This is an optimization exercise on Yosys and OpenROAD, whose aim is small area and a short achievable clock period, not a production implementation.
At most, simulation tests tie the RTL to the original design; equivalence was not proved.
Not every run is shown, and edits may drop behaviour that the tests do not exercise.
Only the layout flow was run in runs 5 to 7; the RTL was not checked for function there.
Power is estimated from default activity; no workload was simulated.

## constraint.sdc

```tcl
create_clock -name core_clock -period 7.5 [get_ports {clk}]
set_input_delay 1.5000 -clock core_clock [delete_from_list [all_inputs] [get_ports {clk}]]
set_output_delay 1.5000 -clock core_clock [all_outputs]
set_load 0.01 [all_outputs]
```

## standard.sh

```bash
#!/bin/bash
# synth_recipe.tcl (not shown) runs the flow's synth.tcl, then flattens the netlist and writes it again
# the make line also repeats each setting of config.mk as NAME=value (left out here)
make -C /OpenROAD-flow-scripts/flow DESIGN_CONFIG=/design/flow/config.mk WORK_HOME=/design/flow/orfs CLKGATE_MAP_FILE= SYNTH_SCRIPT=/design/flow/synth_recipe.tcl "${@:-finish}"
```

## design.v

```verilog
module mac (
    input  logic clk,
    input  logic rst,
    input  logic signed [15:0] a_in,
    input  logic signed [15:0] b_in,
    input  logic acc_clear,
    output logic acc_out_valid,
    output logic signed [34:0] acc_out
);
logic [15:0] a_r;
logic [7:0] one_r, two_r, neg_r;
wire  [16:0] bx = {b_in, 1'b0};
integer k;
always_ff @(posedge clk) begin
    for (k = 0; k < 8; k = k + 1) begin
        one_r[k] <= bx[2*k+1] ^ bx[2*k];
        two_r[k] <= (bx[2*k+2] & ~bx[2*k+1] & ~bx[2*k]) | (~bx[2*k+2] & bx[2*k+1] & bx[2*k]);
        neg_r[k] <= bx[2*k+2];
    end
    a_r <= rst ? 16'd0 : a_in;
end
wire [17:0] ax = {a_r[15], a_r, 1'b0};
wire [16:0] pp0;
wire [16:0] pp1;
wire [16:0] pp2;
wire [16:0] pp3;
wire [16:0] pp4;
wire [16:0] pp5;
wire [16:0] pp6;
wire [16:0] pp7;
genvar gi, gj;
generate for (gj = 0; gj < 8; gj = gj + 1) begin : g_pp
    for (gi = 0; gi < 17; gi = gi + 1) begin : g_bit
        wire v = (one_r[gj] & ax[gi+1]) | (two_r[gj] & ax[gi]);
        if (gj == 0) assign pp0[gi] = v ^ neg_r[0];
        if (gj == 1) assign pp1[gi] = v ^ neg_r[1];
        if (gj == 2) assign pp2[gi] = v ^ neg_r[2];
        if (gj == 3) assign pp3[gi] = v ^ neg_r[3];
        if (gj == 4) assign pp4[gi] = v ^ neg_r[4];
        if (gj == 5) assign pp5[gi] = v ^ neg_r[5];
        if (gj == 6) assign pp6[gi] = v ^ neg_r[6];
        if (gj == 7) assign pp7[gi] = v ^ neg_r[7];
    end
end endgenerate
logic [34:0] acc_s;
logic [16:0] acc_cr;
wire  [34:0] acc_c;
logic [1:0] t;
wire hold = acc_out_valid & ~acc_clear;
wire [34:0] acc_in_s = acc_clear ? 35'd0 : acc_s;
wire [34:0] acc_in_c = acc_clear ? 35'd0 : acc_c;
assign acc_c = {acc_cr[16], 1'b0, acc_cr[15], 1'b0, acc_cr[14], 1'b0, acc_cr[13], 1'b0, acc_cr[12], 1'b0, acc_cr[11], 1'b0, acc_cr[10], 1'b0, acc_cr[9], 1'b0, acc_cr[8], 1'b0, acc_cr[7], 1'b0, acc_cr[6], 1'b0, acc_cr[5], 1'b0, acc_cr[4], 1'b0, acc_cr[3], 1'b0, acc_cr[2], 1'b0, acc_cr[1], 1'b0, acc_cr[0], 1'b0, 1'b0};
wire s0, c0, s1, c1, s2, c2, s3, c3, s4, c4, s5, c5, s6, c6, s7, c7, s8, c8, s9, c9, s10, c10, s11, c11, s12, c12, s13, c13, s14, c14, s15, c15, s16, c16, s17, c17, s18, c18, s19, c19, s20, c20, s21, c21, s22, c22, s23, c23, s24, c24, s25, c25, s26, c26, s27, c27, s28, c28, s29, c29, s30, c30, s31, c31, s32, c32, s33, c33, s34, c34, s35, c35, s36, c36, s37, c37, s38, c38, s39, c39, s40, c40, s41, c41, s42, c42, s43, c43, s44, c44, s45, c45, s46, c46, s47, c47, s48, c48, s49, c49, s50, c50, s51, c51, s52, c52, s53, c53, s54, c54, s55, c55, s56, c56, s57, c57, s58, c58, s59, c59, s60, c60, s61, c61, s62, c62, s63, c63, s64, c64, s65, c65, s66, c66, s67, c67, s68, c68, s69, c69, s70, c70, s71, c71, s72, c72, s73, c73, s74, c74, s75, c75, s76, c76, s77, c77, s78, c78, s79, c79, s80, c80, s81, c81, s82, c82, s83, c83, s84, c84, s85, c85, s86, c86, s87, c87, s88, c88, s89, c89, s90, c90, s91, c91, s92, c92, s93, c93, s94, c94, s95, c95, s96, c96, s97, c97, s98, c98, s99, c99, s100, c100, s101, c101, s102, c102, s103, c103, s104, c104, s105, c105, s106, c106, s107, c107, s108, c108, s109, c109, s110, c110, s111, c111, s112, c112, s113, c113, s114, c114, s115, c115, s116, c116, s117, c117, s118, c118, s119, c119, s120, c120, s121, c121, s122, c122, s123, c123, s124, c124, s125, c125, s126, c126, s127, c127, s128, c128, s129, c129, s130, c130, s131, c131, s132, c132, s133, c133, s134, c134, s135, c135, s136, c136, s137, c137, s138, c138, s139, c139, s140, c140, s141, c141, s142, c142, s143, c143, s144, c144, s145, c145, s146, c146, s147, c147, s148, c148, s149, c149, s150, c150, s151, c151, s152, c152, s153, c153;
mac_ha u_ha0 (.a(neg_r[0]), .b(pp0[0]), .s(s0), .co(c0));
mac_ha u_ha1 (.a(pp0[1]), .b(c0), .s(s1), .co(c1));
mac_fa u_fa2 (.a(neg_r[1]), .b(pp0[2]), .c(pp1[0]), .s(s2), .co(c2));
mac_fa u_fa3 (.a(s2), .b(c1), .c(acc_in_s[2]), .s(s3), .co(c3));
mac_fa u_fa4 (.a(pp0[3]), .b(pp1[1]), .c(c2), .s(s4), .co(c4));
mac_ha u_ha5 (.a(s4), .b(acc_in_s[3]), .s(s5), .co(c5));
mac_fa u_fa6 (.a(neg_r[2]), .b(pp0[4]), .c(pp1[2]), .s(s6), .co(c6));
mac_fa u_fa7 (.a(pp2[0]), .b(s6), .c(c4), .s(s7), .co(c7));
mac_fa u_fa8 (.a(acc_in_s[4]), .b(acc_in_c[4]), .c(c5), .s(s8), .co(c8));
mac_fa u_fa9 (.a(pp0[5]), .b(pp1[3]), .c(pp2[1]), .s(s9), .co(c9));
mac_fa u_fa10 (.a(c6), .b(s9), .c(acc_in_s[5]), .s(s10), .co(c10));
mac_ha u_ha11 (.a(c7), .b(s10), .s(s11), .co(c11));
mac_fa u_fa12 (.a(neg_r[3]), .b(pp0[6]), .c(pp1[4]), .s(s12), .co(c12));
mac_fa u_fa13 (.a(pp2[2]), .b(pp3[0]), .c(c9), .s(s13), .co(c13));
mac_fa u_fa14 (.a(s12), .b(s13), .c(acc_in_s[6]), .s(s14), .co(c14));
mac_fa u_fa15 (.a(acc_in_c[6]), .b(c10), .c(s14), .s(s15), .co(c15));
mac_fa u_fa16 (.a(pp0[7]), .b(pp1[5]), .c(pp2[3]), .s(s16), .co(c16));
mac_fa u_fa17 (.a(pp3[1]), .b(c12), .c(s16), .s(s17), .co(c17));
mac_fa u_fa18 (.a(c13), .b(acc_in_s[7]), .c(s17), .s(s18), .co(c18));
mac_ha u_ha19 (.a(c14), .b(s18), .s(s19), .co(c19));
mac_fa u_fa20 (.a(neg_r[4]), .b(pp0[8]), .c(pp1[6]), .s(s20), .co(c20));
mac_fa u_fa21 (.a(pp2[4]), .b(pp3[2]), .c(pp4[0]), .s(s21), .co(c21));
mac_fa u_fa22 (.a(c16), .b(s20), .c(s21), .s(s22), .co(c22));
mac_fa u_fa23 (.a(c17), .b(acc_in_s[8]), .c(acc_in_c[8]), .s(s23), .co(c23));
mac_fa u_fa24 (.a(s22), .b(c18), .c(s23), .s(s24), .co(c24));
mac_fa u_fa25 (.a(pp0[9]), .b(pp1[7]), .c(pp2[5]), .s(s25), .co(c25));
mac_fa u_fa26 (.a(pp3[3]), .b(pp4[1]), .c(c20), .s(s26), .co(c26));
mac_fa u_fa27 (.a(c21), .b(s25), .c(s26), .s(s27), .co(c27));
mac_fa u_fa28 (.a(c22), .b(acc_in_s[9]), .c(c23), .s(s28), .co(c28));
mac_ha u_ha29 (.a(s27), .b(c24), .s(s29), .co(c29));
mac_fa u_fa30 (.a(neg_r[5]), .b(pp0[10]), .c(pp1[8]), .s(s30), .co(c30));
mac_fa u_fa31 (.a(pp2[6]), .b(pp3[4]), .c(pp4[2]), .s(s31), .co(c31));
mac_fa u_fa32 (.a(pp5[0]), .b(c25), .c(s30), .s(s32), .co(c32));
mac_fa u_fa33 (.a(s31), .b(c26), .c(acc_in_s[10]), .s(s33), .co(c33));
mac_fa u_fa34 (.a(acc_in_c[10]), .b(s32), .c(c27), .s(s34), .co(c34));
mac_fa u_fa35 (.a(s33), .b(c28), .c(s34), .s(s35), .co(c35));
mac_fa u_fa36 (.a(pp0[11]), .b(pp1[9]), .c(pp2[7]), .s(s36), .co(c36));
mac_fa u_fa37 (.a(pp3[5]), .b(pp4[3]), .c(pp5[1]), .s(s37), .co(c37));
mac_fa u_fa38 (.a(c30), .b(c31), .c(s36), .s(s38), .co(c38));
mac_fa u_fa39 (.a(s37), .b(c32), .c(acc_in_s[11]), .s(s39), .co(c39));
mac_fa u_fa40 (.a(s38), .b(c33), .c(s39), .s(s40), .co(c40));
mac_ha u_ha41 (.a(c34), .b(s40), .s(s41), .co(c41));
mac_fa u_fa42 (.a(neg_r[6]), .b(pp0[12]), .c(pp1[10]), .s(s42), .co(c42));
mac_fa u_fa43 (.a(pp2[8]), .b(pp3[6]), .c(pp4[4]), .s(s43), .co(c43));
mac_fa u_fa44 (.a(pp5[2]), .b(pp6[0]), .c(c36), .s(s44), .co(c44));
mac_fa u_fa45 (.a(c37), .b(s42), .c(s43), .s(s45), .co(c45));
mac_fa u_fa46 (.a(s44), .b(c38), .c(acc_in_s[12]), .s(s46), .co(c46));
mac_fa u_fa47 (.a(acc_in_c[12]), .b(s45), .c(c39), .s(s47), .co(c47));
mac_fa u_fa48 (.a(s46), .b(c40), .c(s47), .s(s48), .co(c48));
mac_fa u_fa49 (.a(pp0[13]), .b(pp1[11]), .c(pp2[9]), .s(s49), .co(c49));
mac_fa u_fa50 (.a(pp3[7]), .b(pp4[5]), .c(pp5[3]), .s(s50), .co(c50));
mac_fa u_fa51 (.a(pp6[1]), .b(c42), .c(c43), .s(s51), .co(c51));
mac_fa u_fa52 (.a(s49), .b(s50), .c(c44), .s(s52), .co(c52));
mac_fa u_fa53 (.a(s51), .b(c45), .c(acc_in_s[13]), .s(s53), .co(c53));
mac_fa u_fa54 (.a(s52), .b(c46), .c(s53), .s(s54), .co(c54));
mac_ha u_ha55 (.a(c47), .b(s54), .s(s55), .co(c55));
mac_fa u_fa56 (.a(neg_r[7]), .b(pp0[14]), .c(pp1[12]), .s(s56), .co(c56));
mac_fa u_fa57 (.a(pp2[10]), .b(pp3[8]), .c(pp4[6]), .s(s57), .co(c57));
mac_fa u_fa58 (.a(pp5[4]), .b(pp6[2]), .c(pp7[0]), .s(s58), .co(c58));
mac_fa u_fa59 (.a(c49), .b(c50), .c(s56), .s(s59), .co(c59));
mac_fa u_fa60 (.a(s57), .b(s58), .c(c51), .s(s60), .co(c60));
mac_fa u_fa61 (.a(acc_in_s[14]), .b(acc_in_c[14]), .c(s59), .s(s61), .co(c61));
mac_fa u_fa62 (.a(c52), .b(s60), .c(c53), .s(s62), .co(c62));
mac_fa u_fa63 (.a(s61), .b(c54), .c(s62), .s(s63), .co(c63));
mac_fa u_fa64 (.a(pp0[15]), .b(pp1[13]), .c(pp2[11]), .s(s64), .co(c64));
mac_fa u_fa65 (.a(pp3[9]), .b(pp4[7]), .c(pp5[5]), .s(s65), .co(c65));
mac_fa u_fa66 (.a(pp6[3]), .b(pp7[1]), .c(c56), .s(s66), .co(c66));
mac_fa u_fa67 (.a(c57), .b(c58), .c(s64), .s(s67), .co(c67));
mac_fa u_fa68 (.a(s65), .b(s66), .c(c59), .s(s68), .co(c68));
mac_fa u_fa69 (.a(acc_in_s[15]), .b(s67), .c(c60), .s(s69), .co(c69));
mac_fa u_fa70 (.a(c61), .b(s68), .c(s69), .s(s70), .co(c70));
mac_ha u_ha71 (.a(c62), .b(s70), .s(s71), .co(c71));
mac_fa u_fa72 (.a(pp0[16]), .b(pp1[14]), .c(pp2[12]), .s(s72), .co(c72));
mac_fa u_fa73 (.a(pp3[10]), .b(pp4[8]), .c(pp5[6]), .s(s73), .co(c73));
mac_fa u_fa74 (.a(pp6[4]), .b(pp7[2]), .c(c64), .s(s74), .co(c74));
mac_fa u_fa75 (.a(c65), .b(s72), .c(s73), .s(s75), .co(c75));
mac_fa u_fa76 (.a(c66), .b(s74), .c(c67), .s(s76), .co(c76));
mac_fa u_fa77 (.a(acc_in_s[16]), .b(acc_in_c[16]), .c(s75), .s(s77), .co(c77));
mac_fa u_fa78 (.a(c68), .b(s76), .c(s77), .s(s78), .co(c78));
mac_fa u_fa79 (.a(c69), .b(s78), .c(c70), .s(s79), .co(c79));
mac_fa u_fa80 (.a(pp0[16]), .b(pp1[15]), .c(pp2[13]), .s(s80), .co(c80));
mac_fa u_fa81 (.a(pp3[11]), .b(pp4[9]), .c(pp5[7]), .s(s81), .co(c81));
mac_fa u_fa82 (.a(pp6[5]), .b(pp7[3]), .c(c72), .s(s82), .co(c82));
mac_fa u_fa83 (.a(c73), .b(s80), .c(s81), .s(s83), .co(c83));
mac_fa u_fa84 (.a(c74), .b(s82), .c(c75), .s(s84), .co(c84));
mac_fa u_fa85 (.a(acc_in_s[17]), .b(s83), .c(c76), .s(s85), .co(c85));
mac_fa u_fa86 (.a(c77), .b(s84), .c(s85), .s(s86), .co(c86));
mac_ha u_ha87 (.a(c78), .b(s86), .s(s87), .co(c87));
mac_fa u_fa88 (.a(~pp0[16]), .b(~pp1[16]), .c(pp2[14]), .s(s88), .co(c88));
mac_fa u_fa89 (.a(pp3[12]), .b(pp4[10]), .c(pp5[8]), .s(s89), .co(c89));
mac_fa u_fa90 (.a(pp6[6]), .b(pp7[4]), .c(c80), .s(s90), .co(c90));
mac_fa u_fa91 (.a(c81), .b(s88), .c(s89), .s(s91), .co(c91));
mac_fa u_fa92 (.a(c82), .b(s90), .c(c83), .s(s92), .co(c92));
mac_fa u_fa93 (.a(acc_in_s[18]), .b(acc_in_c[18]), .c(s91), .s(s93), .co(c93));
mac_fa u_fa94 (.a(c84), .b(s92), .c(s93), .s(s94), .co(c94));
mac_fa u_fa95 (.a(c85), .b(s94), .c(c86), .s(s95), .co(c95));
mac_fa u_fa96 (.a(~pp2[15]), .b(pp3[13]), .c(pp4[11]), .s(s96), .co(c96));
mac_fa u_fa97 (.a(pp5[9]), .b(pp6[7]), .c(pp7[5]), .s(s97), .co(c97));
mac_fa u_fa98 (.a(c88), .b(c89), .c(s96), .s(s98), .co(c98));
mac_fa u_fa99 (.a(s97), .b(c90), .c(c91), .s(s99), .co(c99));
mac_fa u_fa100 (.a(acc_in_s[19]), .b(s98), .c(c92), .s(s100), .co(c100));
mac_fa u_fa101 (.a(c93), .b(s99), .c(s100), .s(s101), .co(c101));
mac_ha u_ha102 (.a(c94), .b(s101), .s(s102), .co(c102));
mac_fa u_fa103 (.a(~pp2[16]), .b(pp3[14]), .c(pp4[12]), .s(s103), .co(c103));
mac_fa u_fa104 (.a(pp5[10]), .b(pp6[8]), .c(pp7[6]), .s(s104), .co(c104));
mac_fa u_fa105 (.a(pp2[15]), .b(c96), .c(c97), .s(s105), .co(c105));
mac_fa u_fa106 (.a(s103), .b(s104), .c(s105), .s(s106), .co(c106));
mac_fa u_fa107 (.a(c98), .b(acc_in_s[20]), .c(acc_in_c[20]), .s(s107), .co(c107));
mac_fa u_fa108 (.a(c99), .b(s106), .c(s107), .s(s108), .co(c108));
mac_fa u_fa109 (.a(c100), .b(s108), .c(c101), .s(s109), .co(c109));
mac_fa u_fa110 (.a(~pp3[15]), .b(pp4[13]), .c(pp5[11]), .s(s110), .co(c110));
mac_fa u_fa111 (.a(pp6[9]), .b(pp7[7]), .c(c103), .s(s111), .co(c111));
mac_fa u_fa112 (.a(c104), .b(s110), .c(c105), .s(s112), .co(c112));
mac_fa u_fa113 (.a(s111), .b(acc_in_s[21]), .c(c106), .s(s113), .co(c113));
mac_fa u_fa114 (.a(s112), .b(c107), .c(s113), .s(s114), .co(c114));
mac_ha u_ha115 (.a(c108), .b(s114), .s(s115), .co(c115));
mac_fa u_fa116 (.a(~pp3[16]), .b(pp4[14]), .c(pp5[12]), .s(s116), .co(c116));
mac_fa u_fa117 (.a(pp6[10]), .b(pp7[8]), .c(pp3[15]), .s(s117), .co(c117));
mac_fa u_fa118 (.a(c110), .b(s116), .c(s117), .s(s118), .co(c118));
mac_fa u_fa119 (.a(c111), .b(acc_in_s[22]), .c(acc_in_c[22]), .s(s119), .co(c119));
mac_fa u_fa120 (.a(s118), .b(c112), .c(s119), .s(s120), .co(c120));
mac_fa u_fa121 (.a(c113), .b(s120), .c(c114), .s(s121), .co(c121));
mac_fa u_fa122 (.a(~pp4[15]), .b(pp5[13]), .c(pp6[11]), .s(s122), .co(c122));
mac_fa u_fa123 (.a(pp7[9]), .b(c116), .c(c117), .s(s123), .co(c123));
mac_fa u_fa124 (.a(s122), .b(s123), .c(c118), .s(s124), .co(c124));
mac_fa u_fa125 (.a(acc_in_s[23]), .b(c119), .c(s124), .s(s125), .co(c125));
mac_ha u_ha126 (.a(c120), .b(s125), .s(s126), .co(c126));
mac_fa u_fa127 (.a(~pp4[16]), .b(pp5[14]), .c(pp6[12]), .s(s127), .co(c127));
mac_fa u_fa128 (.a(pp7[10]), .b(pp4[15]), .c(c122), .s(s128), .co(c128));
mac_fa u_fa129 (.a(s127), .b(c123), .c(s128), .s(s129), .co(c129));
mac_fa u_fa130 (.a(acc_in_s[24]), .b(acc_in_c[24]), .c(c124), .s(s130), .co(c130));
mac_fa u_fa131 (.a(s129), .b(c125), .c(s130), .s(s131), .co(c131));
mac_fa u_fa132 (.a(~pp5[15]), .b(pp6[13]), .c(pp7[11]), .s(s132), .co(c132));
mac_fa u_fa133 (.a(c127), .b(s132), .c(c128), .s(s133), .co(c133));
mac_fa u_fa134 (.a(acc_in_s[25]), .b(c129), .c(s133), .s(s134), .co(c134));
mac_ha u_ha135 (.a(c130), .b(s134), .s(s135), .co(c135));
mac_fa u_fa136 (.a(~pp5[16]), .b(pp6[14]), .c(pp7[12]), .s(s136), .co(c136));
mac_fa u_fa137 (.a(pp5[15]), .b(c132), .c(s136), .s(s137), .co(c137));
mac_fa u_fa138 (.a(acc_in_s[26]), .b(acc_in_c[26]), .c(s137), .s(s138), .co(c138));
mac_fa u_fa139 (.a(c133), .b(s138), .c(c134), .s(s139), .co(c139));
mac_fa u_fa140 (.a(~pp6[15]), .b(pp7[13]), .c(c136), .s(s140), .co(c140));
mac_fa u_fa141 (.a(s140), .b(c137), .c(acc_in_s[27]), .s(s141), .co(c141));
mac_ha u_ha142 (.a(c138), .b(s141), .s(s142), .co(c142));
mac_fa u_fa143 (.a(~pp6[16]), .b(pp7[14]), .c(pp6[15]), .s(s143), .co(c143));
mac_fa u_fa144 (.a(s143), .b(c140), .c(acc_in_s[28]), .s(s144), .co(c144));
mac_fa u_fa145 (.a(acc_in_c[28]), .b(c141), .c(s144), .s(s145), .co(c145));
mac_fa u_fa146 (.a(~pp7[15]), .b(c143), .c(acc_in_s[29]), .s(s146), .co(c146));
mac_ha u_ha147 (.a(c144), .b(s146), .s(s147), .co(c147));
mac_fa u_fa148 (.a(~pp7[16]), .b(pp7[15]), .c(acc_in_s[30]), .s(s148), .co(c148));
mac_fa u_fa149 (.a(acc_in_c[30]), .b(c146), .c(s148), .s(s149), .co(c149));
mac_ha u_ha150 (.a(~acc_in_s[31]), .b(c148), .s(s150), .co(c150));
mac_fa u_fa151 (.a(~acc_in_s[32]), .b(acc_in_c[32]), .c(acc_in_s[31]), .s(s151), .co(c151));
mac_ha u_ha152 (.a(~acc_in_s[33]), .b(acc_in_s[32]), .s(s152), .co(c152));
mac_fa u_fa153 (.a(~acc_in_s[34]), .b(acc_in_c[34]), .c(acc_in_s[33]), .s(s153), .co(c153));
wire [34:0] rx = {c152, s152, c150, s150, c147, s147, c142, s142, c135, s135, c126, s126, c115, s115, c102, s102, c87, s87, c71, s71, c55, s55, c41, s41, c29, s29, c19, s19, c11, s11, s7, s5, acc_in_c[2], s1, s0};
wire [34:0] ry = {s153, c151, s151, c149, s149, c145, s145, c139, s139, c131, s131, c121, s121, c109, s109, c95, s95, c79, s79, c63, s63, c48, s48, c35, s35, s28, s24, c15, s15, c8, s8, c3, s3, acc_in_s[1], acc_in_s[0]};
wire [34:0] nxt_s;
wire [34:0] nxt_c;
wire [2:0] blk0 = {1'b0, rx[1:0]} + {1'b0, ry[1:0]};
assign nxt_s[1:0] = blk0[1:0];
wire [2:0] blk2 = {1'b0, rx[3:2]} + {1'b0, ry[3:2]};
assign nxt_s[3:2] = blk2[1:0];
wire [2:0] blk4 = {1'b0, rx[5:4]} + {1'b0, ry[5:4]};
assign nxt_s[5:4] = blk4[1:0];
wire [2:0] blk6 = {1'b0, rx[7:6]} + {1'b0, ry[7:6]};
assign nxt_s[7:6] = blk6[1:0];
wire [2:0] blk8 = {1'b0, rx[9:8]} + {1'b0, ry[9:8]};
assign nxt_s[9:8] = blk8[1:0];
wire [2:0] blk10 = {1'b0, rx[11:10]} + {1'b0, ry[11:10]};
assign nxt_s[11:10] = blk10[1:0];
wire [2:0] blk12 = {1'b0, rx[13:12]} + {1'b0, ry[13:12]};
assign nxt_s[13:12] = blk12[1:0];
wire [2:0] blk14 = {1'b0, rx[15:14]} + {1'b0, ry[15:14]};
assign nxt_s[15:14] = blk14[1:0];
wire [2:0] blk16 = {1'b0, rx[17:16]} + {1'b0, ry[17:16]};
assign nxt_s[17:16] = blk16[1:0];
wire [2:0] blk18 = {1'b0, rx[19:18]} + {1'b0, ry[19:18]};
assign nxt_s[19:18] = blk18[1:0];
wire [2:0] blk20 = {1'b0, rx[21:20]} + {1'b0, ry[21:20]};
assign nxt_s[21:20] = blk20[1:0];
wire [2:0] blk22 = {1'b0, rx[23:22]} + {1'b0, ry[23:22]};
assign nxt_s[23:22] = blk22[1:0];
wire [2:0] blk24 = {1'b0, rx[25:24]} + {1'b0, ry[25:24]};
assign nxt_s[25:24] = blk24[1:0];
wire [2:0] blk26 = {1'b0, rx[27:26]} + {1'b0, ry[27:26]};
assign nxt_s[27:26] = blk26[1:0];
wire [2:0] blk28 = {1'b0, rx[29:28]} + {1'b0, ry[29:28]};
assign nxt_s[29:28] = blk28[1:0];
wire [2:0] blk30 = {1'b0, rx[31:30]} + {1'b0, ry[31:30]};
assign nxt_s[31:30] = blk30[1:0];
wire [2:0] blk32 = {1'b0, rx[33:32]} + {1'b0, ry[33:32]};
assign nxt_s[33:32] = blk32[1:0];
wire [1:0] blk34 = {1'b0, rx[34:34]} + {1'b0, ry[34:34]};
assign nxt_s[34:34] = blk34[0:0];
assign nxt_c[0] = 1'b0;
assign nxt_c[1] = 1'b0;
assign nxt_c[2] = blk0[2];
assign nxt_c[3] = 1'b0;
assign nxt_c[4] = blk2[2];
assign nxt_c[5] = 1'b0;
assign nxt_c[6] = blk4[2];
assign nxt_c[7] = 1'b0;
assign nxt_c[8] = blk6[2];
assign nxt_c[9] = 1'b0;
assign nxt_c[10] = blk8[2];
assign nxt_c[11] = 1'b0;
assign nxt_c[12] = blk10[2];
assign nxt_c[13] = 1'b0;
assign nxt_c[14] = blk12[2];
assign nxt_c[15] = 1'b0;
assign nxt_c[16] = blk14[2];
assign nxt_c[17] = 1'b0;
assign nxt_c[18] = blk16[2];
assign nxt_c[19] = 1'b0;
assign nxt_c[20] = blk18[2];
assign nxt_c[21] = 1'b0;
assign nxt_c[22] = blk20[2];
assign nxt_c[23] = 1'b0;
assign nxt_c[24] = blk22[2];
assign nxt_c[25] = 1'b0;
assign nxt_c[26] = blk24[2];
assign nxt_c[27] = 1'b0;
assign nxt_c[28] = blk26[2];
assign nxt_c[29] = 1'b0;
assign nxt_c[30] = blk28[2];
assign nxt_c[31] = 1'b0;
assign nxt_c[32] = blk30[2];
assign nxt_c[33] = 1'b0;
assign nxt_c[34] = blk32[2];
wire [16:0] nxt_cr = {nxt_c[34], nxt_c[32], nxt_c[30], nxt_c[28], nxt_c[26], nxt_c[24], nxt_c[22], nxt_c[20], nxt_c[18], nxt_c[16], nxt_c[14], nxt_c[12], nxt_c[10], nxt_c[8], nxt_c[6], nxt_c[4], nxt_c[2]};
always_ff @(posedge clk) begin
    if (rst) begin
        acc_s <= '0; acc_cr <= '0; acc_out_valid <= 1'b0; t <= 2'd0;
    end else if (acc_clear) begin
        acc_s <= nxt_s; acc_cr <= nxt_cr; t <= 2'd1; acc_out_valid <= 1'b0;
    end else if (!acc_out_valid) begin
        acc_s <= nxt_s; acc_cr <= nxt_cr; t <= t + 2'd1; acc_out_valid <= (t == 2'd3);
    end
end
assign acc_out = acc_s + acc_c;
endmodule
module mac_fa (input logic a, input logic b, input logic c, output logic s, output logic co);
    assign s = a ^ b ^ c;
    assign co = (a & b) | (c & (a ^ b));
endmodule
module mac_ha (input logic a, input logic b, output logic s, output logic co);
    assign s = a ^ b;
    assign co = a & b;
endmodule
```

## flow/run.sh

```bash
#!/bin/bash
# Standard ORFS layout (standard.sh, standard synthesis unchanged); the only
# difference is the cell used for the port buffers that buffer_ports inserts.
set -euo pipefail
export BUFFER_PORTS_ARGS="-buffer_cell sky130_fd_sc_hd__buf_2"
bash standard.sh > standard_flow.log 2>&1
```

## config.mk

```make
export PLATFORM = sky130hd
export DESIGN_NAME = mac
export DESIGN_NICKNAME = mac
export VERILOG_FILES = /design/flow/design.v
export SDC_FILE = /design/flow/constraint.sdc
export NUM_CORES = 4
export LEC_CHECK = 0
export CAP_MARGIN = 20
export CORE_MARGIN = 2
export CORE_UTILIZATION = 40
export SETUP_SLACK_MARGIN = 3.5
export SLEW_MARGIN = 20
export SYNTH_HIERARCHICAL = 1
export SYNTH_MINIMUM_KEEP_SIZE = 0
export TNS_END_PERCENT = 100
```

Fig. 1: run 1, routed clock nets over the placement
The bar under the picture is 50 um long.
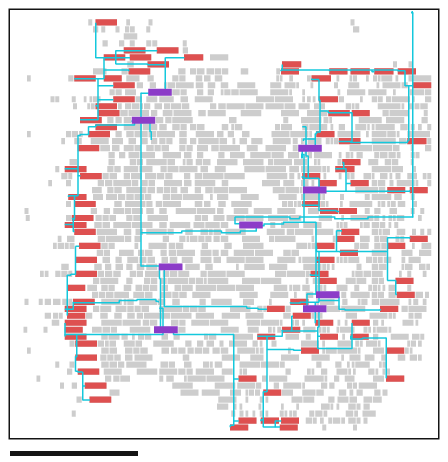
- flip-flops: red (count 95)
- clock-net drivers: purple (count 9)
- clock wires: cyan (length 1550 um)
- routed clock nets: 10
clk latency of the worst-skew pair: 0.36 ns
Setup Skew: 0.0116 ns
clock-net power: 473 uW

Fig. 2: run 1, IR drop map
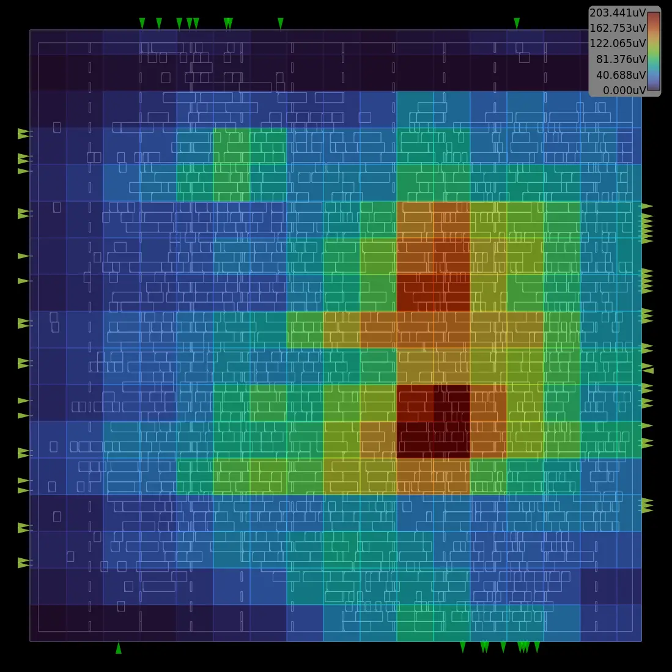
internal power: 2.65 mW
power per cell area: 371 mW/mm^2
NetSw: 2.21 mW

Fig. 3: run 1, signal wires on met3
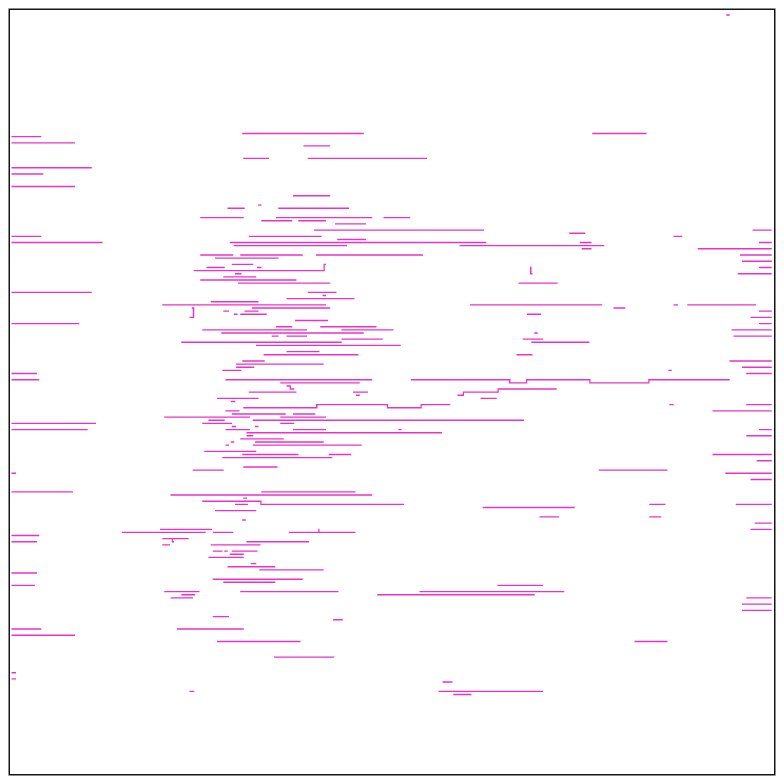
- nets with wire on the layer: 159
- share of all routed wire: 7.7%
- longest straight run: 58.9 um
- main direction: horizontal
- wire length on this layer: 2290 um
final wirelength: 29.9 mm
routed vias: 8370
met3 GRT Util: 4.30%

Fig. 4: run 1, signal wires on met4
The bar under the picture is 50 um long.
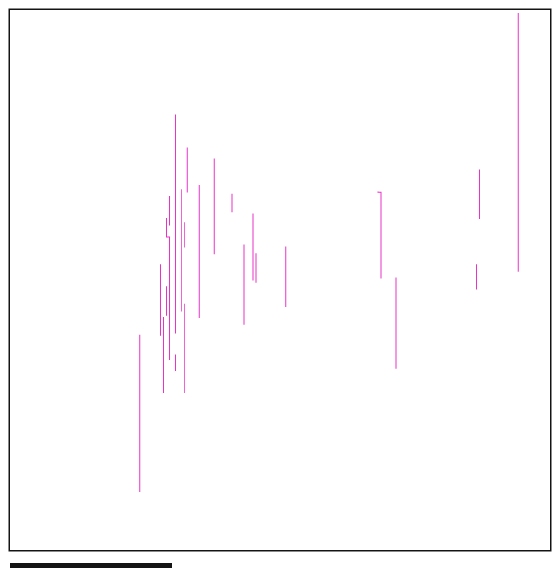
- main direction: vertical
- longest straight run: 79.6 um
- wire length on this layer: 618 um
- nets with wire on the layer: 18
- share of all routed wire: 2.1%

==> results.py, run 1 <==
metrics = {
    "outcome": {
        "status": "timing/DRC/antenna clean",
    },
    "clock_network": {
        "cts_hold_buf": 0,
        "cts_root_buffer": "clkbuf_16",
        "cts_tree": "yes",
        "path_clk_slew_ns": 0.07,
        "cts_buffer_depth": 2,
        "cts_max_level": 3,
        "cts_sinks": 95,
        "cts_buffers": 9,
    },
    "yosys": {
        "ys.flop_type": "dfxtp_1",
        "synth_area_leader_cell": "fa_1",
        "synth-seq-cells": 95,
        "netlist_area_sq_mm": 0.0106,
        "synth.distinct_cells": 51,
        "synthArstFlopShare_pct": 0,
        "ys_seq_area_share_pct": 18.0,
        "synth_top_area_share_pct": 28.9,
        "yosys_warnings": 7,
        "synth_area_leaders": "fa_1, dfxtp_1, xnor2_1, a22oi_1, ha_1",
        "avgSynthCellArea_sq_um": 9.69,
        "synth_edf_count": 0,
        "synth_cells": 1092,
    },
    "global_route": {
        "grt_usage_pct": 20.9,
        "grt_pass1_vias": 8276,
        "antenna_found_initial": 0,
        "grt_max_degree": 72,
        "grt-ovfl-total": 0,
        "grt_pass1_wl_mm": 46.5,
    },
    "pwr": {
        "power_mw": 4.87,
        "p_leak_nw": 4.95,
        "peakVddDrop_uv": 197,
    },
    "job": {
        "maxCapViolations": 0,
    },
    "die": {
        "rows": 59,
        "die_h_um": 167,
        "initial_utilization_pct": 40.7,
        "dieWidth_um": 167,
        "dieArea_sq_mm": 0.0278,
        "coreArea_sq_mm": 0.0260,
        "io_pins": 71,
    },
    "timing": {
        "fin_crit_sh_pct": 57.1,
        "clock.fmax_mhz": 234,
        "tightest_slew_ns": 0.823,
        "tns_ns": 0,
        "fin_crit_ns": 4.28,
        "setup_viol": 0,
        "slew_headroom_pct": 45.2,
        "hold_viol": 0,
        "rsz0062_at_grt": "true",
        "setup_slack_ns": 3.22,
        "final_max_slew_viol_count": 0,
    },
    "worst_setup_path": {
        "crit_path_max_incr_delay_ns": 0.48,
        "cpMaxStageDelayCell": "fa_1",
        "reg2reg_depth": 13,
        "cp-start-kind": "flop",
        "path_max_fanout": 8,
        "end_kind": "flop",
        "worstPathCellList": "buf_4, a22oi_2, xnor2_2, fa_2, fa_1, fa_2, fa_1, fa_2, fa_1, ha_2, fa_1, nand2_1, a21oi_1",
        "path_class": "flop to flop",
        "cp_common_cell": "fa_1",
        "critPathArrivalTime_ns": 4.57,
        "required_ns": 7.78,
    },
    "detailed_routing": {
        "met2_length_mm": 13.0,
        "firstDrtPassIters": 6,
        "vias_per_cell": 5.51,
        "ant_nets": 0,
        "drc": 0,
        "wl_met1_mm": 13.9,
        "wl_met3_mm": 2.29,
        "wire_per_inst_um": 19.6,
        "drt-initial-drc-count": 869,
        "routed.top_layer": "met4",
    },
    "placed_design": {
        "post-place-cells": 1398,
        "io_buffers": 70,
        "dp_slack_ns": 2.46,
        "gp_congestion": 0.878,
        "place_hpwl_mm": 19.6,
    },
    "layout": {
        "drive_gt1_share_pct": 34.2,
        "layout_common_cells": "xnor2_1, nand2_1, fa_1, buf_4, a22oi_1",
        "mostFrequentLayoutCell": "xnor2_1",
        "area_growth_pct": 23.8,
        "layout.cells.non_filler": 1520,
        "n_antenna_cell": 0,
        "fin_nets": 1421,
    },
    "min_path": {
        "hp-class": "flop to flop",
        "whs_path_depth": 2,
    },
}
[run 1: registers in the layout, summed over array words and instances (netlist names)]
register,cells
two_r,8
a_r,16
acc_cr,17
one_r,8
t,2
neg_r,8
acc_out_valid,1
acc_s,35
[run 1: power by group]
part / internal [mW] / switching, mW / total, mW
Combinational: 1.74 / 1.79 / 3.53
Clock: 0.256 / 0.216 / 0.473
Sequential: 0.655 / 0.211 / 0.865
[run 1: cell families after synthesis]
family | count (synthesis) | share of synthesized area [%]
simple gates | 254 | 11.7
mux | 1 | 0.0946
fa+ha+maj | 206 | 35.2
flops | 95 | 18.0
compound gates | 240 | 16.0
xor+xnor | 175 | 14.5
buf+inv | 121 | 4.56
[run 1: Yosys stat by module (local to each module, per instance)]
module,copies in the design,cells,flip-flops and latches
mac,1,938,95
mac_fa,136,1,0
mac_ha,18,1,0
[run 1: through the flow]
step / utilization [%] / area, sq um / hold WS, ns
final: 50.4 / 13100 / 0.470
after global routing: 50.4 / 13100 / 0.486
after CTS: 48.1 / 12500 / 0.470
after detailed placement: 43.1 / 11200 / 0.460
after global placement: 43.0 / 11200 / 0.449
after floorplan: - / 11100 / 0.441
[run 1: repair_timing]
| item | CTS | global route |
|---|---|---|
| setup buffers | 69 | 37 |
| pin swaps | 46 | 58 |
| gates resized for setup | 149 | 76 |
| setup endpoints to repair | 48 | 40 |
[run 1: worst max-delay path: cells and delay by family (launching register included)]
kind / cells / cell delay, ns
AOI/OAI and AO/OA: 2 / 0.39
xor gates and xnor gates: 1 / 0.10
adders and majority gates: 8 / 3.11
buffers and inverters: 1 / 0.17
DFF: 1 / 0.38
and+or+nand+nor: 1 / 0.05
[run 1: layout make-up]
type	count	area, sq um
Tap cell	335	419
Fill cell	2327	12900
Multi-Input combinational cell	876	8960
Inverter	13	48.8
Clock inverter	3	23.8
Timing Repair Buffer	185	1330
Sequential cell	95	2050
Clock buffer	13	272
[run 1: worst paths after layout]
path                     end  slack, ns  startpoint
setup reg to reg   acc_s[17]       3.22     a_r[11]
setup / recovery   acc_s[17]       3.22     a_r[11]
hold reg to reg   acc_cr[15]       0.47  acc_cr[15]
hold / removal    acc_cr[15]       0.47  acc_cr[15]
[run 1: synthesized netlist by cell type, types with 3 or more instances]
| library cell | instances |
|---|---|
| dfxtp_1 | 95 |
| a211oi_1 | 3 |
| o21ai_0 | 19 |
| fa_1 | 153 |
| xnor2_1 | 151 |
| a31oi_1 | 11 |
| o21bai_1 | 3 |
| ha_1 | 53 |
| nand2_1 | 130 |
| nand3_1 | 3 |
| a21oi_1 | 56 |
| a22oi_1 | 121 |
| xor2_1 | 24 |
| o21ai_1 | 4 |
| nor2b_1 | 67 |
| nand3b_1 | 6 |
| nor3b_1 | 3 |
| inv_1 | 13 |
| clkbuf_1 | 90 |
| buf_4 | 3 |
| buf_2 | 14 |
| nor2_1 | 17 |
| nand2b_1 | 13 |
| nand4_1 | 7 |
[run 1: metal layers]
layer | up-vias | GRT usage (%)
li1 | 3849 | -
met1 | 4111 | 31.0
met2 | 354 | 31.0
met3 | 56 | 4.30
met4 | 0 | 5.81
met5 | - | 0
Fig. 5: run 1, pin map
Pins as bars across the die edge, other pins in gray.
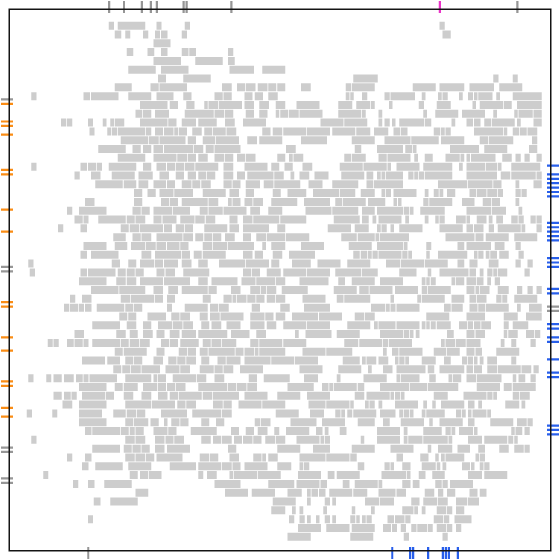

==> run 2, diff against run 1 <==
--- a/config.mk
+++ b/config.mk
@@ -9,7 +9,7 @@
 export CORE_MARGIN = 2
 export CORE_UTILIZATION = 40
-export SETUP_SLACK_MARGIN = 3.5
-export SLEW_MARGIN = 20
+export SETUP_SLACK_MARGIN = 4.5
+export SLEW_MARGIN = 60
 export SYNTH_HIERARCHICAL = 1
 export SYNTH_MINIMUM_KEEP_SIZE = 0
-export TNS_END_PERCENT = 100
+export TNS_END_PERCENT = 0
Fig. 6: run 2, pin map
Pins as bars across the die edge, other pins in gray.
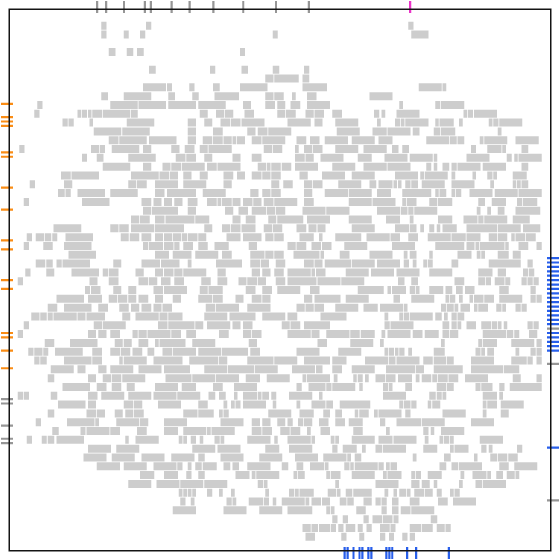
- `rst`: magenta (pins 1; direction input; edge north)
- `acc_out`: blue (pins 35; direction output; edge 22 east, 13 south)
- `b_in`: orange (pins 16; direction input; edge west)
- all pins by edge: 25 east, 21 west, 13 south, 12 north
PortBufs: 70
die height: 167 um
die extent in x: 167 um

Fig. 7: run 2, IR drop map
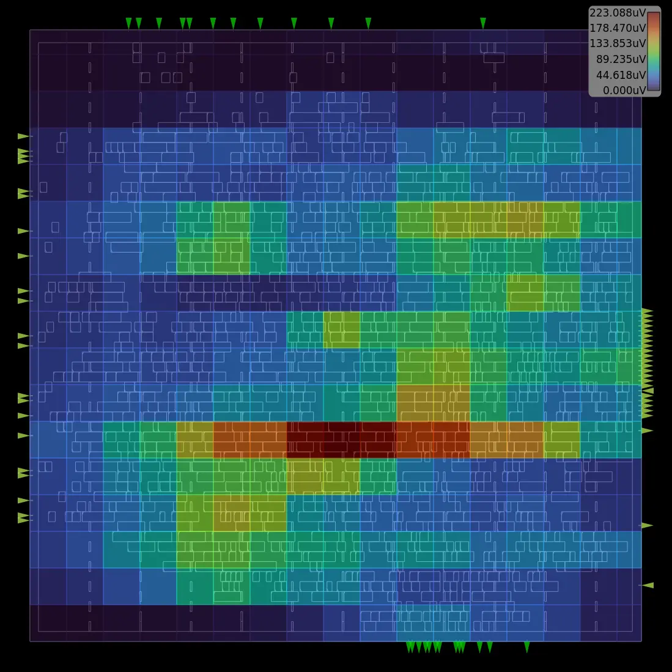
power per cell area: 380 mW/mm^2
NetSw: 2.07 mW

Fig. 8: run 2, routed clock nets over the placement
The bar under the picture is 50 um long.
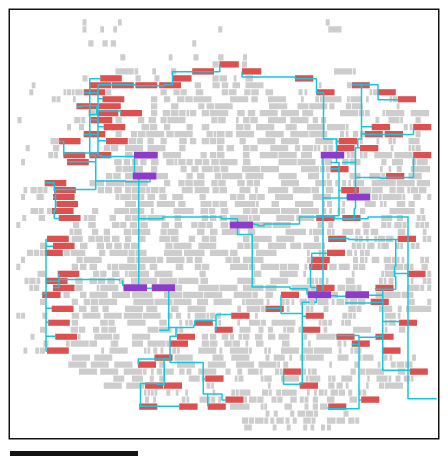
- clock-net drivers: purple (count 9)
- flip-flops: red (count 95)
- clock wires: cyan (length 1540 um)
- routed clock nets: 10
Setup Skew: 0.0118 ns
clock share of power: 10.5%

==> results.py, run 2 <==
metrics = {
    "clock_network": {
        "clk-insertion-delay-late_ns": 0.36,
        "cts_tree": "yes",
        "cts_buffers": 9,
        "cts_buffer_depth": 2,
        "cts_max_level": 3,
        "cts_root_buffer": "clkbuf_16",
        "cts_hold_buf": 0,
        "path_clk_slew_ns": 0.08,
        "cts_sinks": 95,
    },
    "detailed_routing": {
        "vias": 7873,
        "drc": 0,
        "wl_met3_mm": 1.42,
        "met2_length_mm": 12.2,
        "wl_met1_mm": 13.4,
        "routed.top_layer": "met4",
        "wire_per_inst_um": 19.1,
        "vias_per_cell": 5.49,
        "firstDrtPassIters": 5,
        "ant_nets": 0,
        "drt-initial-drc-count": 637,
        "wirelength_mm": 27.5,
    },
    "yosys": {
        "synth_area_leaders": "fa_1, dfxtp_1, xnor2_1, a22oi_1, ha_1",
        "synth-seq-cells": 95,
        "synth_common_cells": "fa_1, xnor2_1, nand2_1, a22oi_1, dfxtp_1",
        "synth_xor_area_share_pct": 14.5,
        "synth_top_area_share_pct": 28.9,
        "synth_mux_area_share_pct": 0.0946,
        "netlist_area_sq_mm": 0.0106,
        "synth_area_leader_cell": "fa_1",
        "synth_fa_ha_area_share_pct": 35.2,
        "synth_top_family_by_area": "adder cells",
        "yosys.cell_count.top_type": "fa_1",
        "avgSynthCellArea_sq_um": 9.69,
        "synthSimpleGateAreaFrac_pct": 11.7,
        "synth_edf_count": 0,
        "ys.flop_type": "dfxtp_1",
        "synth_cells": 1092,
        "synthArstFlopShare_pct": 0,
        "synth.distinct_cells": 51,
        "ys_seq_area_share_pct": 18.0,
        "synth_compound_area_share_pct": 16.0,
        "yosys_warnings": 7,
    },
    "global_route": {
        "grt_max_degree": 72,
        "grt-ovfl-total": 0,
        "grt_pass1_vias": 7858,
        "grt_usage_pct": 20.0,
        "antenna_found_initial": 0,
        "grt_pass1_wl_mm": 44.6,
    },
    "layout": {
        "final_util_pct": 45.8,
        "final_area_sq_mm": 0.0119,
        "n_antenna_cell": 0,
        "largest_reg_flops": 35,
        "drive_gt1_share_pct": 19.8,
        "fin_nets": 1336,
        "reg_top3": "acc_s (35), acc_cr (17), a_r (16)",
        "layout_common_cells": "xnor2_1, fa_1, nand2_1, a22oi_1, buf_2",
        "layout.cells.non_filler": 1435,
        "regMostFlops": "acc_s",
        "mostFrequentLayoutCell": "xnor2_1",
        "area_growth_pct": 12.3,
    },
    "pwr": {
        "power_mw": 4.52,
        "p_leak_nw": 4.52,
        "peakVddDrop_uv": 201,
    },
    "die": {
        "coreArea_sq_mm": 0.0260,
        "initial_utilization_pct": 40.7,
        "rows": 59,
        "io_pins": 71,
        "dieArea_sq_mm": 0.0278,
    },
    "timing": {
        "fin_crit_sh_pct": 56.5,
        "slew_headroom_pct": 66.7,
        "clock.fmax_mhz": 236,
        "final_max_slew_viol_count": 0,
        "tns_ns": 0,
        "rsz0062_at_grt": "true",
        "setup_viol": 0,
        "fin_crit_ns": 4.24,
        "tightest_slew_ns": 0.499,
        "hold_viol": 0,
    },
    "placed_design": {
        "post-place-cells": 1397,
        "place_hpwl_mm": 20.2,
        "gp_congestion": 0.842,
        "place_area_sq_mm": 0.0112,
    },
    "min_path": {
        "hp-class": "flop to flop",
        "whs_path_depth": 2,
    },
    "job": {
        "maxCapViolations": 0,
    },
    "worst_setup_path": {
        "critPathArrivalTime_ns": 4.52,
        "path_max_fanout": 5,
        "reg2reg_depth": 13,
        "required_ns": 7.78,
        "end_kind": "flop",
        "path_class": "flop to flop",
        "cp-start-kind": "flop",
    },
    "outcome": {
        "status": "timing/DRC/antenna clean",
    },
}
## run 2: what timing repair did
action / in CTS / in global routing
gates resized for setup: 47 / 3
pin swaps: 7 / 1
setup endpoints to repair: 77 / 79
buffers inserted: 22 / 0
## run 2: modules after synthesis, one instance, submodules excluded
module / flops+latches / cells inside / cell area [sq um] / copies in the design
mac: 95 / 938 / 7640 / 1
mac_fa: 0 / 1 / 20.0 / 136
mac_ha: 0 / 1 / 12.5 / 18
## run 2: logic make-up after synthesis
family,after synthesis
buf+inv,121
simple gates,254
fa+ha+maj,206
flops,95
mux,1
xor+xnor,175
compound gates,240
## run 2: cell type report
cell class                      count  area (sq um)
Multi-Input combinational cell    876          8430
Clock inverter                      5          36.3
Fill cell                        2489         14100
Inverter                           13          48.8
Sequential cell                    95          2040
Tap cell                          335           419
Timing Repair Buffer              100           656
Clock buffer                       11           264
## run 2: power by group
| group | leakage, nW | switching, mW | internal (mW) |
|---|---|---|---|
| clock | 0.148 | 0.218 | 0.256 |
| combinational | 3.56 | 1.65 | 1.54 |
| sequential | 0.808 | 0.206 | 0.649 |
| total | 4.52 | 2.07 | 2.45 |
## run 2: critical path: stages (launching register included)
cell     delay [ns]
dfxtp_4        0.37
buf_12         0.13
a22oi_1        0.19
xnor2_1        0.13
fa_1           0.48
fa_2           0.41
fa_2           0.34
fa_1           0.45
fa_2           0.35
fa_1           0.46
ha_2           0.19
fa_1           0.47
nand2_1        0.05
a21oi_1        0.13
## run 2: final timing paths
check	from	to	slack (ns)
max	one_r[2]	acc_s[19]	3.26
min reg2reg	acc_s[0]	acc_s[0]	0.47
max reg2reg	one_r[2]	acc_s[19]	3.26
min	acc_s[0]	acc_s[0]	0.47
## run 2: stage by stage
stage	setup slack, ns	hold slack, ns
CTS	3.26	0.472
floorplan	3.30	0.441
finish	3.26	0.467
global route	3.09	0.493
global placement	2.60	0.448
detailed placement	2.97	0.462
## run 2: per-layer routing
| layer | vias up | track usage (%) |
|---|---|---|
| met5 | - | 0 |
| met4 | 0 | 4.42 |
| met3 | 26 | 2.99 |
| met2 | 233 | 30.4 |
| met1 | 3938 | 30.2 |
| li1 | 3676 | - |
Fig. 9: run 2, signal wires on met4
The bar under the picture is 50 um long.
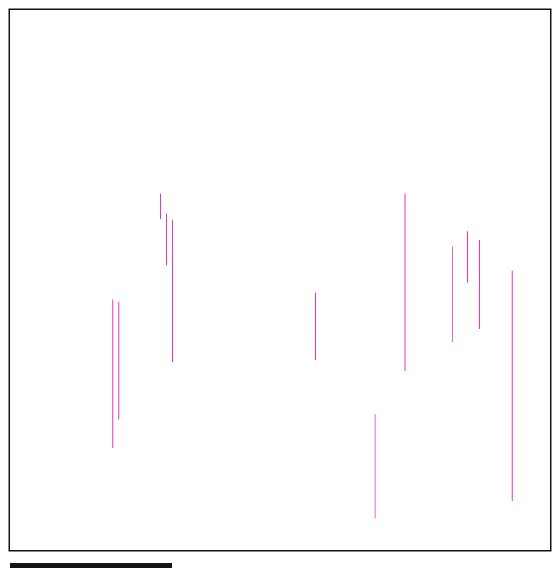

==> run 3, diff against run 2 <==
--- a/config.mk
+++ b/config.mk
@@ -8,5 +8,5 @@
 export CAP_MARGIN = 20
 export CORE_MARGIN = 2
-export CORE_UTILIZATION = 40
+export CORE_UTILIZATION = 60
 export SETUP_SLACK_MARGIN = 4.5
 export SLEW_MARGIN = 60
Fig. 10: run 3, signal wires on met4
The bar under the picture is 50 um long.
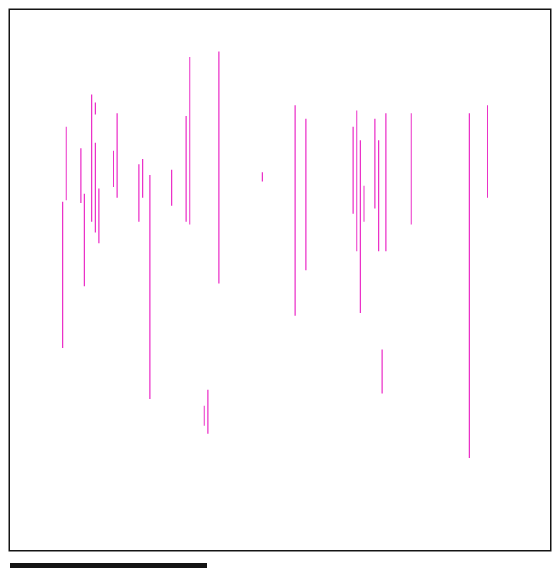
final wirelength: 26.3 mm
routed vias: 8191

Fig. 11: run 3, pin map
Pins as bars across the die edge, other pins in gray.
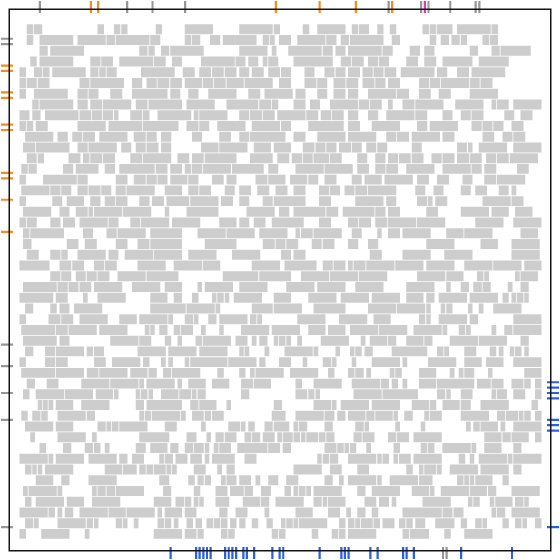
- `b_in`: orange (pins 16; direction input; edge 10 west, 6 north)
- `rst`: magenta (pins 1; direction input; edge north)
- `acc_out`: blue (pins 35; direction output; edge 27 south, 8 east)
die height: 137 um
die extent in x: 137 um

Fig. 12: run 3, IR drop map
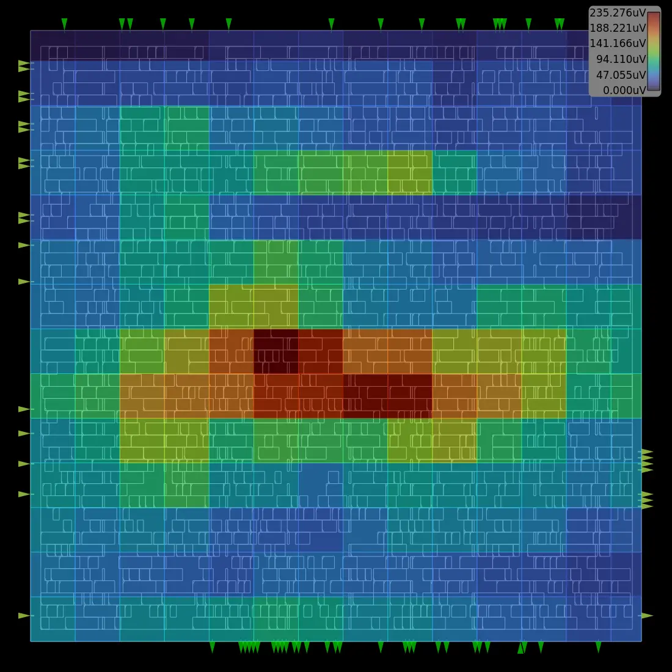
Tot Pwr: 4.54 mW
NetSw: 2.08 mW
internal power: 2.46 mW
power per cell area: 382 mW/mm^2

==> results.py, run 3 <==
metrics = {
    "outcome": {
        "status": "timing/DRC/antenna clean",
    },
    "clock_network": {
        "cts_buffers": 9,
        "cts_buffer_depth": 2,
        "clk-insertion-delay-late_ns": 0.37,
        "cts_max_level": 3,
        "path_clk_slew_ns": 0.08,
        "cts_tree": "yes",
        "cts_sinks": 95,
    },
    "global_route": {
        "grt_pass1_wl_mm": 41.8,
        "grt_max_degree": 39,
        "grt-ovfl-total": 0,
        "grt_pass1_vias": 8015,
        "grt_usage_pct": 29.1,
    },
    "worst_setup_path": {
        "critPathBufInv": 1,
        "reg2reg_slack_ns": 3.26,
        "worstPathCellList": "ha_1, a31oi_2, o21ba_2, o21ai_1, a221o_1, a31oi_1, xnor2_1, buf_2",
        "cpMaxStageDelayCell": "a221o_1",
        "reg2reg_depth": 12,
        "path_max_fanout": 4,
        "crit_path_max_incr_delay_ns": 0.42,
        "required_ns": 6.00,
        "rr_endpoint": "acc_s[23]",
        "path_class": "flop to primary output",
        "critPathArrivalTime_ns": 2.77,
    },
    "yosys": {
        "synthArstFlopShare_pct": 0,
        "synth_common_cells": "fa_1, xnor2_1, nand2_1, a22oi_1, dfxtp_1",
        "ys.flop_type": "dfxtp_1",
        "synth.distinct_cells": 51,
        "synth_mux_area_share_pct": 0.0946,
        "synth_area_leaders": "fa_1, dfxtp_1, xnor2_1, a22oi_1, ha_1",
        "synth_top_area_share_pct": 28.9,
        "synth-seq-cells": 95,
        "synth_area_leader_cell": "fa_1",
        "yosys_warnings": 7,
        "netlist_area_sq_mm": 0.0106,
        "synth_top_family_by_area": "adder cells",
        "avgSynthCellArea_sq_um": 9.69,
        "synth_edf_count": 0,
        "synth_fa_ha_area_share_pct": 35.2,
        "ys_seq_area_share_pct": 18.0,
    },
    "min_path": {
        "whs_path_depth": 2,
        "hp-start": "acc_s[1]",
        "hp-class": "flop to flop",
        "whs_endpoint": "acc_s[1]",
    },
    "placed_design": {
        "place_hpwl_mm": 18.8,
        "gp_congestion": 0.842,
        "place_area_sq_mm": 0.0111,
        "io_buffers": 70,
        "post-place-cells": 1288,
    },
    "timing": {
        "clock.fmax_mhz": 234,
        "rsz0062_at_grt": "true",
        "whs_ns": 0.465,
        "tns_ns": 0,
        "slew_headroom_pct": 70.2,
        "setup_viol": 0,
        "final_max_slew_viol_count": 0,
        "fin_crit_ns": 4.27,
    },
    "pwr": {
        "combPwrFrac_pct": 70.8,
        "p_leak_nw": 4.62,
        "clock_power_share_pct": 10.7,
        "peakVddDrop_uv": 234,
        "power_frac_seq_pct": 18.5,
    },
    "detailed_routing": {
        "drt-initial-drc-count": 572,
        "firstDrtPassIters": 5,
        "vias_per_cell": 6.09,
        "wire_per_inst_um": 19.6,
    },
    "die": {
        "initial_utilization_pct": 61.2,
        "rows": 48,
        "dieArea_sq_mm": 0.0187,
        "coreArea_sq_mm": 0.0173,
    },
    "layout": {
        "drive_gt1_share_pct": 20.3,
        "layout.cells.non_filler": 1346,
        "final-seq-area_sq_mm": 0.00203,
        "largest_reg_flops": 35,
        "final_area_sq_mm": 0.0119,
        "reg_top3": "acc_s (35), acc_cr (17), a_r (16)",
        "fillers": 1414,
        "fin_nets": 1357,
        "mostFrequentLayoutCell": "xnor2_1",
        "multiInputGateArea_sq_mm": 0.00839,
        "layout_common_cells": "xnor2_1, fa_1, nand2_1, a22oi_1, buf_2",
        "n_antenna_cell": 0,
    },
    "job": {
        "maxCapViolations": 0,
    },
}
run 3: cell counts after synthesis:
No cell type changed its count.
run 3: final cells by class:
cell class / instances / area share [%]
clock buffers: 10 / 2.11
clock inverters: 6 / 0.495
inverters: 13 / 0.411
multi-input cells: 876 / 70.6
flip-flops and latches: 95 / 17.1
well taps: 225 / 2.37
repair buffers: 121 / 6.92
run 3: logic make-up after synthesis:
family,Yosys count
simple gates,254
compound gates,240
fa+ha+maj,206
xor+xnor,175
buf+inv,121
flops,95
mux,1
run 3: worst max-delay path by stage:
stage,depth (start not counted),end
after floorplan,14,acc_s[19]
after global placement,11,acc_s[21]
after detailed placement,12,acc_s[23]
after CTS,13,acc_s[19]
after global routing,13,acc_s[19]
final,8,acc_out[31]
run 3: power by group through the flow:
stage	logic [mW]	registers (mW)	clock network (mW)
2_1_floorplan	2.57	0.723	0
3_3_place_gp	3.18	0.856	0
3_5_place_dp	3.22	0.861	0
4_1_cts	3.28	0.838	0.498
5_1_grt	3.75	0.860	0.519
6_report	3.21	0.840	0.486
run 3: what timing repair did:
action,4_1_cts,5_1_grt
gates resized for setup,33,5
setup buffers,23,19
endpoints found under the setup margin,77,80
endpoints found under the hold margin,0,0
hold buffers,0,0
pin swaps,2,6
run 3: metal layers:
layer / vias to the layer above / GRT usage (%) / routed length, um / share of wire, %
li1: 3719 / - / - / -
met1: 4125 / 38.7 / 10800 / 41
met3: 68 / 4.15 / 1380 / 5.3
met4: 0 / 9.97 / 860 / 3.3
met2: 279 / 48.7 / 13300 / 50
met5: - / 0 / 0 / 0
run 3: worst reg2reg max path: stages (launching register included):
cell     delay (ns)
dfxtp_1        0.31
buf_4          0.34
xnor2_1        0.20
fa_2           0.42
fa_1           0.48
fa_2           0.35
fa_1           0.45
fa_2           0.35
fa_1           0.43
ha_1           0.20
fa_1           0.47
nand2_1        0.05
a21oi_1        0.14
run 3: through the flow:
stage / worst slack (ns) / power (mW)
2_1_floorplan: 3.30 / 3.29
3_3_place_gp: 2.71 / 4.04
3_5_place_dp: 3.03 / 4.09
4_1_cts: 3.24 / 4.62
5_1_grt: 3.12 / 5.13
6_report: 3.23 / 4.54
run 3: Yosys stat by module, one instance, submodules excluded:
module | flops+latches | cell area, sq um | cells | times used
mac | 95 | 7640 | 938 | 1
mac_ha | 0 | 12.5 | 1 | 18
mac_fa | 0 | 20.0 | 1 | 136
Fig. 13: run 3, routed clock nets over the placement
The bar under the picture is 50 um long.
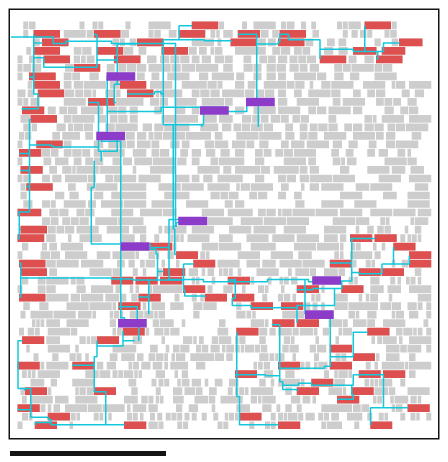

==> run 4, diff against run 3 <==
--- a/config.mk
+++ b/config.mk
@@ -8,8 +8,8 @@
 export CAP_MARGIN = 20
 export CORE_MARGIN = 2
-export CORE_UTILIZATION = 60
+export CORE_UTILIZATION = 40
 export SETUP_SLACK_MARGIN = 4.5
 export SLEW_MARGIN = 60
 export SYNTH_HIERARCHICAL = 1
 export SYNTH_MINIMUM_KEEP_SIZE = 0
-export TNS_END_PERCENT = 0
+export TNS_END_PERCENT = 30
Fig. 14: run 4, routed clock nets over the placement
The bar under the picture is 50 um long.
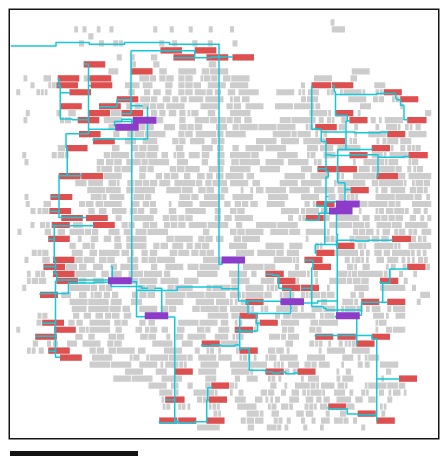
clock-net power: 508 uW
Setup Skew: 0.0115 ns

Fig. 15: run 4, pin map
Pins as bars across the die edge, other pins in gray.
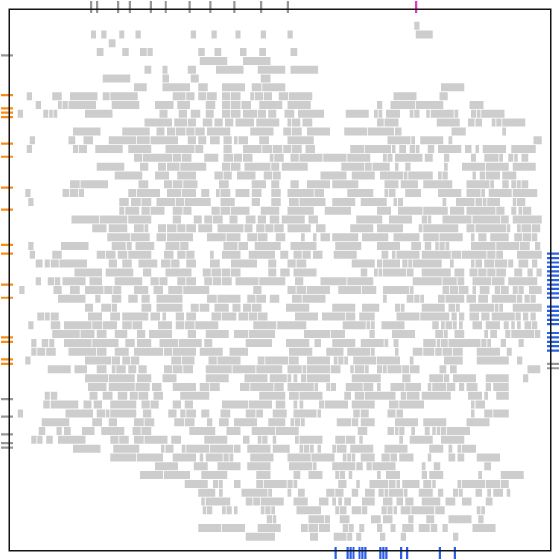
- `acc_out`: blue (pins 35; direction output; edge 21 east, 14 south)
- `b_in`: orange (pins 16; direction input; edge west)
- `rst`: magenta (pins 1; direction input; edge north)
- all pins by edge: 23 east, 22 west, 14 south, 12 north
die extent in x: 167 um
die height: 167 um

Fig. 16: run 4, IR drop map
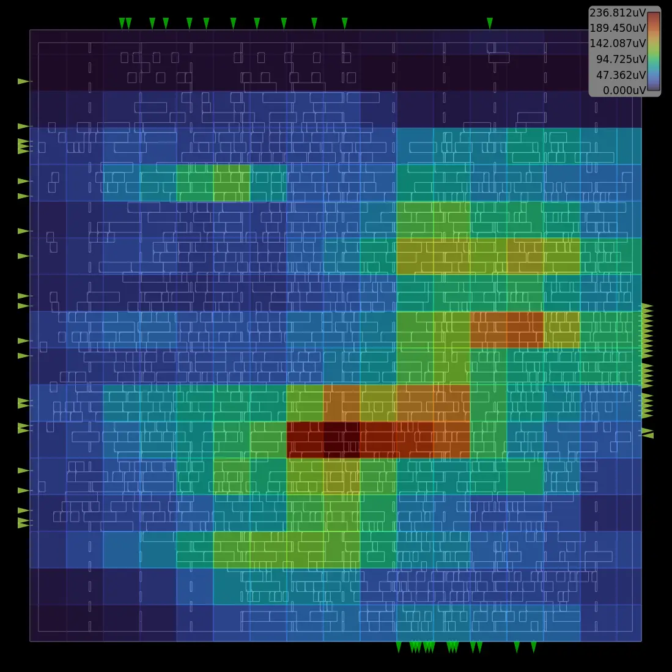
NetSw: 2.23 mW
power per cell area: 379 mW/mm^2
internal power: 2.68 mW
Tot Pwr: 4.91 mW

==> results.py, run 4 <==
metrics = {
    "detailed_routing": {
        "drt-initial-drc-count": 535,
        "wire_per_inst_um": 19.4,
        "wirelength_mm": 28.7,
        "vias_per_cell": 5.50,
        "firstDrtPassIters": 5,
        "vias": 8155,
        "drc": 0,
        "ant_nets": 0,
    },
    "yosys": {
        "synth_area_leaders": "fa_1, dfxtp_1, xnor2_1, a22oi_1, ha_1",
        "synth_top_area_share_pct": 28.9,
        "synth_edf_count": 0,
        "synth_common_cells": "fa_1, xnor2_1, nand2_1, a22oi_1, dfxtp_1",
        "ys_seq_area_share_pct": 18.0,
        "synth_cells": 1092,
        "synth.distinct_cells": 51,
        "synth-seq-cells": 95,
        "netlist_area_sq_mm": 0.0106,
        "ys.flop_type": "dfxtp_1",
        "yosys_warnings": 7,
        "yosys.cell_count.top_type": "fa_1",
        "synthArstFlopShare_pct": 0,
        "avgSynthCellArea_sq_um": 9.69,
        "synth_area_leader_cell": "fa_1",
    },
    "worst_setup_path": {
        "path_max_fanout": 5,
        "cp_common_cell": "fa_1",
        "critPathTopFamily": "adder cells",
        "required_ns": 7.79,
        "worstPathCellList": "buf_12, a22oi_2, xnor2_2, fa_1, fa_1, fa_1, fa_1, fa_1, ha_2, fa_1, nand2_1, a21oi_2",
        "reg2reg_slack_ns": 3.22,
        "crit_path_max_incr_delay_ns": 0.63,
        "path_class": "flop to flop",
        "critPathArrivalTime_ns": 4.58,
        "rr_endpoint": "acc_s[19]",
        "reg2reg_depth": 12,
        "timing.rr.start": "a_r[14]",
        "cpMaxStageDelayCell": "fa_1",
        "critPathBufInv": 1,
        "cp-start-kind": "flop",
        "end_kind": "flop",
    },
    "layout": {
        "layout.cells.non_filler": 1482,
        "layout_common_cells": "xnor2_1, nand2_1, fa_1, a22oi_1, buf_2",
        "fin_nets": 1382,
        "area_growth_pct": 22.5,
        "regMostFlops": "acc_s",
        "final_area_sq_mm": 0.0130,
        "largest_reg_flops": 35,
        "fillers": 2371,
        "drive_gt1_share_pct": 34.1,
        "mostFrequentLayoutCell": "xnor2_1",
        "reg_top3": "acc_s (35), acc_cr (17), a_r (16)",
    },
    "die": {
        "coreArea_sq_mm": 0.0260,
        "io_pins": 71,
        "rows": 59,
        "dieArea_sq_mm": 0.0278,
        "initial_utilization_pct": 40.7,
    },
    "timing": {
        "tns_ns": 0,
        "setup_slack_ns": 3.22,
        "final_max_slew_viol_count": 0,
        "setup_viol": 0,
        "rsz0062_at_grt": "true",
        "fin_crit_ns": 4.28,
        "clock.fmax_mhz": 234,
        "fin_crit_sh_pct": 57.1,
        "slew_headroom_pct": 66.3,
        "hold_viol": 0,
        "tightest_slew_ns": 0.505,
    },
    "global_route": {
        "grt-ovfl-total": 0,
        "grt_usage_pct": 20.8,
        "grt_pass1_vias": 8070,
        "antenna_found_initial": 1,
        "grt_max_degree": 72,
        "grt_pass1_wl_mm": 46.2,
    },
    "clock_network": {
        "cts_hold_buf": 0,
        "cts_max_level": 3,
        "cts_tree": "yes",
        "cts_buffers": 9,
        "cts_root_buffer": "clkbuf_16",
        "path_clk_slew_ns": 0.08,
        "cts_buffer_depth": 2,
        "cts_sinks": 95,
        "clk-insertion-delay-late_ns": 0.37,
    },
    "placed_design": {
        "gp_congestion": 0.847,
        "io_buffers": 70,
        "dp_slack_ns": 2.96,
        "place_hpwl_mm": 20.4,
        "post-place-cells": 1396,
        "place_area_sq_mm": 0.0113,
    },
    "outcome": {
        "status": "timing/DRC/antenna clean",
    },
    "min_path": {
        "whs_endpoint": "acc_s[1]",
        "hp-start": "acc_s[1]",
        "whs_path_depth": 2,
        "hp-class": "flop to flop",
    },
    "pwr": {
        "p_leak_nw": 4.82,
        "peakVddDrop_uv": 222,
    },
    "job": {
        "maxCapViolations": 0,
    },
}
-- run 4: what timing repair did --
| item | 4_1_cts | 5_1_grt |
|---|---|---|
| gates resized for setup | 132 | 65 |
| endpoints found under the setup margin | 77 | 79 |
| pin swaps | 68 | 80 |
| setup buffers | 53 | 16 |
-- run 4: kinds of logic after synthesis --
kind of cell / Yosys count / share of synthesized area, %
adders and majority gates: 206 / 35.2
DFF: 95 / 18.0
xor gates and xnor gates: 175 / 14.5
and+or+nand+nor: 254 / 11.7
buffers and inverters: 121 / 4.56
AOI/OAI and AO/OA: 240 / 16.0
muxes: 1 / 0.0946
-- run 4: worst min-delay path, cell delays in order, from the launching register on --
cell and delay [ns]:
dfxtp_1 0.32, nand2_1 0.05, a21oi_1 0.05
-- run 4: per-module statistics from Yosys (local to each module, per instance) --
module  area, sq um  cells inside  flops+latches
mac            7640           938             95
mac_fa         20.0             1              0
mac_ha         12.5             1              0
-- run 4: final cells by class --
class	instances	area, sq um	share of cell area (%)
well taps	335	419	3.23
multi-input cells	876	9050	69.8
flip-flops and latches	95	2070	15.9
clock buffers	10	239	1.84
clock inverters	6	75.1	0.579
repair buffers	146	1060	8.20
inverters	13	48.8	0.376
diodes	1	2.50	0.0193
-- run 4: worst max path at each step --
stage	depth (start not counted)	end	start	slack [ns]
after floorplan	14	acc_s[19]	a_r[14]	3.30
after detailed placement	12	acc_s[23]	two_r[7]	2.96
final	12	acc_s[19]	a_r[14]	3.22
after global routing	13	acc_s[23]	one_r[2]	3.13
after global placement	11	acc_s[21]	neg_r[1]	2.63
after CTS	13	acc_s[23]	a_r[15]	3.23
-- run 4: metrics by stage --
stage	power (mW)	util, %	hold slack (ns)
finish	4.91	49.9	0.460
global route	5.51	49.9	0.501
CTS	4.84	48.3	0.468
detailed placement	4.12	43.6	0.456
global placement	4.07	43.1	0.446
floorplan	3.35	-	0.441
-- run 4: per-layer routing --
metal	vias up	routed length, um	GRT usage, %
met2	278	12900	31.2
met1	4071	13500	30.5
li1	3770	-	-
met4	0	513	5.66
met3	36	1730	3.99
met5	-	0	0
-- run 4: power breakdown --
part	internal, mW	switching (mW)	leakage, nW	total (mW)
Clock	0.274	0.234	0.152	0.508
Combinational	1.75	1.78	3.86	3.53
Sequential	0.654	0.221	0.814	0.876
Fig. 17: run 4, signal wires on met3
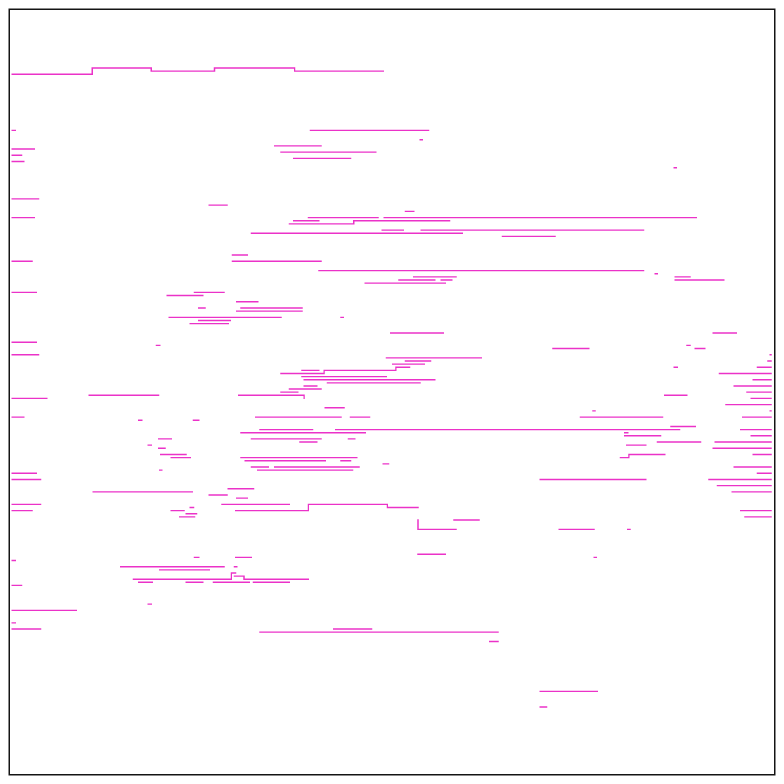

==> run 5, diff against run 4 <==
--- a/design.v
+++ b/design.v
@@ -291,5 +291,141 @@
     end
 end
-assign acc_out = acc_s + acc_c;
+wire ao0 = &acc_s[1:0];
+wire ao1 = &acc_s[3:2];
+wire ao2 = &acc_s[5:4];
+wire ao3 = &acc_s[7:6];
+wire ao4 = &acc_s[9:8];
+wire ao5 = &acc_s[11:10];
+wire ao6 = &acc_s[13:12];
+wire ao7 = &acc_s[15:14];
+wire ao8 = &acc_s[17:16];
+wire ao9 = &acc_s[19:18];
+wire ao10 = &acc_s[21:20];
+wire ao11 = &acc_s[23:22];
+wire ao12 = &acc_s[25:24];
+wire ao13 = &acc_s[27:26];
+wire ao14 = &acc_s[29:28];
+wire ao15 = &acc_s[31:30];
+wire ao16 = &acc_s[33:32];
+wire ao17 = &acc_s[34:34];
+wire xg0 = acc_c[4] | (ao1 & acc_c[2]);
+wire xp0 = ao1 & ao0;
+wire xg1 = acc_c[8] | (ao3 & acc_c[6]);
+wire xp1 = ao3 & ao2;
+wire xg2 = acc_c[12] | (ao5 & acc_c[10]);
+wire xp2 = ao5 & ao4;
+wire xg3 = acc_c[16] | (ao7 & acc_c[14]);
+wire xp3 = ao7 & ao6;
+wire xg4 = acc_c[20] | (ao9 & acc_c[18]);
+wire xp4 = ao9 & ao8;
+wire xg5 = acc_c[24] | (ao11 & acc_c[22]);
+wire xp5 = ao11 & ao10;
+wire xg6 = acc_c[28] | (ao13 & acc_c[26]);
+wire xp6 = ao13 & ao12;
+wire xg7 = acc_c[32] | (ao15 & acc_c[30]);
+wire xp7 = ao15 & ao14;
+wire xg8 = acc_c[6] | (ao2 & xg0);
+wire xp8 = ao2 & xp0;
+wire xg9 = xg1 | (xp1 & xg0);
+wire xp9 = xp1 & xp0;
+wire xg10 = acc_c[14] | (ao6 & xg2);
+wire xp10 = ao6 & xp2;
+wire xg11 = xg3 | (xp3 & xg2);
+wire xp11 = xp3 & xp2;
+wire xg12 = acc_c[22] | (ao10 & xg4);
+wire xp12 = ao10 & xp4;
+wire xg13 = xg5 | (xp5 & xg4);
+wire xp13 = xp5 & xp4;
+wire xg14 = acc_c[30] | (ao14 & xg6);
+wire xp14 = ao14 & xp6;
+wire xg15 = xg7 | (xp7 & xg6);
+wire xp15 = xp7 & xp6;
+wire xg16 = acc_c[10] | (ao4 & xg9);
+wire xp16 = ao4 & xp9;
+wire xg17 = xg2 | (xp2 & xg9);
+wire xp17 = xp2 & xp9;
+wire xg18 = xg10 | (xp10 & xg9);
+wire xp18 = xp10 & xp9;
+wire xg19 = xg11 | (xp11 & xg9);
+wire xp19 = xp11 & xp9;
+wire xg20 = acc_c[26] | (ao12 & xg13);
+wire xp20 = ao12 & xp13;
+wire xg21 = xg6 | (xp6 & xg13);
+wire xp21 = xp6 & xp13;
+wire xg22 = xg14 | (xp14 & xg13);
+wire xp22 = xp14 & xp13;
+wire xg23 = xg15 | (xp15 & xg13);
+wire xp23 = xp15 & xp13;
+wire xg24 = acc_c[18] | (ao8 & xg19);
+wire xp24 = ao8 & xp19;
+wire xg25 = xg4 | (xp4 & xg19);
+wire xp25 = xp4 & xp19;
+wire xg26 = xg12 | (xp12 & xg19);
+wire xp26 = xp12 & xp19;
+wire xg27 = xg13 | (xp13 & xg19);
+wire xp27 = xp13 & xp19;
+wire xg28 = xg20 | (xp20 & xg19);
+wire xp28 = xp20 & xp19;
+wire xg29 = xg21 | (xp21 & xg19);
+wire xp29 = xp21 & xp19;
+wire xg30 = xg22 | (xp22 & xg19);
+wire xp30 = xp22 & xp19;
+wire xg31 = xg23 | (xp23 & xg19);
+wire xp31 = xp23 & xp19;
+wire xg32 = acc_c[34] | (ao16 & xg31);
+wire xp32 = ao16 & xp31;
+wire ci0 = 1'b0;
+assign acc_out[0] = acc_s[0] ^ (ci0);
+assign acc_out[1] = acc_s[1] ^ (ci0 & acc_s[0]);
+wire ci1 = acc_c[2];
+assign acc_out[2] = acc_s[2] ^ (ci1);
+assign acc_out[3] = acc_s[3] ^ (ci1 & acc_s[2]);
+wire ci2 = xg0;
+assign acc_out[4] = acc_s[4] ^ (ci2);
+assign acc_out[5] = acc_s[5] ^ (ci2 & acc_s[4]);
+wire ci3 = xg8;
+assign acc_out[6] = acc_s[6] ^ (ci3);
+assign acc_out[7] = acc_s[7] ^ (ci3 & acc_s[6]);
+wire ci4 = xg9;
+assign acc_out[8] = acc_s[8] ^ (ci4);
+assign acc_out[9] = acc_s[9] ^ (ci4 & acc_s[8]);
+wire ci5 = xg16;
+assign acc_out[10] = acc_s[10] ^ (ci5);
+assign acc_out[11] = acc_s[11] ^ (ci5 & acc_s[10]);
+wire ci6 = xg17;
+assign acc_out[12] = acc_s[12] ^ (ci6);
+assign acc_out[13] = acc_s[13] ^ (ci6 & acc_s[12]);
+wire ci7 = xg18;
+assign acc_out[14] = acc_s[14] ^ (ci7);
+assign acc_out[15] = acc_s[15] ^ (ci7 & acc_s[14]);
+wire ci8 = xg19;
+assign acc_out[16] = acc_s[16] ^ (ci8);
+assign acc_out[17] = acc_s[17] ^ (ci8 & acc_s[16]);
+wire ci9 = xg24;
+assign acc_out[18] = acc_s[18] ^ (ci9);
+assign acc_out[19] = acc_s[19] ^ (ci9 & acc_s[18]);
+wire ci10 = xg25;
+assign acc_out[20] = acc_s[20] ^ (ci10);
+assign acc_out[21] = acc_s[21] ^ (ci10 & acc_s[20]);
+wire ci11 = xg26;
+assign acc_out[22] = acc_s[22] ^ (ci11);
+assign acc_out[23] = acc_s[23] ^ (ci11 & acc_s[22]);
+wire ci12 = xg27;
+assign acc_out[24] = acc_s[24] ^ (ci12);
+assign acc_out[25] = acc_s[25] ^ (ci12 & acc_s[24]);
+wire ci13 = xg28;
+assign acc_out[26] = acc_s[26] ^ (ci13);
+assign acc_out[27] = acc_s[27] ^ (ci13 & acc_s[26]);
+wire ci14 = xg29;
+assign acc_out[28] = acc_s[28] ^ (ci14);
+assign acc_out[29] = acc_s[29] ^ (ci14 & acc_s[28]);
+wire ci15 = xg30;
+assign acc_out[30] = acc_s[30] ^ (ci15);
+assign acc_out[31] = acc_s[31] ^ (ci15 & acc_s[30]);
+wire ci16 = xg31;
+assign acc_out[32] = acc_s[32] ^ (ci16);
+assign acc_out[33] = acc_s[33] ^ (ci16 & acc_s[32]);
+wire ci17 = xg32;
+assign acc_out[34] = acc_s[34] ^ (ci17);
 endmodule
 module mac_fa (input logic a, input logic b, input logic c, output logic s, output logic co);
--- a/config.mk
+++ b/config.mk
@@ -13,3 +13,3 @@
 export SYNTH_HIERARCHICAL = 1
 export SYNTH_MINIMUM_KEEP_SIZE = 0
-export TNS_END_PERCENT = 30
+export TNS_END_PERCENT = 0
Fig. 18: run 5, signal wires on met3
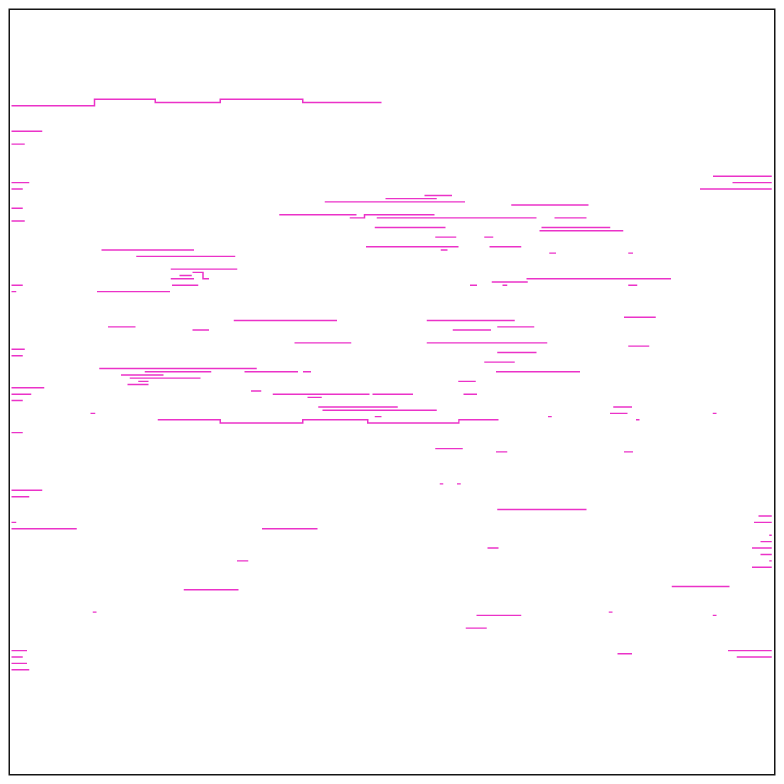
- longest straight run: 33.6 um
- main direction: horizontal
met3 GRT Util: 2.86%
routed vias: 7543
final wirelength: 25.5 mm

Fig. 19: run 5, signal wires on met4
The bar under the picture is 50 um long.
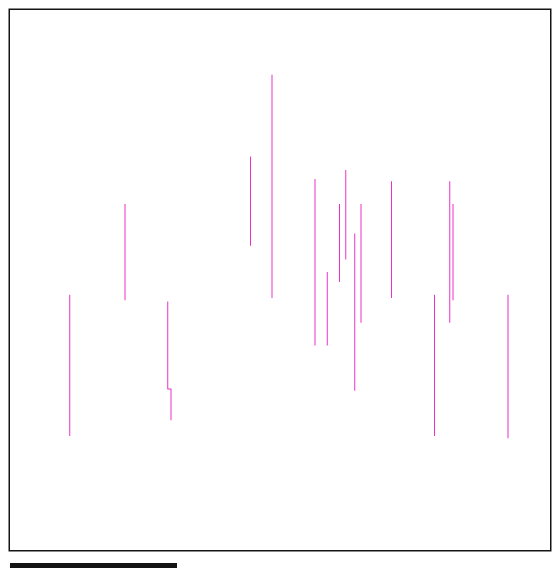
- longest straight run: 66.6 um
- main direction: vertical
- nets with wire on the layer: 14
- share of all routed wire: 2.3%
- wire length on this layer: 594 um

==> results.py, run 5 <==
metrics = {
    "outcome": {
        "status": "timing/DRC/antenna clean",
    },
    "timing": {
        "slew_headroom_pct": 68.4,
        "fin_crit_sh_pct": 56.3,
        "setup_slack_ns": 3.27,
        "clock_skew_ns": 0.00951,
        "tightest_slew_ns": 0.474,
        "fin_crit_ns": 4.23,
        "setup_viol": 0,
        "tns_ns": 0,
        "whs_ns": 0.459,
        "clock.fmax_mhz": 237,
        "hold_viol": 0,
        "final_max_slew_viol_count": 0,
        "rsz0062_at_grt": "true",
    },
    "die": {
        "die_h_um": 162,
        "io_pins": 71,
        "rows": 57,
        "dieArea_sq_mm": 0.0263,
        "initial_utilization_pct": 40.9,
        "coreArea_sq_mm": 0.0245,
        "dieWidth_um": 162,
    },
    "worst_setup_path": {
        "crit_path_max_incr_delay_ns": 0.50,
        "cp-start-kind": "flop",
        "required_ns": 7.79,
        "path_class": "flop to flop",
        "critPathArrivalTime_ns": 4.51,
        "critPathBufInv": 1,
        "cp_common_cell": "fa_1",
        "path_max_fanout": 5,
        "cpMaxStageDelayCell": "fa_1",
        "rr_endpoint": "acc_s[21]",
        "worstPathCellList": "buf_4, a22oi_2, xnor2_2, fa_2, fa_1, fa_2, fa_1, fa_2, fa_1, ha_1, fa_1, nand2_1, a21oi_1",
        "end_kind": "flop",
        "reg2reg_depth": 13,
        "reg2reg_slack_ns": 3.27,
        "critPathTopFamily": "adder cells",
    },
    "layout": {
        "layout.cells.non_filler": 1390,
        "regMostFlops": "acc_s",
        "final_util_pct": 47.6,
        "multiInputGateArea_sq_mm": 0.00792,
        "mostFrequentLayoutCell": "fa_1",
        "final-seq-area_sq_mm": 0.00204,
        "layout_common_cells": "fa_1, xnor2_1, nand2_1, a22oi_1, buf_2",
        "fillers": 2305,
        "n_antenna_cell": 0,
        "reg_top3": "acc_s (35), acc_cr (17), a_r (16)",
        "final_area_sq_mm": 0.0117,
        "largest_reg_flops": 35,
        "drive_gt1_share_pct": 24.4,
        "area_growth_pct": 16.6,
        "fin_nets": 1301,
    },
    "yosys": {
        "ys.flop_type": "dfxtp_1",
        "synth-seq-cells": 95,
        "synth_area_leader_cell": "fa_1",
        "synth_edf_count": 0,
        "synth_cells": 1011,
        "synthArstFlopShare_pct": 0,
        "yosys.cell_count.top_type": "fa_1",
        "avgSynthCellArea_sq_um": 9.89,
        "netlist_area_sq_mm": 0.0100,
        "synth.distinct_cells": 35,
        "synth_top_area_share_pct": 30.6,
        "ys_seq_area_share_pct": 19.0,
        "synth_common_cells": "fa_1, xnor2_1, a22oi_1, nand2_1",
        "synth_area_leaders": "fa_1, dfxtp_1, xnor2_1, a22oi_1, ha_1",
    },
    "min_path": {
        "whs_path_depth": 2,
        "hp-start": "acc_cr[7]",
        "hp-class": "flop to flop",
        "whs_endpoint": "acc_cr[7]",
    },
    "placed_design": {
        "dp_slack_ns": 2.84,
        "post-place-cells": 1314,
        "io_buffers": 70,
        "place_area_sq_mm": 0.0107,
        "place_hpwl_mm": 17.9,
        "gp_congestion": 0.833,
    },
    "detailed_routing": {
        "ant_nets": 0,
        "wire_per_inst_um": 18.4,
        "met2_length_mm": 13.3,
        "drt-initial-drc-count": 530,
        "wl_met1_mm": 10.6,
        "vias_per_cell": 5.43,
        "drc": 0,
        "firstDrtPassIters": 5,
    },
    "clock_network": {
        "cts_max_level": 3,
        "cts_tree": "yes",
        "cts_buffer_depth": 2,
        "clk-insertion-delay-late_ns": 0.36,
        "path_clk_slew_ns": 0.07,
        "cts_buffers": 9,
        "cts_root_buffer": "clkbuf_16",
        "cts_sinks": 95,
    },
    "global_route": {
        "antenna_found_initial": 0,
        "grt_pass1_vias": 7874,
        "grt_usage_pct": 20.2,
        "grt_max_degree": 72,
        "grt-ovfl-total": 0,
    },
    "pwr": {
        "peakVddDrop_uv": 289,
        "p_leak_nw": 4.66,
    },
}
Fig. 20: run 5, IR drop map
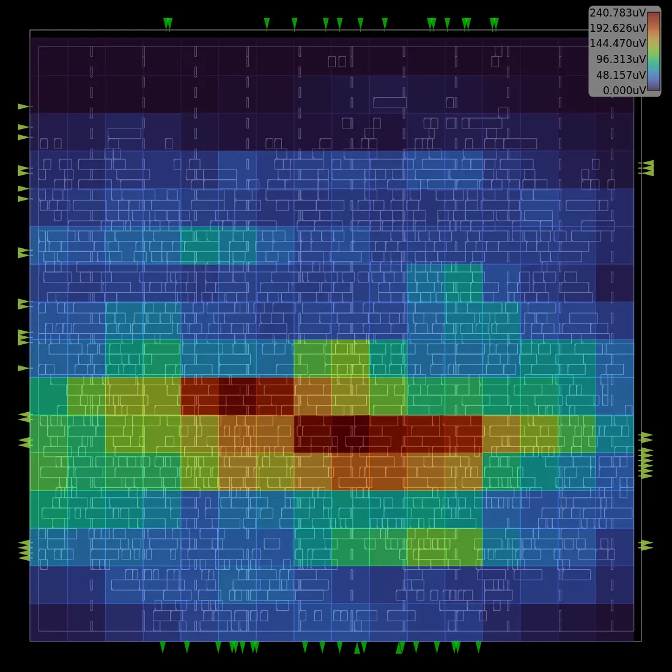
power per cell area: 378 mW/mm^2
internal power: 2.43 mW
Tot Pwr: 4.41 mW

==> run 5: what timing repair did <==
| item | 4_1_cts | 5_1_grt |
|---|---|---|
| setup endpoints to repair | 76 | 77 |
| pin swaps | 22 | 19 |
| hold buffers | 0 | 0 |
| gates resized for setup | 59 | 11 |
| setup buffers | 56 | 4 |
==> run 5: logic make-up after synthesis <==
| logic type | Yosys count | share of synthesized area [%] |
|---|---|---|
| AOI/OAI and AO/OA | 213 | 14.5 |
| xor gates and xnor gates | 162 | 14.2 |
| DFF | 95 | 19.0 |
| and+or+nand+nor | 222 | 10.7 |
| adders and majority gates | 205 | 37.2 |
| muxes | 1 | 0.100 |
| buffers and inverters | 113 | 4.32 |
==> run 5: metal layers <==
layer	global-route usage, %	vias to the layer above
met1	25.9	3854
met5	0	-
met4	6.36	0
li1	-	3464
met2	35.3	189
met3	2.86	36
==> run 5: worst max-delay path by stage <==
stage | from | to | slack (ns) | cells past startpoint
floorplan | a_r[14] | acc_s[19] | 3.30 | 14
global placement | acc_clear | acc_s[23] | 2.63 | 10
detailed placement | acc_clear | acc_s[23] | 2.84 | 10
CTS | a_r[15] | acc_s[23] | 3.27 | 13
global route | one_r[2] | acc_s[17] | 3.16 | 12
finish | one_r[2] | acc_s[21] | 3.27 | 13
==> run 5: final cells by class <==
cell class / count / area share [%]
clock inverters: 4 / 0.462
well taps: 324 / 3.48
clock buffers: 12 / 2.03
multi-input cells: 803 / 68.0
flip-flops and latches: 95 / 17.5
inverters: 14 / 0.451
repair buffers: 138 / 8.13
==> run 5: where the power goes <==
| group | internal, mW | total (mW) | switching, mW |
|---|---|---|---|
| Sequential | 0.649 | 0.833 | 0.184 |
| Combinational | 1.52 | 3.10 | 1.58 |
| Clock | 0.262 | 0.477 | 0.216 |
==> run 5: Yosys stat by module, one instance, submodules excluded <==
| module | copies in the design | cells |
|---|---|---|
| mac | 1 | 857 |
| mac_ha | 18 | 1 |
| mac_fa | 136 | 1 |
==> run 5: worst min-delay path, cell delays in order, from the launching register on <==
cell	delay (ns)
dfxtp_1	0.31
nand2_1	0.05
a21oi_1	0.05
Fig. 21: run 5, pin map
Pins as bars across the die edge, other pins in gray.
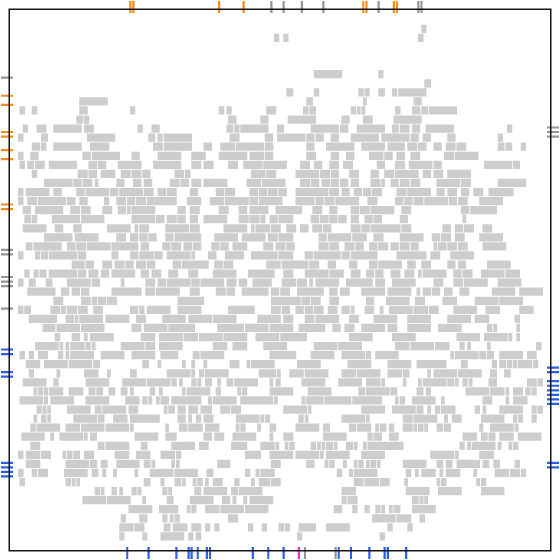

==> run 6, diff against run 5 <==
--- a/design.v
+++ b/design.v
@@ -210,39 +210,199 @@
 wire [34:0] nxt_s;
 wire [34:0] nxt_c;
-wire [2:0] blk0 = {1'b0, rx[1:0]} + {1'b0, ry[1:0]};
+wire [2:0] blk0;
+wire [1:0] bp0 = rx[1:0] ^ ry[1:0];
+wire [1:0] bg0 = rx[1:0] & ry[1:0];
+wire [2:0] bc0;
+assign bc0[0] = 1'b0;
+assign blk0[0] = bp0[0];
+assign bc0[1] = bg0[0];
+mac_xor u_bx0_1 (.a(bp0[1]), .b(bc0[1]), .y(blk0[1]));
+assign bc0[2] = bg0[1] | (bp0[1] & bc0[1]);
+assign blk0[2] = bc0[2];
 assign nxt_s[1:0] = blk0[1:0];
-wire [2:0] blk2 = {1'b0, rx[3:2]} + {1'b0, ry[3:2]};
+wire [2:0] blk2;
+wire [1:0] bp2 = rx[3:2] ^ ry[3:2];
+wire [1:0] bg2 = rx[3:2] & ry[3:2];
+wire [2:0] bc2;
+assign bc2[0] = 1'b0;
+assign blk2[0] = bp2[0];
+assign bc2[1] = bg2[0];
+mac_xor u_bx2_1 (.a(bp2[1]), .b(bc2[1]), .y(blk2[1]));
+assign bc2[2] = bg2[1] | (bp2[1] & bc2[1]);
+assign blk2[2] = bc2[2];
 assign nxt_s[3:2] = blk2[1:0];
-wire [2:0] blk4 = {1'b0, rx[5:4]} + {1'b0, ry[5:4]};
+wire [2:0] blk4;
+wire [1:0] bp4 = rx[5:4] ^ ry[5:4];
+wire [1:0] bg4 = rx[5:4] & ry[5:4];
+wire [2:0] bc4;
+assign bc4[0] = 1'b0;
+assign blk4[0] = bp4[0];
+assign bc4[1] = bg4[0];
+mac_xor u_bx4_1 (.a(bp4[1]), .b(bc4[1]), .y(blk4[1]));
+assign bc4[2] = bg4[1] | (bp4[1] & bc4[1]);
+assign blk4[2] = bc4[2];
 assign nxt_s[5:4] = blk4[1:0];
-wire [2:0] blk6 = {1'b0, rx[7:6]} + {1'b0, ry[7:6]};
+wire [2:0] blk6;
+wire [1:0] bp6 = rx[7:6] ^ ry[7:6];
+wire [1:0] bg6 = rx[7:6] & ry[7:6];
+wire [2:0] bc6;
+assign bc6[0] = 1'b0;
+assign blk6[0] = bp6[0];
+assign bc6[1] = bg6[0];
+mac_xor u_bx6_1 (.a(bp6[1]), .b(bc6[1]), .y(blk6[1]));
+assign bc6[2] = bg6[1] | (bp6[1] & bc6[1]);
+assign blk6[2] = bc6[2];
 assign nxt_s[7:6] = blk6[1:0];
-wire [2:0] blk8 = {1'b0, rx[9:8]} + {1'b0, ry[9:8]};
+wire [2:0] blk8;
+wire [1:0] bp8 = rx[9:8] ^ ry[9:8];
+wire [1:0] bg8 = rx[9:8] & ry[9:8];
+wire [2:0] bc8;
+assign bc8[0] = 1'b0;
+assign blk8[0] = bp8[0];
+assign bc8[1] = bg8[0];
+mac_xor u_bx8_1 (.a(bp8[1]), .b(bc8[1]), .y(blk8[1]));
+assign bc8[2] = bg8[1] | (bp8[1] & bc8[1]);
+assign blk8[2] = bc8[2];
 assign nxt_s[9:8] = blk8[1:0];
-wire [2:0] blk10 = {1'b0, rx[11:10]} + {1'b0, ry[11:10]};
+wire [2:0] blk10;
+wire [1:0] bp10 = rx[11:10] ^ ry[11:10];
+wire [1:0] bg10 = rx[11:10] & ry[11:10];
+wire [2:0] bc10;
+assign bc10[0] = 1'b0;
+assign blk10[0] = bp10[0];
+assign bc10[1] = bg10[0];
+mac_xor u_bx10_1 (.a(bp10[1]), .b(bc10[1]), .y(blk10[1]));
+assign bc10[2] = bg10[1] | (bp10[1] & bc10[1]);
+assign blk10[2] = bc10[2];
 assign nxt_s[11:10] = blk10[1:0];
-wire [2:0] blk12 = {1'b0, rx[13:12]} + {1'b0, ry[13:12]};
+wire [2:0] blk12;
+wire [1:0] bp12 = rx[13:12] ^ ry[13:12];
+wire [1:0] bg12 = rx[13:12] & ry[13:12];
+wire [2:0] bc12;
+assign bc12[0] = 1'b0;
+assign blk12[0] = bp12[0];
+assign bc12[1] = bg12[0];
+mac_xor u_bx12_1 (.a(bp12[1]), .b(bc12[1]), .y(blk12[1]));
+assign bc12[2] = bg12[1] | (bp12[1] & bc12[1]);
+assign blk12[2] = bc12[2];
 assign nxt_s[13:12] = blk12[1:0];
-wire [2:0] blk14 = {1'b0, rx[15:14]} + {1'b0, ry[15:14]};
+wire [2:0] blk14;
+wire [1:0] bp14 = rx[15:14] ^ ry[15:14];
+wire [1:0] bg14 = rx[15:14] & ry[15:14];
+wire [2:0] bc14;
+assign bc14[0] = 1'b0;
+assign blk14[0] = bp14[0];
+assign bc14[1] = bg14[0];
+mac_xor u_bx14_1 (.a(bp14[1]), .b(bc14[1]), .y(blk14[1]));
+assign bc14[2] = bg14[1] | (bp14[1] & bc14[1]);
+assign blk14[2] = bc14[2];
 assign nxt_s[15:14] = blk14[1:0];
-wire [2:0] blk16 = {1'b0, rx[17:16]} + {1'b0, ry[17:16]};
+wire [2:0] blk16;
+wire [1:0] bp16 = rx[17:16] ^ ry[17:16];
+wire [1:0] bg16 = rx[17:16] & ry[17:16];
+wire [2:0] bc16;
+assign bc16[0] = 1'b0;
+assign blk16[0] = bp16[0];
+assign bc16[1] = bg16[0];
+mac_xor u_bx16_1 (.a(bp16[1]), .b(bc16[1]), .y(blk16[1]));
+assign bc16[2] = bg16[1] | (bp16[1] & bc16[1]);
+assign blk16[2] = bc16[2];
 assign nxt_s[17:16] = blk16[1:0];
-wire [2:0] blk18 = {1'b0, rx[19:18]} + {1'b0, ry[19:18]};
+wire [2:0] blk18;
+wire [1:0] bp18 = rx[19:18] ^ ry[19:18];
+wire [1:0] bg18 = rx[19:18] & ry[19:18];
+wire [2:0] bc18;
+assign bc18[0] = 1'b0;
+assign blk18[0] = bp18[0];
+assign bc18[1] = bg18[0];
+mac_xor u_bx18_1 (.a(bp18[1]), .b(bc18[1]), .y(blk18[1]));
+assign bc18[2] = bg18[1] | (bp18[1] & bc18[1]);
+assign blk18[2] = bc18[2];
 assign nxt_s[19:18] = blk18[1:0];
-wire [2:0] blk20 = {1'b0, rx[21:20]} + {1'b0, ry[21:20]};
+wire [2:0] blk20;
+wire [1:0] bp20 = rx[21:20] ^ ry[21:20];
+wire [1:0] bg20 = rx[21:20] & ry[21:20];
+wire [2:0] bc20;
+assign bc20[0] = 1'b0;
+assign blk20[0] = bp20[0];
+assign bc20[1] = bg20[0];
+mac_xor u_bx20_1 (.a(bp20[1]), .b(bc20[1]), .y(blk20[1]));
+assign bc20[2] = bg20[1] | (bp20[1] & bc20[1]);
+assign blk20[2] = bc20[2];
 assign nxt_s[21:20] = blk20[1:0];
-wire [2:0] blk22 = {1'b0, rx[23:22]} + {1'b0, ry[23:22]};
+wire [2:0] blk22;
+wire [1:0] bp22 = rx[23:22] ^ ry[23:22];
+wire [1:0] bg22 = rx[23:22] & ry[23:22];
+wire [2:0] bc22;
+assign bc22[0] = 1'b0;
+assign blk22[0] = bp22[0];
+assign bc22[1] = bg22[0];
+mac_xor u_bx22_1 (.a(bp22[1]), .b(bc22[1]), .y(blk22[1]));
+assign bc22[2] = bg22[1] | (bp22[1] & bc22[1]);
+assign blk22[2] = bc22[2];
 assign nxt_s[23:22] = blk22[1:0];
-wire [2:0] blk24 = {1'b0, rx[25:24]} + {1'b0, ry[25:24]};
+wire [2:0] blk24;
+wire [1:0] bp24 = rx[25:24] ^ ry[25:24];
+wire [1:0] bg24 = rx[25:24] & ry[25:24];
+wire [2:0] bc24;
+assign bc24[0] = 1'b0;
+assign blk24[0] = bp24[0];
+assign bc24[1] = bg24[0];
+mac_xor u_bx24_1 (.a(bp24[1]), .b(bc24[1]), .y(blk24[1]));
+assign bc24[2] = bg24[1] | (bp24[1] & bc24[1]);
+assign blk24[2] = bc24[2];
 assign nxt_s[25:24] = blk24[1:0];
-wire [2:0] blk26 = {1'b0, rx[27:26]} + {1'b0, ry[27:26]};
+wire [2:0] blk26;
+wire [1:0] bp26 = rx[27:26] ^ ry[27:26];
+wire [1:0] bg26 = rx[27:26] & ry[27:26];
+wire [2:0] bc26;
+assign bc26[0] = 1'b0;
+assign blk26[0] = bp26[0];
+assign bc26[1] = bg26[0];
+mac_xor u_bx26_1 (.a(bp26[1]), .b(bc26[1]), .y(blk26[1]));
+assign bc26[2] = bg26[1] | (bp26[1] & bc26[1]);
+assign blk26[2] = bc26[2];
 assign nxt_s[27:26] = blk26[1:0];
-wire [2:0] blk28 = {1'b0, rx[29:28]} + {1'b0, ry[29:28]};
+wire [2:0] blk28;
+wire [1:0] bp28 = rx[29:28] ^ ry[29:28];
+wire [1:0] bg28 = rx[29:28] & ry[29:28];
+wire [2:0] bc28;
+assign bc28[0] = 1'b0;
+assign blk28[0] = bp28[0];
+assign bc28[1] = bg28[0];
+mac_xor u_bx28_1 (.a(bp28[1]), .b(bc28[1]), .y(blk28[1]));
+assign bc28[2] = bg28[1] | (bp28[1] & bc28[1]);
+assign blk28[2] = bc28[2];
 assign nxt_s[29:28] = blk28[1:0];
-wire [2:0] blk30 = {1'b0, rx[31:30]} + {1'b0, ry[31:30]};
+wire [2:0] blk30;
+wire [1:0] bp30 = rx[31:30] ^ ry[31:30];
+wire [1:0] bg30 = rx[31:30] & ry[31:30];
+wire [2:0] bc30;
+assign bc30[0] = 1'b0;
+assign blk30[0] = bp30[0];
+assign bc30[1] = bg30[0];
+mac_xor u_bx30_1 (.a(bp30[1]), .b(bc30[1]), .y(blk30[1]));
+assign bc30[2] = bg30[1] | (bp30[1] & bc30[1]);
+assign blk30[2] = bc30[2];
 assign nxt_s[31:30] = blk30[1:0];
-wire [2:0] blk32 = {1'b0, rx[33:32]} + {1'b0, ry[33:32]};
+wire [2:0] blk32;
+wire [1:0] bp32 = rx[33:32] ^ ry[33:32];
+wire [1:0] bg32 = rx[33:32] & ry[33:32];
+wire [2:0] bc32;
+assign bc32[0] = 1'b0;
+assign blk32[0] = bp32[0];
+assign bc32[1] = bg32[0];
+mac_xor u_bx32_1 (.a(bp32[1]), .b(bc32[1]), .y(blk32[1]));
+assign bc32[2] = bg32[1] | (bp32[1] & bc32[1]);
+assign blk32[2] = bc32[2];
 assign nxt_s[33:32] = blk32[1:0];
-wire [1:0] blk34 = {1'b0, rx[34:34]} + {1'b0, ry[34:34]};
+wire [1:0] blk34;
+wire [0:0] bp34 = rx[34:34] ^ ry[34:34];
+wire [0:0] bg34 = rx[34:34] & ry[34:34];
+wire [1:0] bc34;
+assign bc34[0] = 1'b0;
+assign blk34[0] = bp34[0];
+assign bc34[1] = bg34[0];
+assign blk34[1] = bc34[1];
 assign nxt_s[34:34] = blk34[0:0];
 assign nxt_c[0] = 1'b0;
@@ -437,2 +597,5 @@
     assign co = a & b;
 endmodule
+module mac_xor (input logic a, input logic b, output logic y);
+    assign y = a ^ b;
+endmodule
Fig. 22: run 6, pin map
Pins as bars across the die edge, other pins in gray.
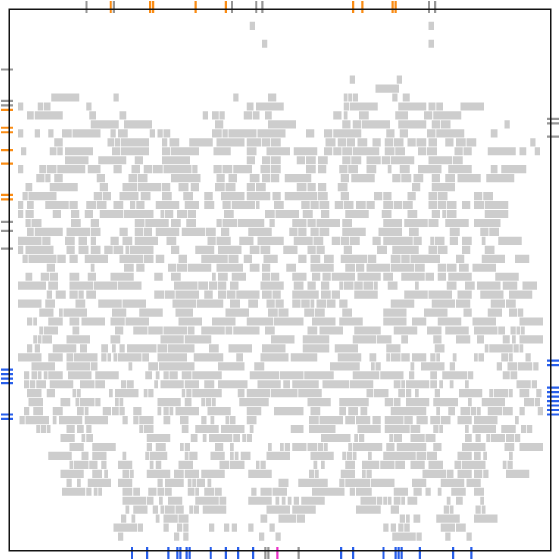
- `acc_out`: blue (pins 35; direction output; edge 20 south, 9 east, 6 west)
- `b_in`: orange (pins 16; direction input; edge 9 north, 7 west)
- `rst`: magenta (pins 1; direction input; edge south)
- all pins by edge: 24 south, 19 west, 16 north, 12 east
die height: 164 um
die extent in x: 164 um

Fig. 23: run 6, signal wires on met3
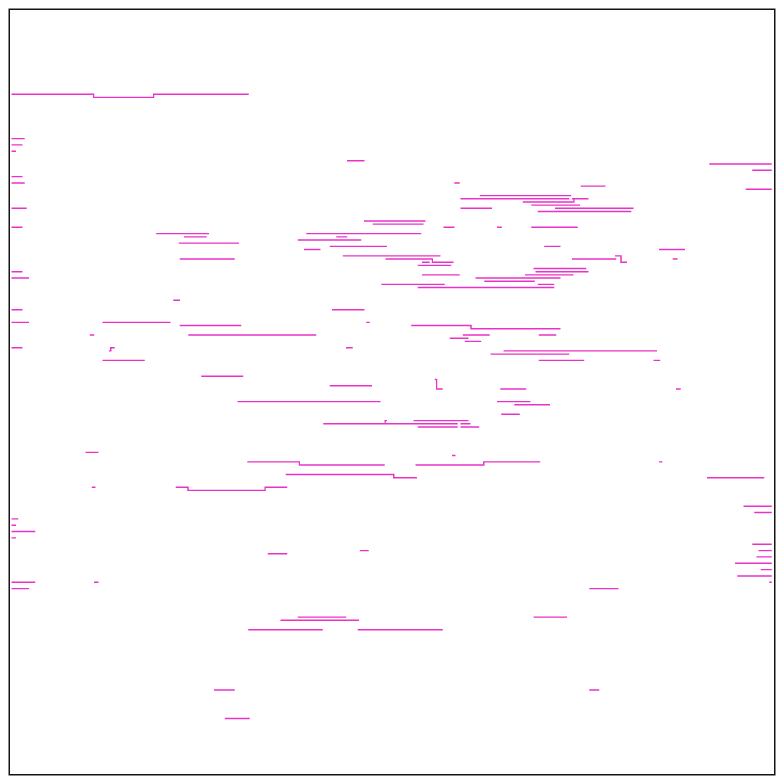
- share of all routed wire: 4.3%
- main direction: horizontal
- wire length on this layer: 1110 um
met3 GRT Util: 2.47%
routed vias: 7731
final wirelength: 26.0 mm

Fig. 24: run 6, IR drop map
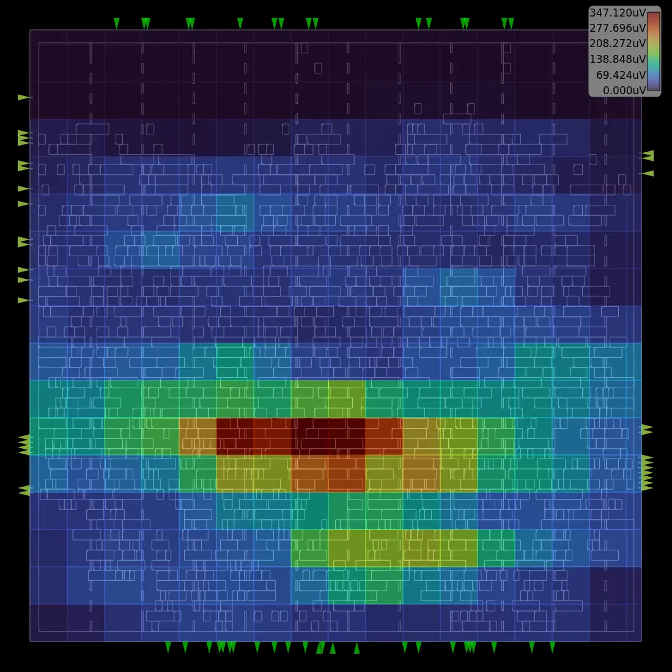
Tot Pwr: 5.42 mW
internal power: 3.06 mW
NetSw: 2.36 mW
power per cell area: 454 mW/mm^2

==> results.py, run 6 <==
metrics = {
    "die": {
        "dieArea_sq_mm": 0.0269,
        "io_pins": 71,
        "initial_utilization_pct": 40.6,
        "coreArea_sq_mm": 0.0252,
        "rows": 58,
    },
    "layout": {
        "mostFrequentLayoutCell": "xnor2_1",
        "final_util_pct": 47.4,
        "layout.cells.non_filler": 1415,
        "drive_gt1_share_pct": 24.1,
        "area_growth_pct": 16.7,
        "regMostFlops": "acc_s",
        "largest_reg_flops": 35,
        "n_antenna_cell": 0,
        "fin_nets": 1320,
        "layout_common_cells": "xnor2_1, fa_1, a22oi_1, nand2_1, buf_2",
        "reg_top3": "acc_s (35), acc_cr (17), a_r (16)",
        "fillers": 2403,
    },
    "worst_setup_path": {
        "end_kind": "flop",
        "path_class": "flop to flop",
        "required_ns": 7.78,
        "critPathArrivalTime_ns": 4.30,
        "worstPathCellList": "buf_4, a22oi_2, xnor2_2, fa_1, fa_2, fa_1, fa_1, fa_2, ha_4, xor2_1, nand2_1, a21oi_1",
        "cp-start-kind": "flop",
        "cp_common_cell": "fa_1",
        "cpMaxStageDelayCell": "fa_1",
        "critPathTopFamily": "adder cells",
        "crit_path_max_incr_delay_ns": 0.56,
        "critPathBufInv": 1,
        "path_max_fanout": 6,
    },
    "detailed_routing": {
        "drc": 0,
        "drt-initial-drc-count": 546,
        "firstDrtPassIters": 6,
        "vias_per_cell": 5.46,
        "wire_per_inst_um": 18.4,
        "ant_nets": 0,
    },
    "timing": {
        "whs_ns": 0.466,
        "setup_viol": 0,
        "hold_viol": 0,
        "clock_skew_ns": 0.0125,
        "tns_ns": 0,
        "tightest_slew_ns": 0.547,
        "fin_crit_ns": 4.02,
        "fin_crit_sh_pct": 53.6,
        "clock.fmax_mhz": 249,
        "final_max_slew_viol_count": 0,
        "setup_slack_ns": 3.48,
        "rsz0062_at_grt": "true",
        "slew_headroom_pct": 63.5,
    },
    "yosys": {
        "avgSynthCellArea_sq_um": 9.81,
        "ys_seq_area_share_pct": 18.6,
        "synth-seq-cells": 95,
        "synth_cells": 1043,
        "ys.flop_type": "dfxtp_1",
        "yosys.cell_count.top_type": "fa_1",
        "synth.distinct_cells": 47,
        "synth_common_cells": "fa_1, xnor2_1, a22oi_1, dfxtp_1, nand2_1",
        "synthArstFlopShare_pct": 0,
        "netlist_area_sq_mm": 0.0102,
        "synth_area_leaders": "fa_1, dfxtp_1, xnor2_1, a22oi_1, ha_1",
        "synth_edf_count": 0,
        "synth_top_area_share_pct": 26.6,
        "yosys_warnings": 7,
        "synth_area_leader_cell": "fa_1",
    },
    "clock_network": {
        "cts_max_level": 3,
        "cts_sinks": 95,
        "cts_tree": "yes",
        "cts_hold_buf": 0,
        "cts_root_buffer": "clkbuf_16",
        "clk-insertion-delay-late_ns": 0.37,
        "cts_buffers": 9,
        "cts_buffer_depth": 2,
        "path_clk_slew_ns": 0.08,
    },
    "global_route": {
        "grt_usage_pct": 20.0,
        "grt_pass1_wl_mm": 41.6,
        "grt-ovfl-total": 0,
        "grt_max_degree": 72,
        "grt_pass1_vias": 7821,
        "antenna_found_initial": 0,
    },
    "placed_design": {
        "io_buffers": 70,
        "dp_slack_ns": 2.90,
        "post-place-cells": 1353,
        "place_hpwl_mm": 18.5,
        "gp_congestion": 0.837,
    },
    "pwr": {
        "p_leak_nw": 4.77,
        "peakVddDrop_uv": 285,
    },
    "outcome": {
        "status": "timing/DRC/antenna clean",
    },
    "job": {
        "maxCapViolations": 0,
    },
    "min_path": {
        "hp-class": "flop to flop",
    },
}
==> run 6: cell count changes in the layout (fill, tap and decap cells not counted), moves of 12 or more <==
| cell | delta |
|---|---|
| ha_4 | +12 |
| nor3_1 | +17 |
| a211oi_1 | +13 |
| fa_1 | -21 |
| a21oi_1 | -16 |
| xor2_1 | +17 |
| nand2_1 | -31 |
| nor2_1 | +19 |
==> run 6: cell families after synthesis <==
logic type	after synthesis	share of synthesized area, %
mux	1	0.0978
compound gates	221	15.6
flops	95	18.6
fa+ha+maj	205	35.0
simple gates	228	11.0
buf+inv	115	4.41
xor+xnor	178	15.2
==> run 6: worst reg2reg max path: cells and delay by family, from the launching register on <==
family                   cells  cell delay, ns
flip-flops                   1            0.38
XOR/XNOR                     2            0.24
AND/OR/NAND/NOR              1            0.06
AO/OA/AOI/OAI                2            0.38
buffers and inverters        1            0.17
adder cells (fa/ha/maj)      6            2.72
==> run 6: per-module statistics from Yosys, one instance, submodules excluded <==
module	cells inside	area [sq um]	flops+latches	copies in the design
mac_xor	1	8.76	0	17
mac_ha	1	12.5	0	18
mac	872	7130	95	1
mac_fa	1	20.0	0	136
==> run 6: area by class of cell <==
type	instances	area (sq um)	share of cell area, %
multi-input cells	833	8290	69.4
inverters	16	60.1	0.503
clock buffers	9	225	1.89
repair buffers	125	812	6.80
flip-flops and latches	95	2040	17.0
clock inverters	7	111	0.932
well taps	330	413	3.46
==> run 6: routing by layer <==
layer  up-vias  track usage (%)  wire length [um]
li1       3604                -                 -
met1      3878             25.4             10600
met2       218             35.5             13700
met3        31             2.47              1110
met4         0             6.10               531
met5         -                0                 0
==> run 6: final timing paths <==
check / from / to / slack [ns] / cells after the start
worst max register to register: one_r[2] / acc_s[19] / 3.48 / 12
worst min-delay path: acc_s[1] / acc_s[1] / 0.47 / 2
worst max-delay path: one_r[2] / acc_s[19] / 3.48 / 12
worst min register to register: acc_s[1] / acc_s[1] / 0.47 / 2
==> run 6: repair_timing <==
item | 4_1_cts | 5_1_grt
pin swaps | 10 | 3
resized for setup | 61 | 10
endpoints found under the setup margin | 73 | 75
buffers inserted | 43 | 3
==> run 6: metrics by stage <==
| stage | total power [mW] | cell area (sq um) |
|---|---|---|
| final | 5.42 | 11900 |
| after global routing | 6.02 | 11900 |
| after CTS | 5.52 | 11900 |
| after detailed placement | 4.88 | 11000 |
| after global placement | 4.76 | 11000 |
| after floorplan | 3.99 | 10700 |
==> run 6: power by group <==
| group | internal (mW) | switching [mW] |
|---|---|---|
| sequential | 0.652 | 0.195 |
| combinational | 2.11 | 1.93 |
| clock | 0.301 | 0.237 |
| total | 3.06 | 2.36 |
Fig. 25: run 6, routed clock nets over the placement
The bar under the picture is 50 um long.
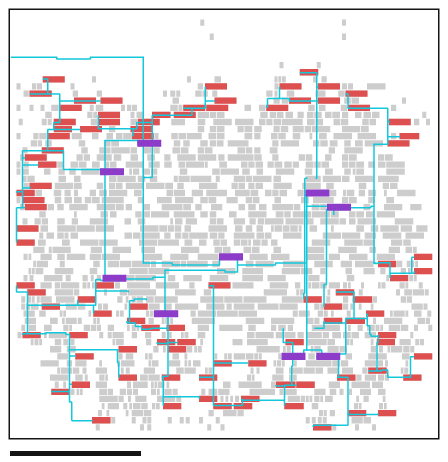

==> run 7, diff against run 6 <==
--- a/design.v
+++ b/design.v
@@ -536,56 +536,56 @@
 wire xp32 = ao16 & xp31;
 wire ci0 = 1'b0;
-assign acc_out[0] = acc_s[0] ^ (ci0);
-assign acc_out[1] = acc_s[1] ^ (ci0 & acc_s[0]);
+mac_xor u_xo0 (.a(acc_s[0]), .b(ci0), .y(acc_out[0]));
+mac_xor u_xo1 (.a(acc_s[1]), .b(ci0 & acc_s[0]), .y(acc_out[1]));
 wire ci1 = acc_c[2];
-assign acc_out[2] = acc_s[2] ^ (ci1);
-assign acc_out[3] = acc_s[3] ^ (ci1 & acc_s[2]);
+mac_xor u_xo2 (.a(acc_s[2]), .b(ci1), .y(acc_out[2]));
+mac_xor u_xo3 (.a(acc_s[3]), .b(ci1 & acc_s[2]), .y(acc_out[3]));
 wire ci2 = xg0;
-assign acc_out[4] = acc_s[4] ^ (ci2);
-assign acc_out[5] = acc_s[5] ^ (ci2 & acc_s[4]);
+mac_xor u_xo4 (.a(acc_s[4]), .b(ci2), .y(acc_out[4]));
+mac_xor u_xo5 (.a(acc_s[5]), .b(ci2 & acc_s[4]), .y(acc_out[5]));
 wire ci3 = xg8;
-assign acc_out[6] = acc_s[6] ^ (ci3);
-assign acc_out[7] = acc_s[7] ^ (ci3 & acc_s[6]);
+mac_xor u_xo6 (.a(acc_s[6]), .b(ci3), .y(acc_out[6]));
+mac_xor u_xo7 (.a(acc_s[7]), .b(ci3 & acc_s[6]), .y(acc_out[7]));
 wire ci4 = xg9;
-assign acc_out[8] = acc_s[8] ^ (ci4);
-assign acc_out[9] = acc_s[9] ^ (ci4 & acc_s[8]);
+mac_xor u_xo8 (.a(acc_s[8]), .b(ci4), .y(acc_out[8]));
+mac_xor u_xo9 (.a(acc_s[9]), .b(ci4 & acc_s[8]), .y(acc_out[9]));
 wire ci5 = xg16;
-assign acc_out[10] = acc_s[10] ^ (ci5);
-assign acc_out[11] = acc_s[11] ^ (ci5 & acc_s[10]);
+mac_xor u_xo10 (.a(acc_s[10]), .b(ci5), .y(acc_out[10]));
+mac_xor u_xo11 (.a(acc_s[11]), .b(ci5 & acc_s[10]), .y(acc_out[11]));
 wire ci6 = xg17;
-assign acc_out[12] = acc_s[12] ^ (ci6);
-assign acc_out[13] = acc_s[13] ^ (ci6 & acc_s[12]);
+mac_xor u_xo12 (.a(acc_s[12]), .b(ci6), .y(acc_out[12]));
+mac_xor u_xo13 (.a(acc_s[13]), .b(ci6 & acc_s[12]), .y(acc_out[13]));
 wire ci7 = xg18;
-assign acc_out[14] = acc_s[14] ^ (ci7);
-assign acc_out[15] = acc_s[15] ^ (ci7 & acc_s[14]);
+mac_xor u_xo14 (.a(acc_s[14]), .b(ci7), .y(acc_out[14]));
+mac_xor u_xo15 (.a(acc_s[15]), .b(ci7 & acc_s[14]), .y(acc_out[15]));
 wire ci8 = xg19;
-assign acc_out[16] = acc_s[16] ^ (ci8);
-assign acc_out[17] = acc_s[17] ^ (ci8 & acc_s[16]);
+mac_xor u_xo16 (.a(acc_s[16]), .b(ci8), .y(acc_out[16]));
+mac_xor u_xo17 (.a(acc_s[17]), .b(ci8 & acc_s[16]), .y(acc_out[17]));
 wire ci9 = xg24;
-assign acc_out[18] = acc_s[18] ^ (ci9);
-assign acc_out[19] = acc_s[19] ^ (ci9 & acc_s[18]);
+mac_xor u_xo18 (.a(acc_s[18]), .b(ci9), .y(acc_out[18]));
+mac_xor u_xo19 (.a(acc_s[19]), .b(ci9 & acc_s[18]), .y(acc_out[19]));
 wire ci10 = xg25;
-assign acc_out[20] = acc_s[20] ^ (ci10);
-assign acc_out[21] = acc_s[21] ^ (ci10 & acc_s[20]);
+mac_xor u_xo20 (.a(acc_s[20]), .b(ci10), .y(acc_out[20]));
+mac_xor u_xo21 (.a(acc_s[21]), .b(ci10 & acc_s[20]), .y(acc_out[21]));
 wire ci11 = xg26;
-assign acc_out[22] = acc_s[22] ^ (ci11);
-assign acc_out[23] = acc_s[23] ^ (ci11 & acc_s[22]);
+mac_xor u_xo22 (.a(acc_s[22]), .b(ci11), .y(acc_out[22]));
+mac_xor u_xo23 (.a(acc_s[23]), .b(ci11 & acc_s[22]), .y(acc_out[23]));
 wire ci12 = xg27;
-assign acc_out[24] = acc_s[24] ^ (ci12);
-assign acc_out[25] = acc_s[25] ^ (ci12 & acc_s[24]);
+mac_xor u_xo24 (.a(acc_s[24]), .b(ci12), .y(acc_out[24]));
+mac_xor u_xo25 (.a(acc_s[25]), .b(ci12 & acc_s[24]), .y(acc_out[25]));
 wire ci13 = xg28;
-assign acc_out[26] = acc_s[26] ^ (ci13);
-assign acc_out[27] = acc_s[27] ^ (ci13 & acc_s[26]);
+mac_xor u_xo26 (.a(acc_s[26]), .b(ci13), .y(acc_out[26]));
+mac_xor u_xo27 (.a(acc_s[27]), .b(ci13 & acc_s[26]), .y(acc_out[27]));
 wire ci14 = xg29;
-assign acc_out[28] = acc_s[28] ^ (ci14);
-assign acc_out[29] = acc_s[29] ^ (ci14 & acc_s[28]);
+mac_xor u_xo28 (.a(acc_s[28]), .b(ci14), .y(acc_out[28]));
+mac_xor u_xo29 (.a(acc_s[29]), .b(ci14 & acc_s[28]), .y(acc_out[29]));
 wire ci15 = xg30;
-assign acc_out[30] = acc_s[30] ^ (ci15);
-assign acc_out[31] = acc_s[31] ^ (ci15 & acc_s[30]);
+mac_xor u_xo30 (.a(acc_s[30]), .b(ci15), .y(acc_out[30]));
+mac_xor u_xo31 (.a(acc_s[31]), .b(ci15 & acc_s[30]), .y(acc_out[31]));
 wire ci16 = xg31;
-assign acc_out[32] = acc_s[32] ^ (ci16);
-assign acc_out[33] = acc_s[33] ^ (ci16 & acc_s[32]);
+mac_xor u_xo32 (.a(acc_s[32]), .b(ci16), .y(acc_out[32]));
+mac_xor u_xo33 (.a(acc_s[33]), .b(ci16 & acc_s[32]), .y(acc_out[33]));
 wire ci17 = xg32;
-assign acc_out[34] = acc_s[34] ^ (ci17);
+mac_xor u_xo34 (.a(acc_s[34]), .b(ci17), .y(acc_out[34]));
 endmodule
 module mac_fa (input logic a, input logic b, input logic c, output logic s, output logic co);
Fig. 26: run 7, routed clock nets over the placement
The bar under the picture is 50 um long.
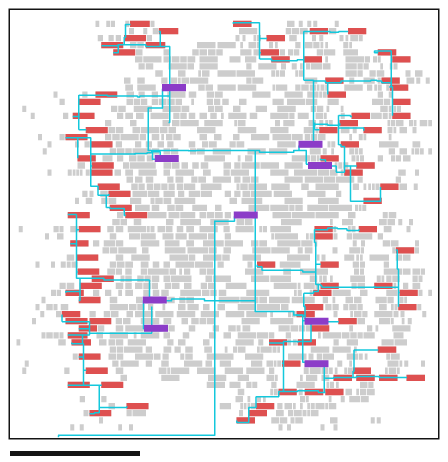
- clock-net drivers: purple (count 9)
- flip-flops: red (count 95)
- clock wires: cyan (length 1470 um)
- flops lie: widely spread
- routed clock nets: 10
clock-net power: 494 uW
clock share of power: 9.1%

Fig. 27: run 7, pin map
Pins as bars across the die edge, other pins in gray.
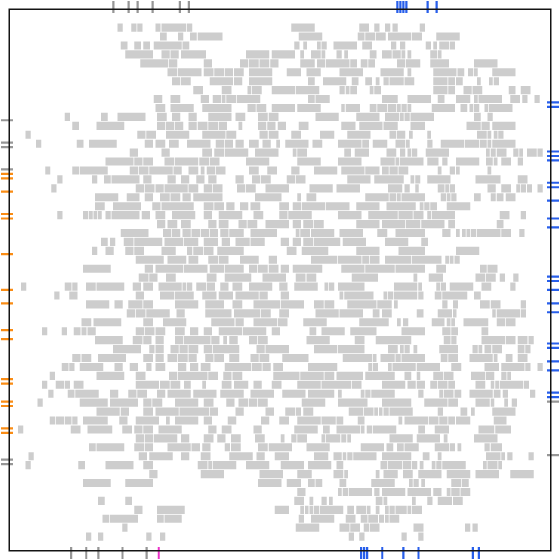
- `rst`: magenta (pins 1; direction input; edge south)
- `acc_out`: blue (pins 35; direction output; edge 21 east, 8 south, 6 north)
- `b_in`: orange (pins 16; direction input; edge west)
die height: 164 um
die extent in x: 164 um

==> results.py, run 7 <==
metrics = {
    "global_route": {
        "met1_usage_pct": 30.4,
        "grt_pass1_wl_mm": 41.8,
    },
    "min_path": {
        "whs_endpoint": "acc_s[0]",
    },
    "yosys": {
        "synth_common_cells": "fa_1, xnor2_1, a22oi_1, dfxtp_1, nand2_1",
        "yosys_warnings": 7,
        "synth_top_area_share_pct": 26.4,
        "synth_cells": 1062,
        "ys.flop_type": "dfxtp_1",
    },
    "clock_network": {
        "cts_sinks": 95,
        "path_clk_slew_ns": 0.08,
        "cts_hold_buf": 0,
    },
    "detailed_routing": {
        "routed.top_layer": "met4",
        "wl_met3_mm": 1.76,
        "drc": 0,
        "wl_met1_mm": 12.7,
    },
    "layout": {
        "fillers": 2354,
        "regMostFlops": "acc_s",
        "area_growth_pct": 15.8,
        "fin_nets": 1315,
    },
    "placed_design": {
        "io_buffers": 70,
    },
    "timing": {
        "final_max_slew_viol_count": 0,
        "fin_crit_ns": 4.05,
        "tightest_slew_ns": 0.502,
    },
    "outcome": {
        "status": "timing/DRC/antenna clean",
    },
    "die": {
        "dieArea_sq_mm": 0.0271,
    },
}
Fig. 28: run 7, signal wires on met3
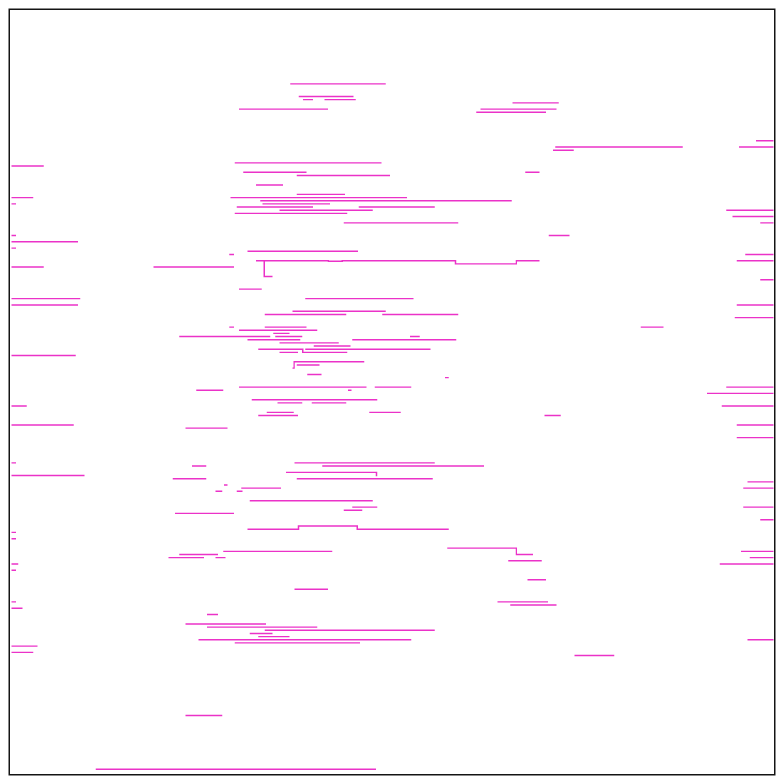
- nets with wire on the layer: 116
- main direction: horizontal
routed vias: 7667
final wirelength: 25.7 mm
met3 GRT Util: 3.74%

run 7: worst max-delay path by stage:
stage	startpoint	endpoint	slack, ns	depth (start not counted)
2_1_floorplan	a_r[14]	acc_s[19]	3.57	14
3_3_place_gp	acc_clear	acc_cr[6]	2.94	9
3_5_place_dp	acc_clear	acc_cr[6]	2.91	9
4_1_cts	a_r[15]	acc_s[23]	3.50	13
5_1_grt	a_r[15]	acc_s[19]	3.33	13
6_report	a_r[13]	acc_s[17]	3.45	11
run 7: repair_timing:
| item | in CTS | in global routing |
|---|---|---|
| pin swaps | 8 | 6 |
| setup endpoints to repair | 74 | 74 |
| resized for setup | 41 | 11 |
| endpoints found under the hold margin | 0 | 0 |
| buffers inserted | 23 | 12 |
run 7: area by class of cell:
cell class / instances / share of cell area, %
Inverter: 13 / 0.409
Tap cell: 330 / 3.46
Multi-Input combinational cell: 858 / 70.3
Timing Repair Buffer: 114 / 6.25
Sequential cell: 95 / 16.9
Clock inverter: 6 / 0.598
Clock buffer: 10 / 2.00

## what the ideal ports hide
In the flow no input, the clock included, has a driving cell. The finished layouts below were timed again as built, in two steps.
Step 1, drivers: a clkbuf_16 drives clk and a buf_2 each remaining input, both assumed.
Step 2 moves the port delays by t, midway between the first and last clock arrival at a register: inputs arrive t later, outputs are due t later. That takes back most of the time a late clock gives input paths.
Slacks: ideal / step 1 / step 2; pairs: ideal / step 1.
run	t, ns	setup WS [ns]	worst setup path at the end	worst register clock-pin slew, ns	worst data-port slew with drivers (ns)
run 1	0.405	3.218 / 3.218 / 2.958	input to register	0.07 / 0.07	0.04
run 2	0.404	3.264 / 3.243 / 3.058	input to register	0.08 / 0.08	0.03
run 3	0.402	3.234 / 3.191 / 3.144	input to register	0.08 / 0.08	0.03
run 4	0.412	3.218 / 3.218 / 3.179	input to register	0.08 / 0.08	0.04
run 5	0.403	3.275 / 3.275 / 2.937	input to register	0.07 / 0.07	0.04
run 6	0.407	3.482 / 3.470 / 3.155	input to register	0.08 / 0.08	0.04
run 7	0.397	3.453 / 3.453 / 3.135	input to register	0.08 / 0.08	0.04
After both steps setup and hold are still met in every run listed. The setup slack of run 5, which loses most, moves by 0.000 ns with the drivers and by -0.338 ns with both steps.
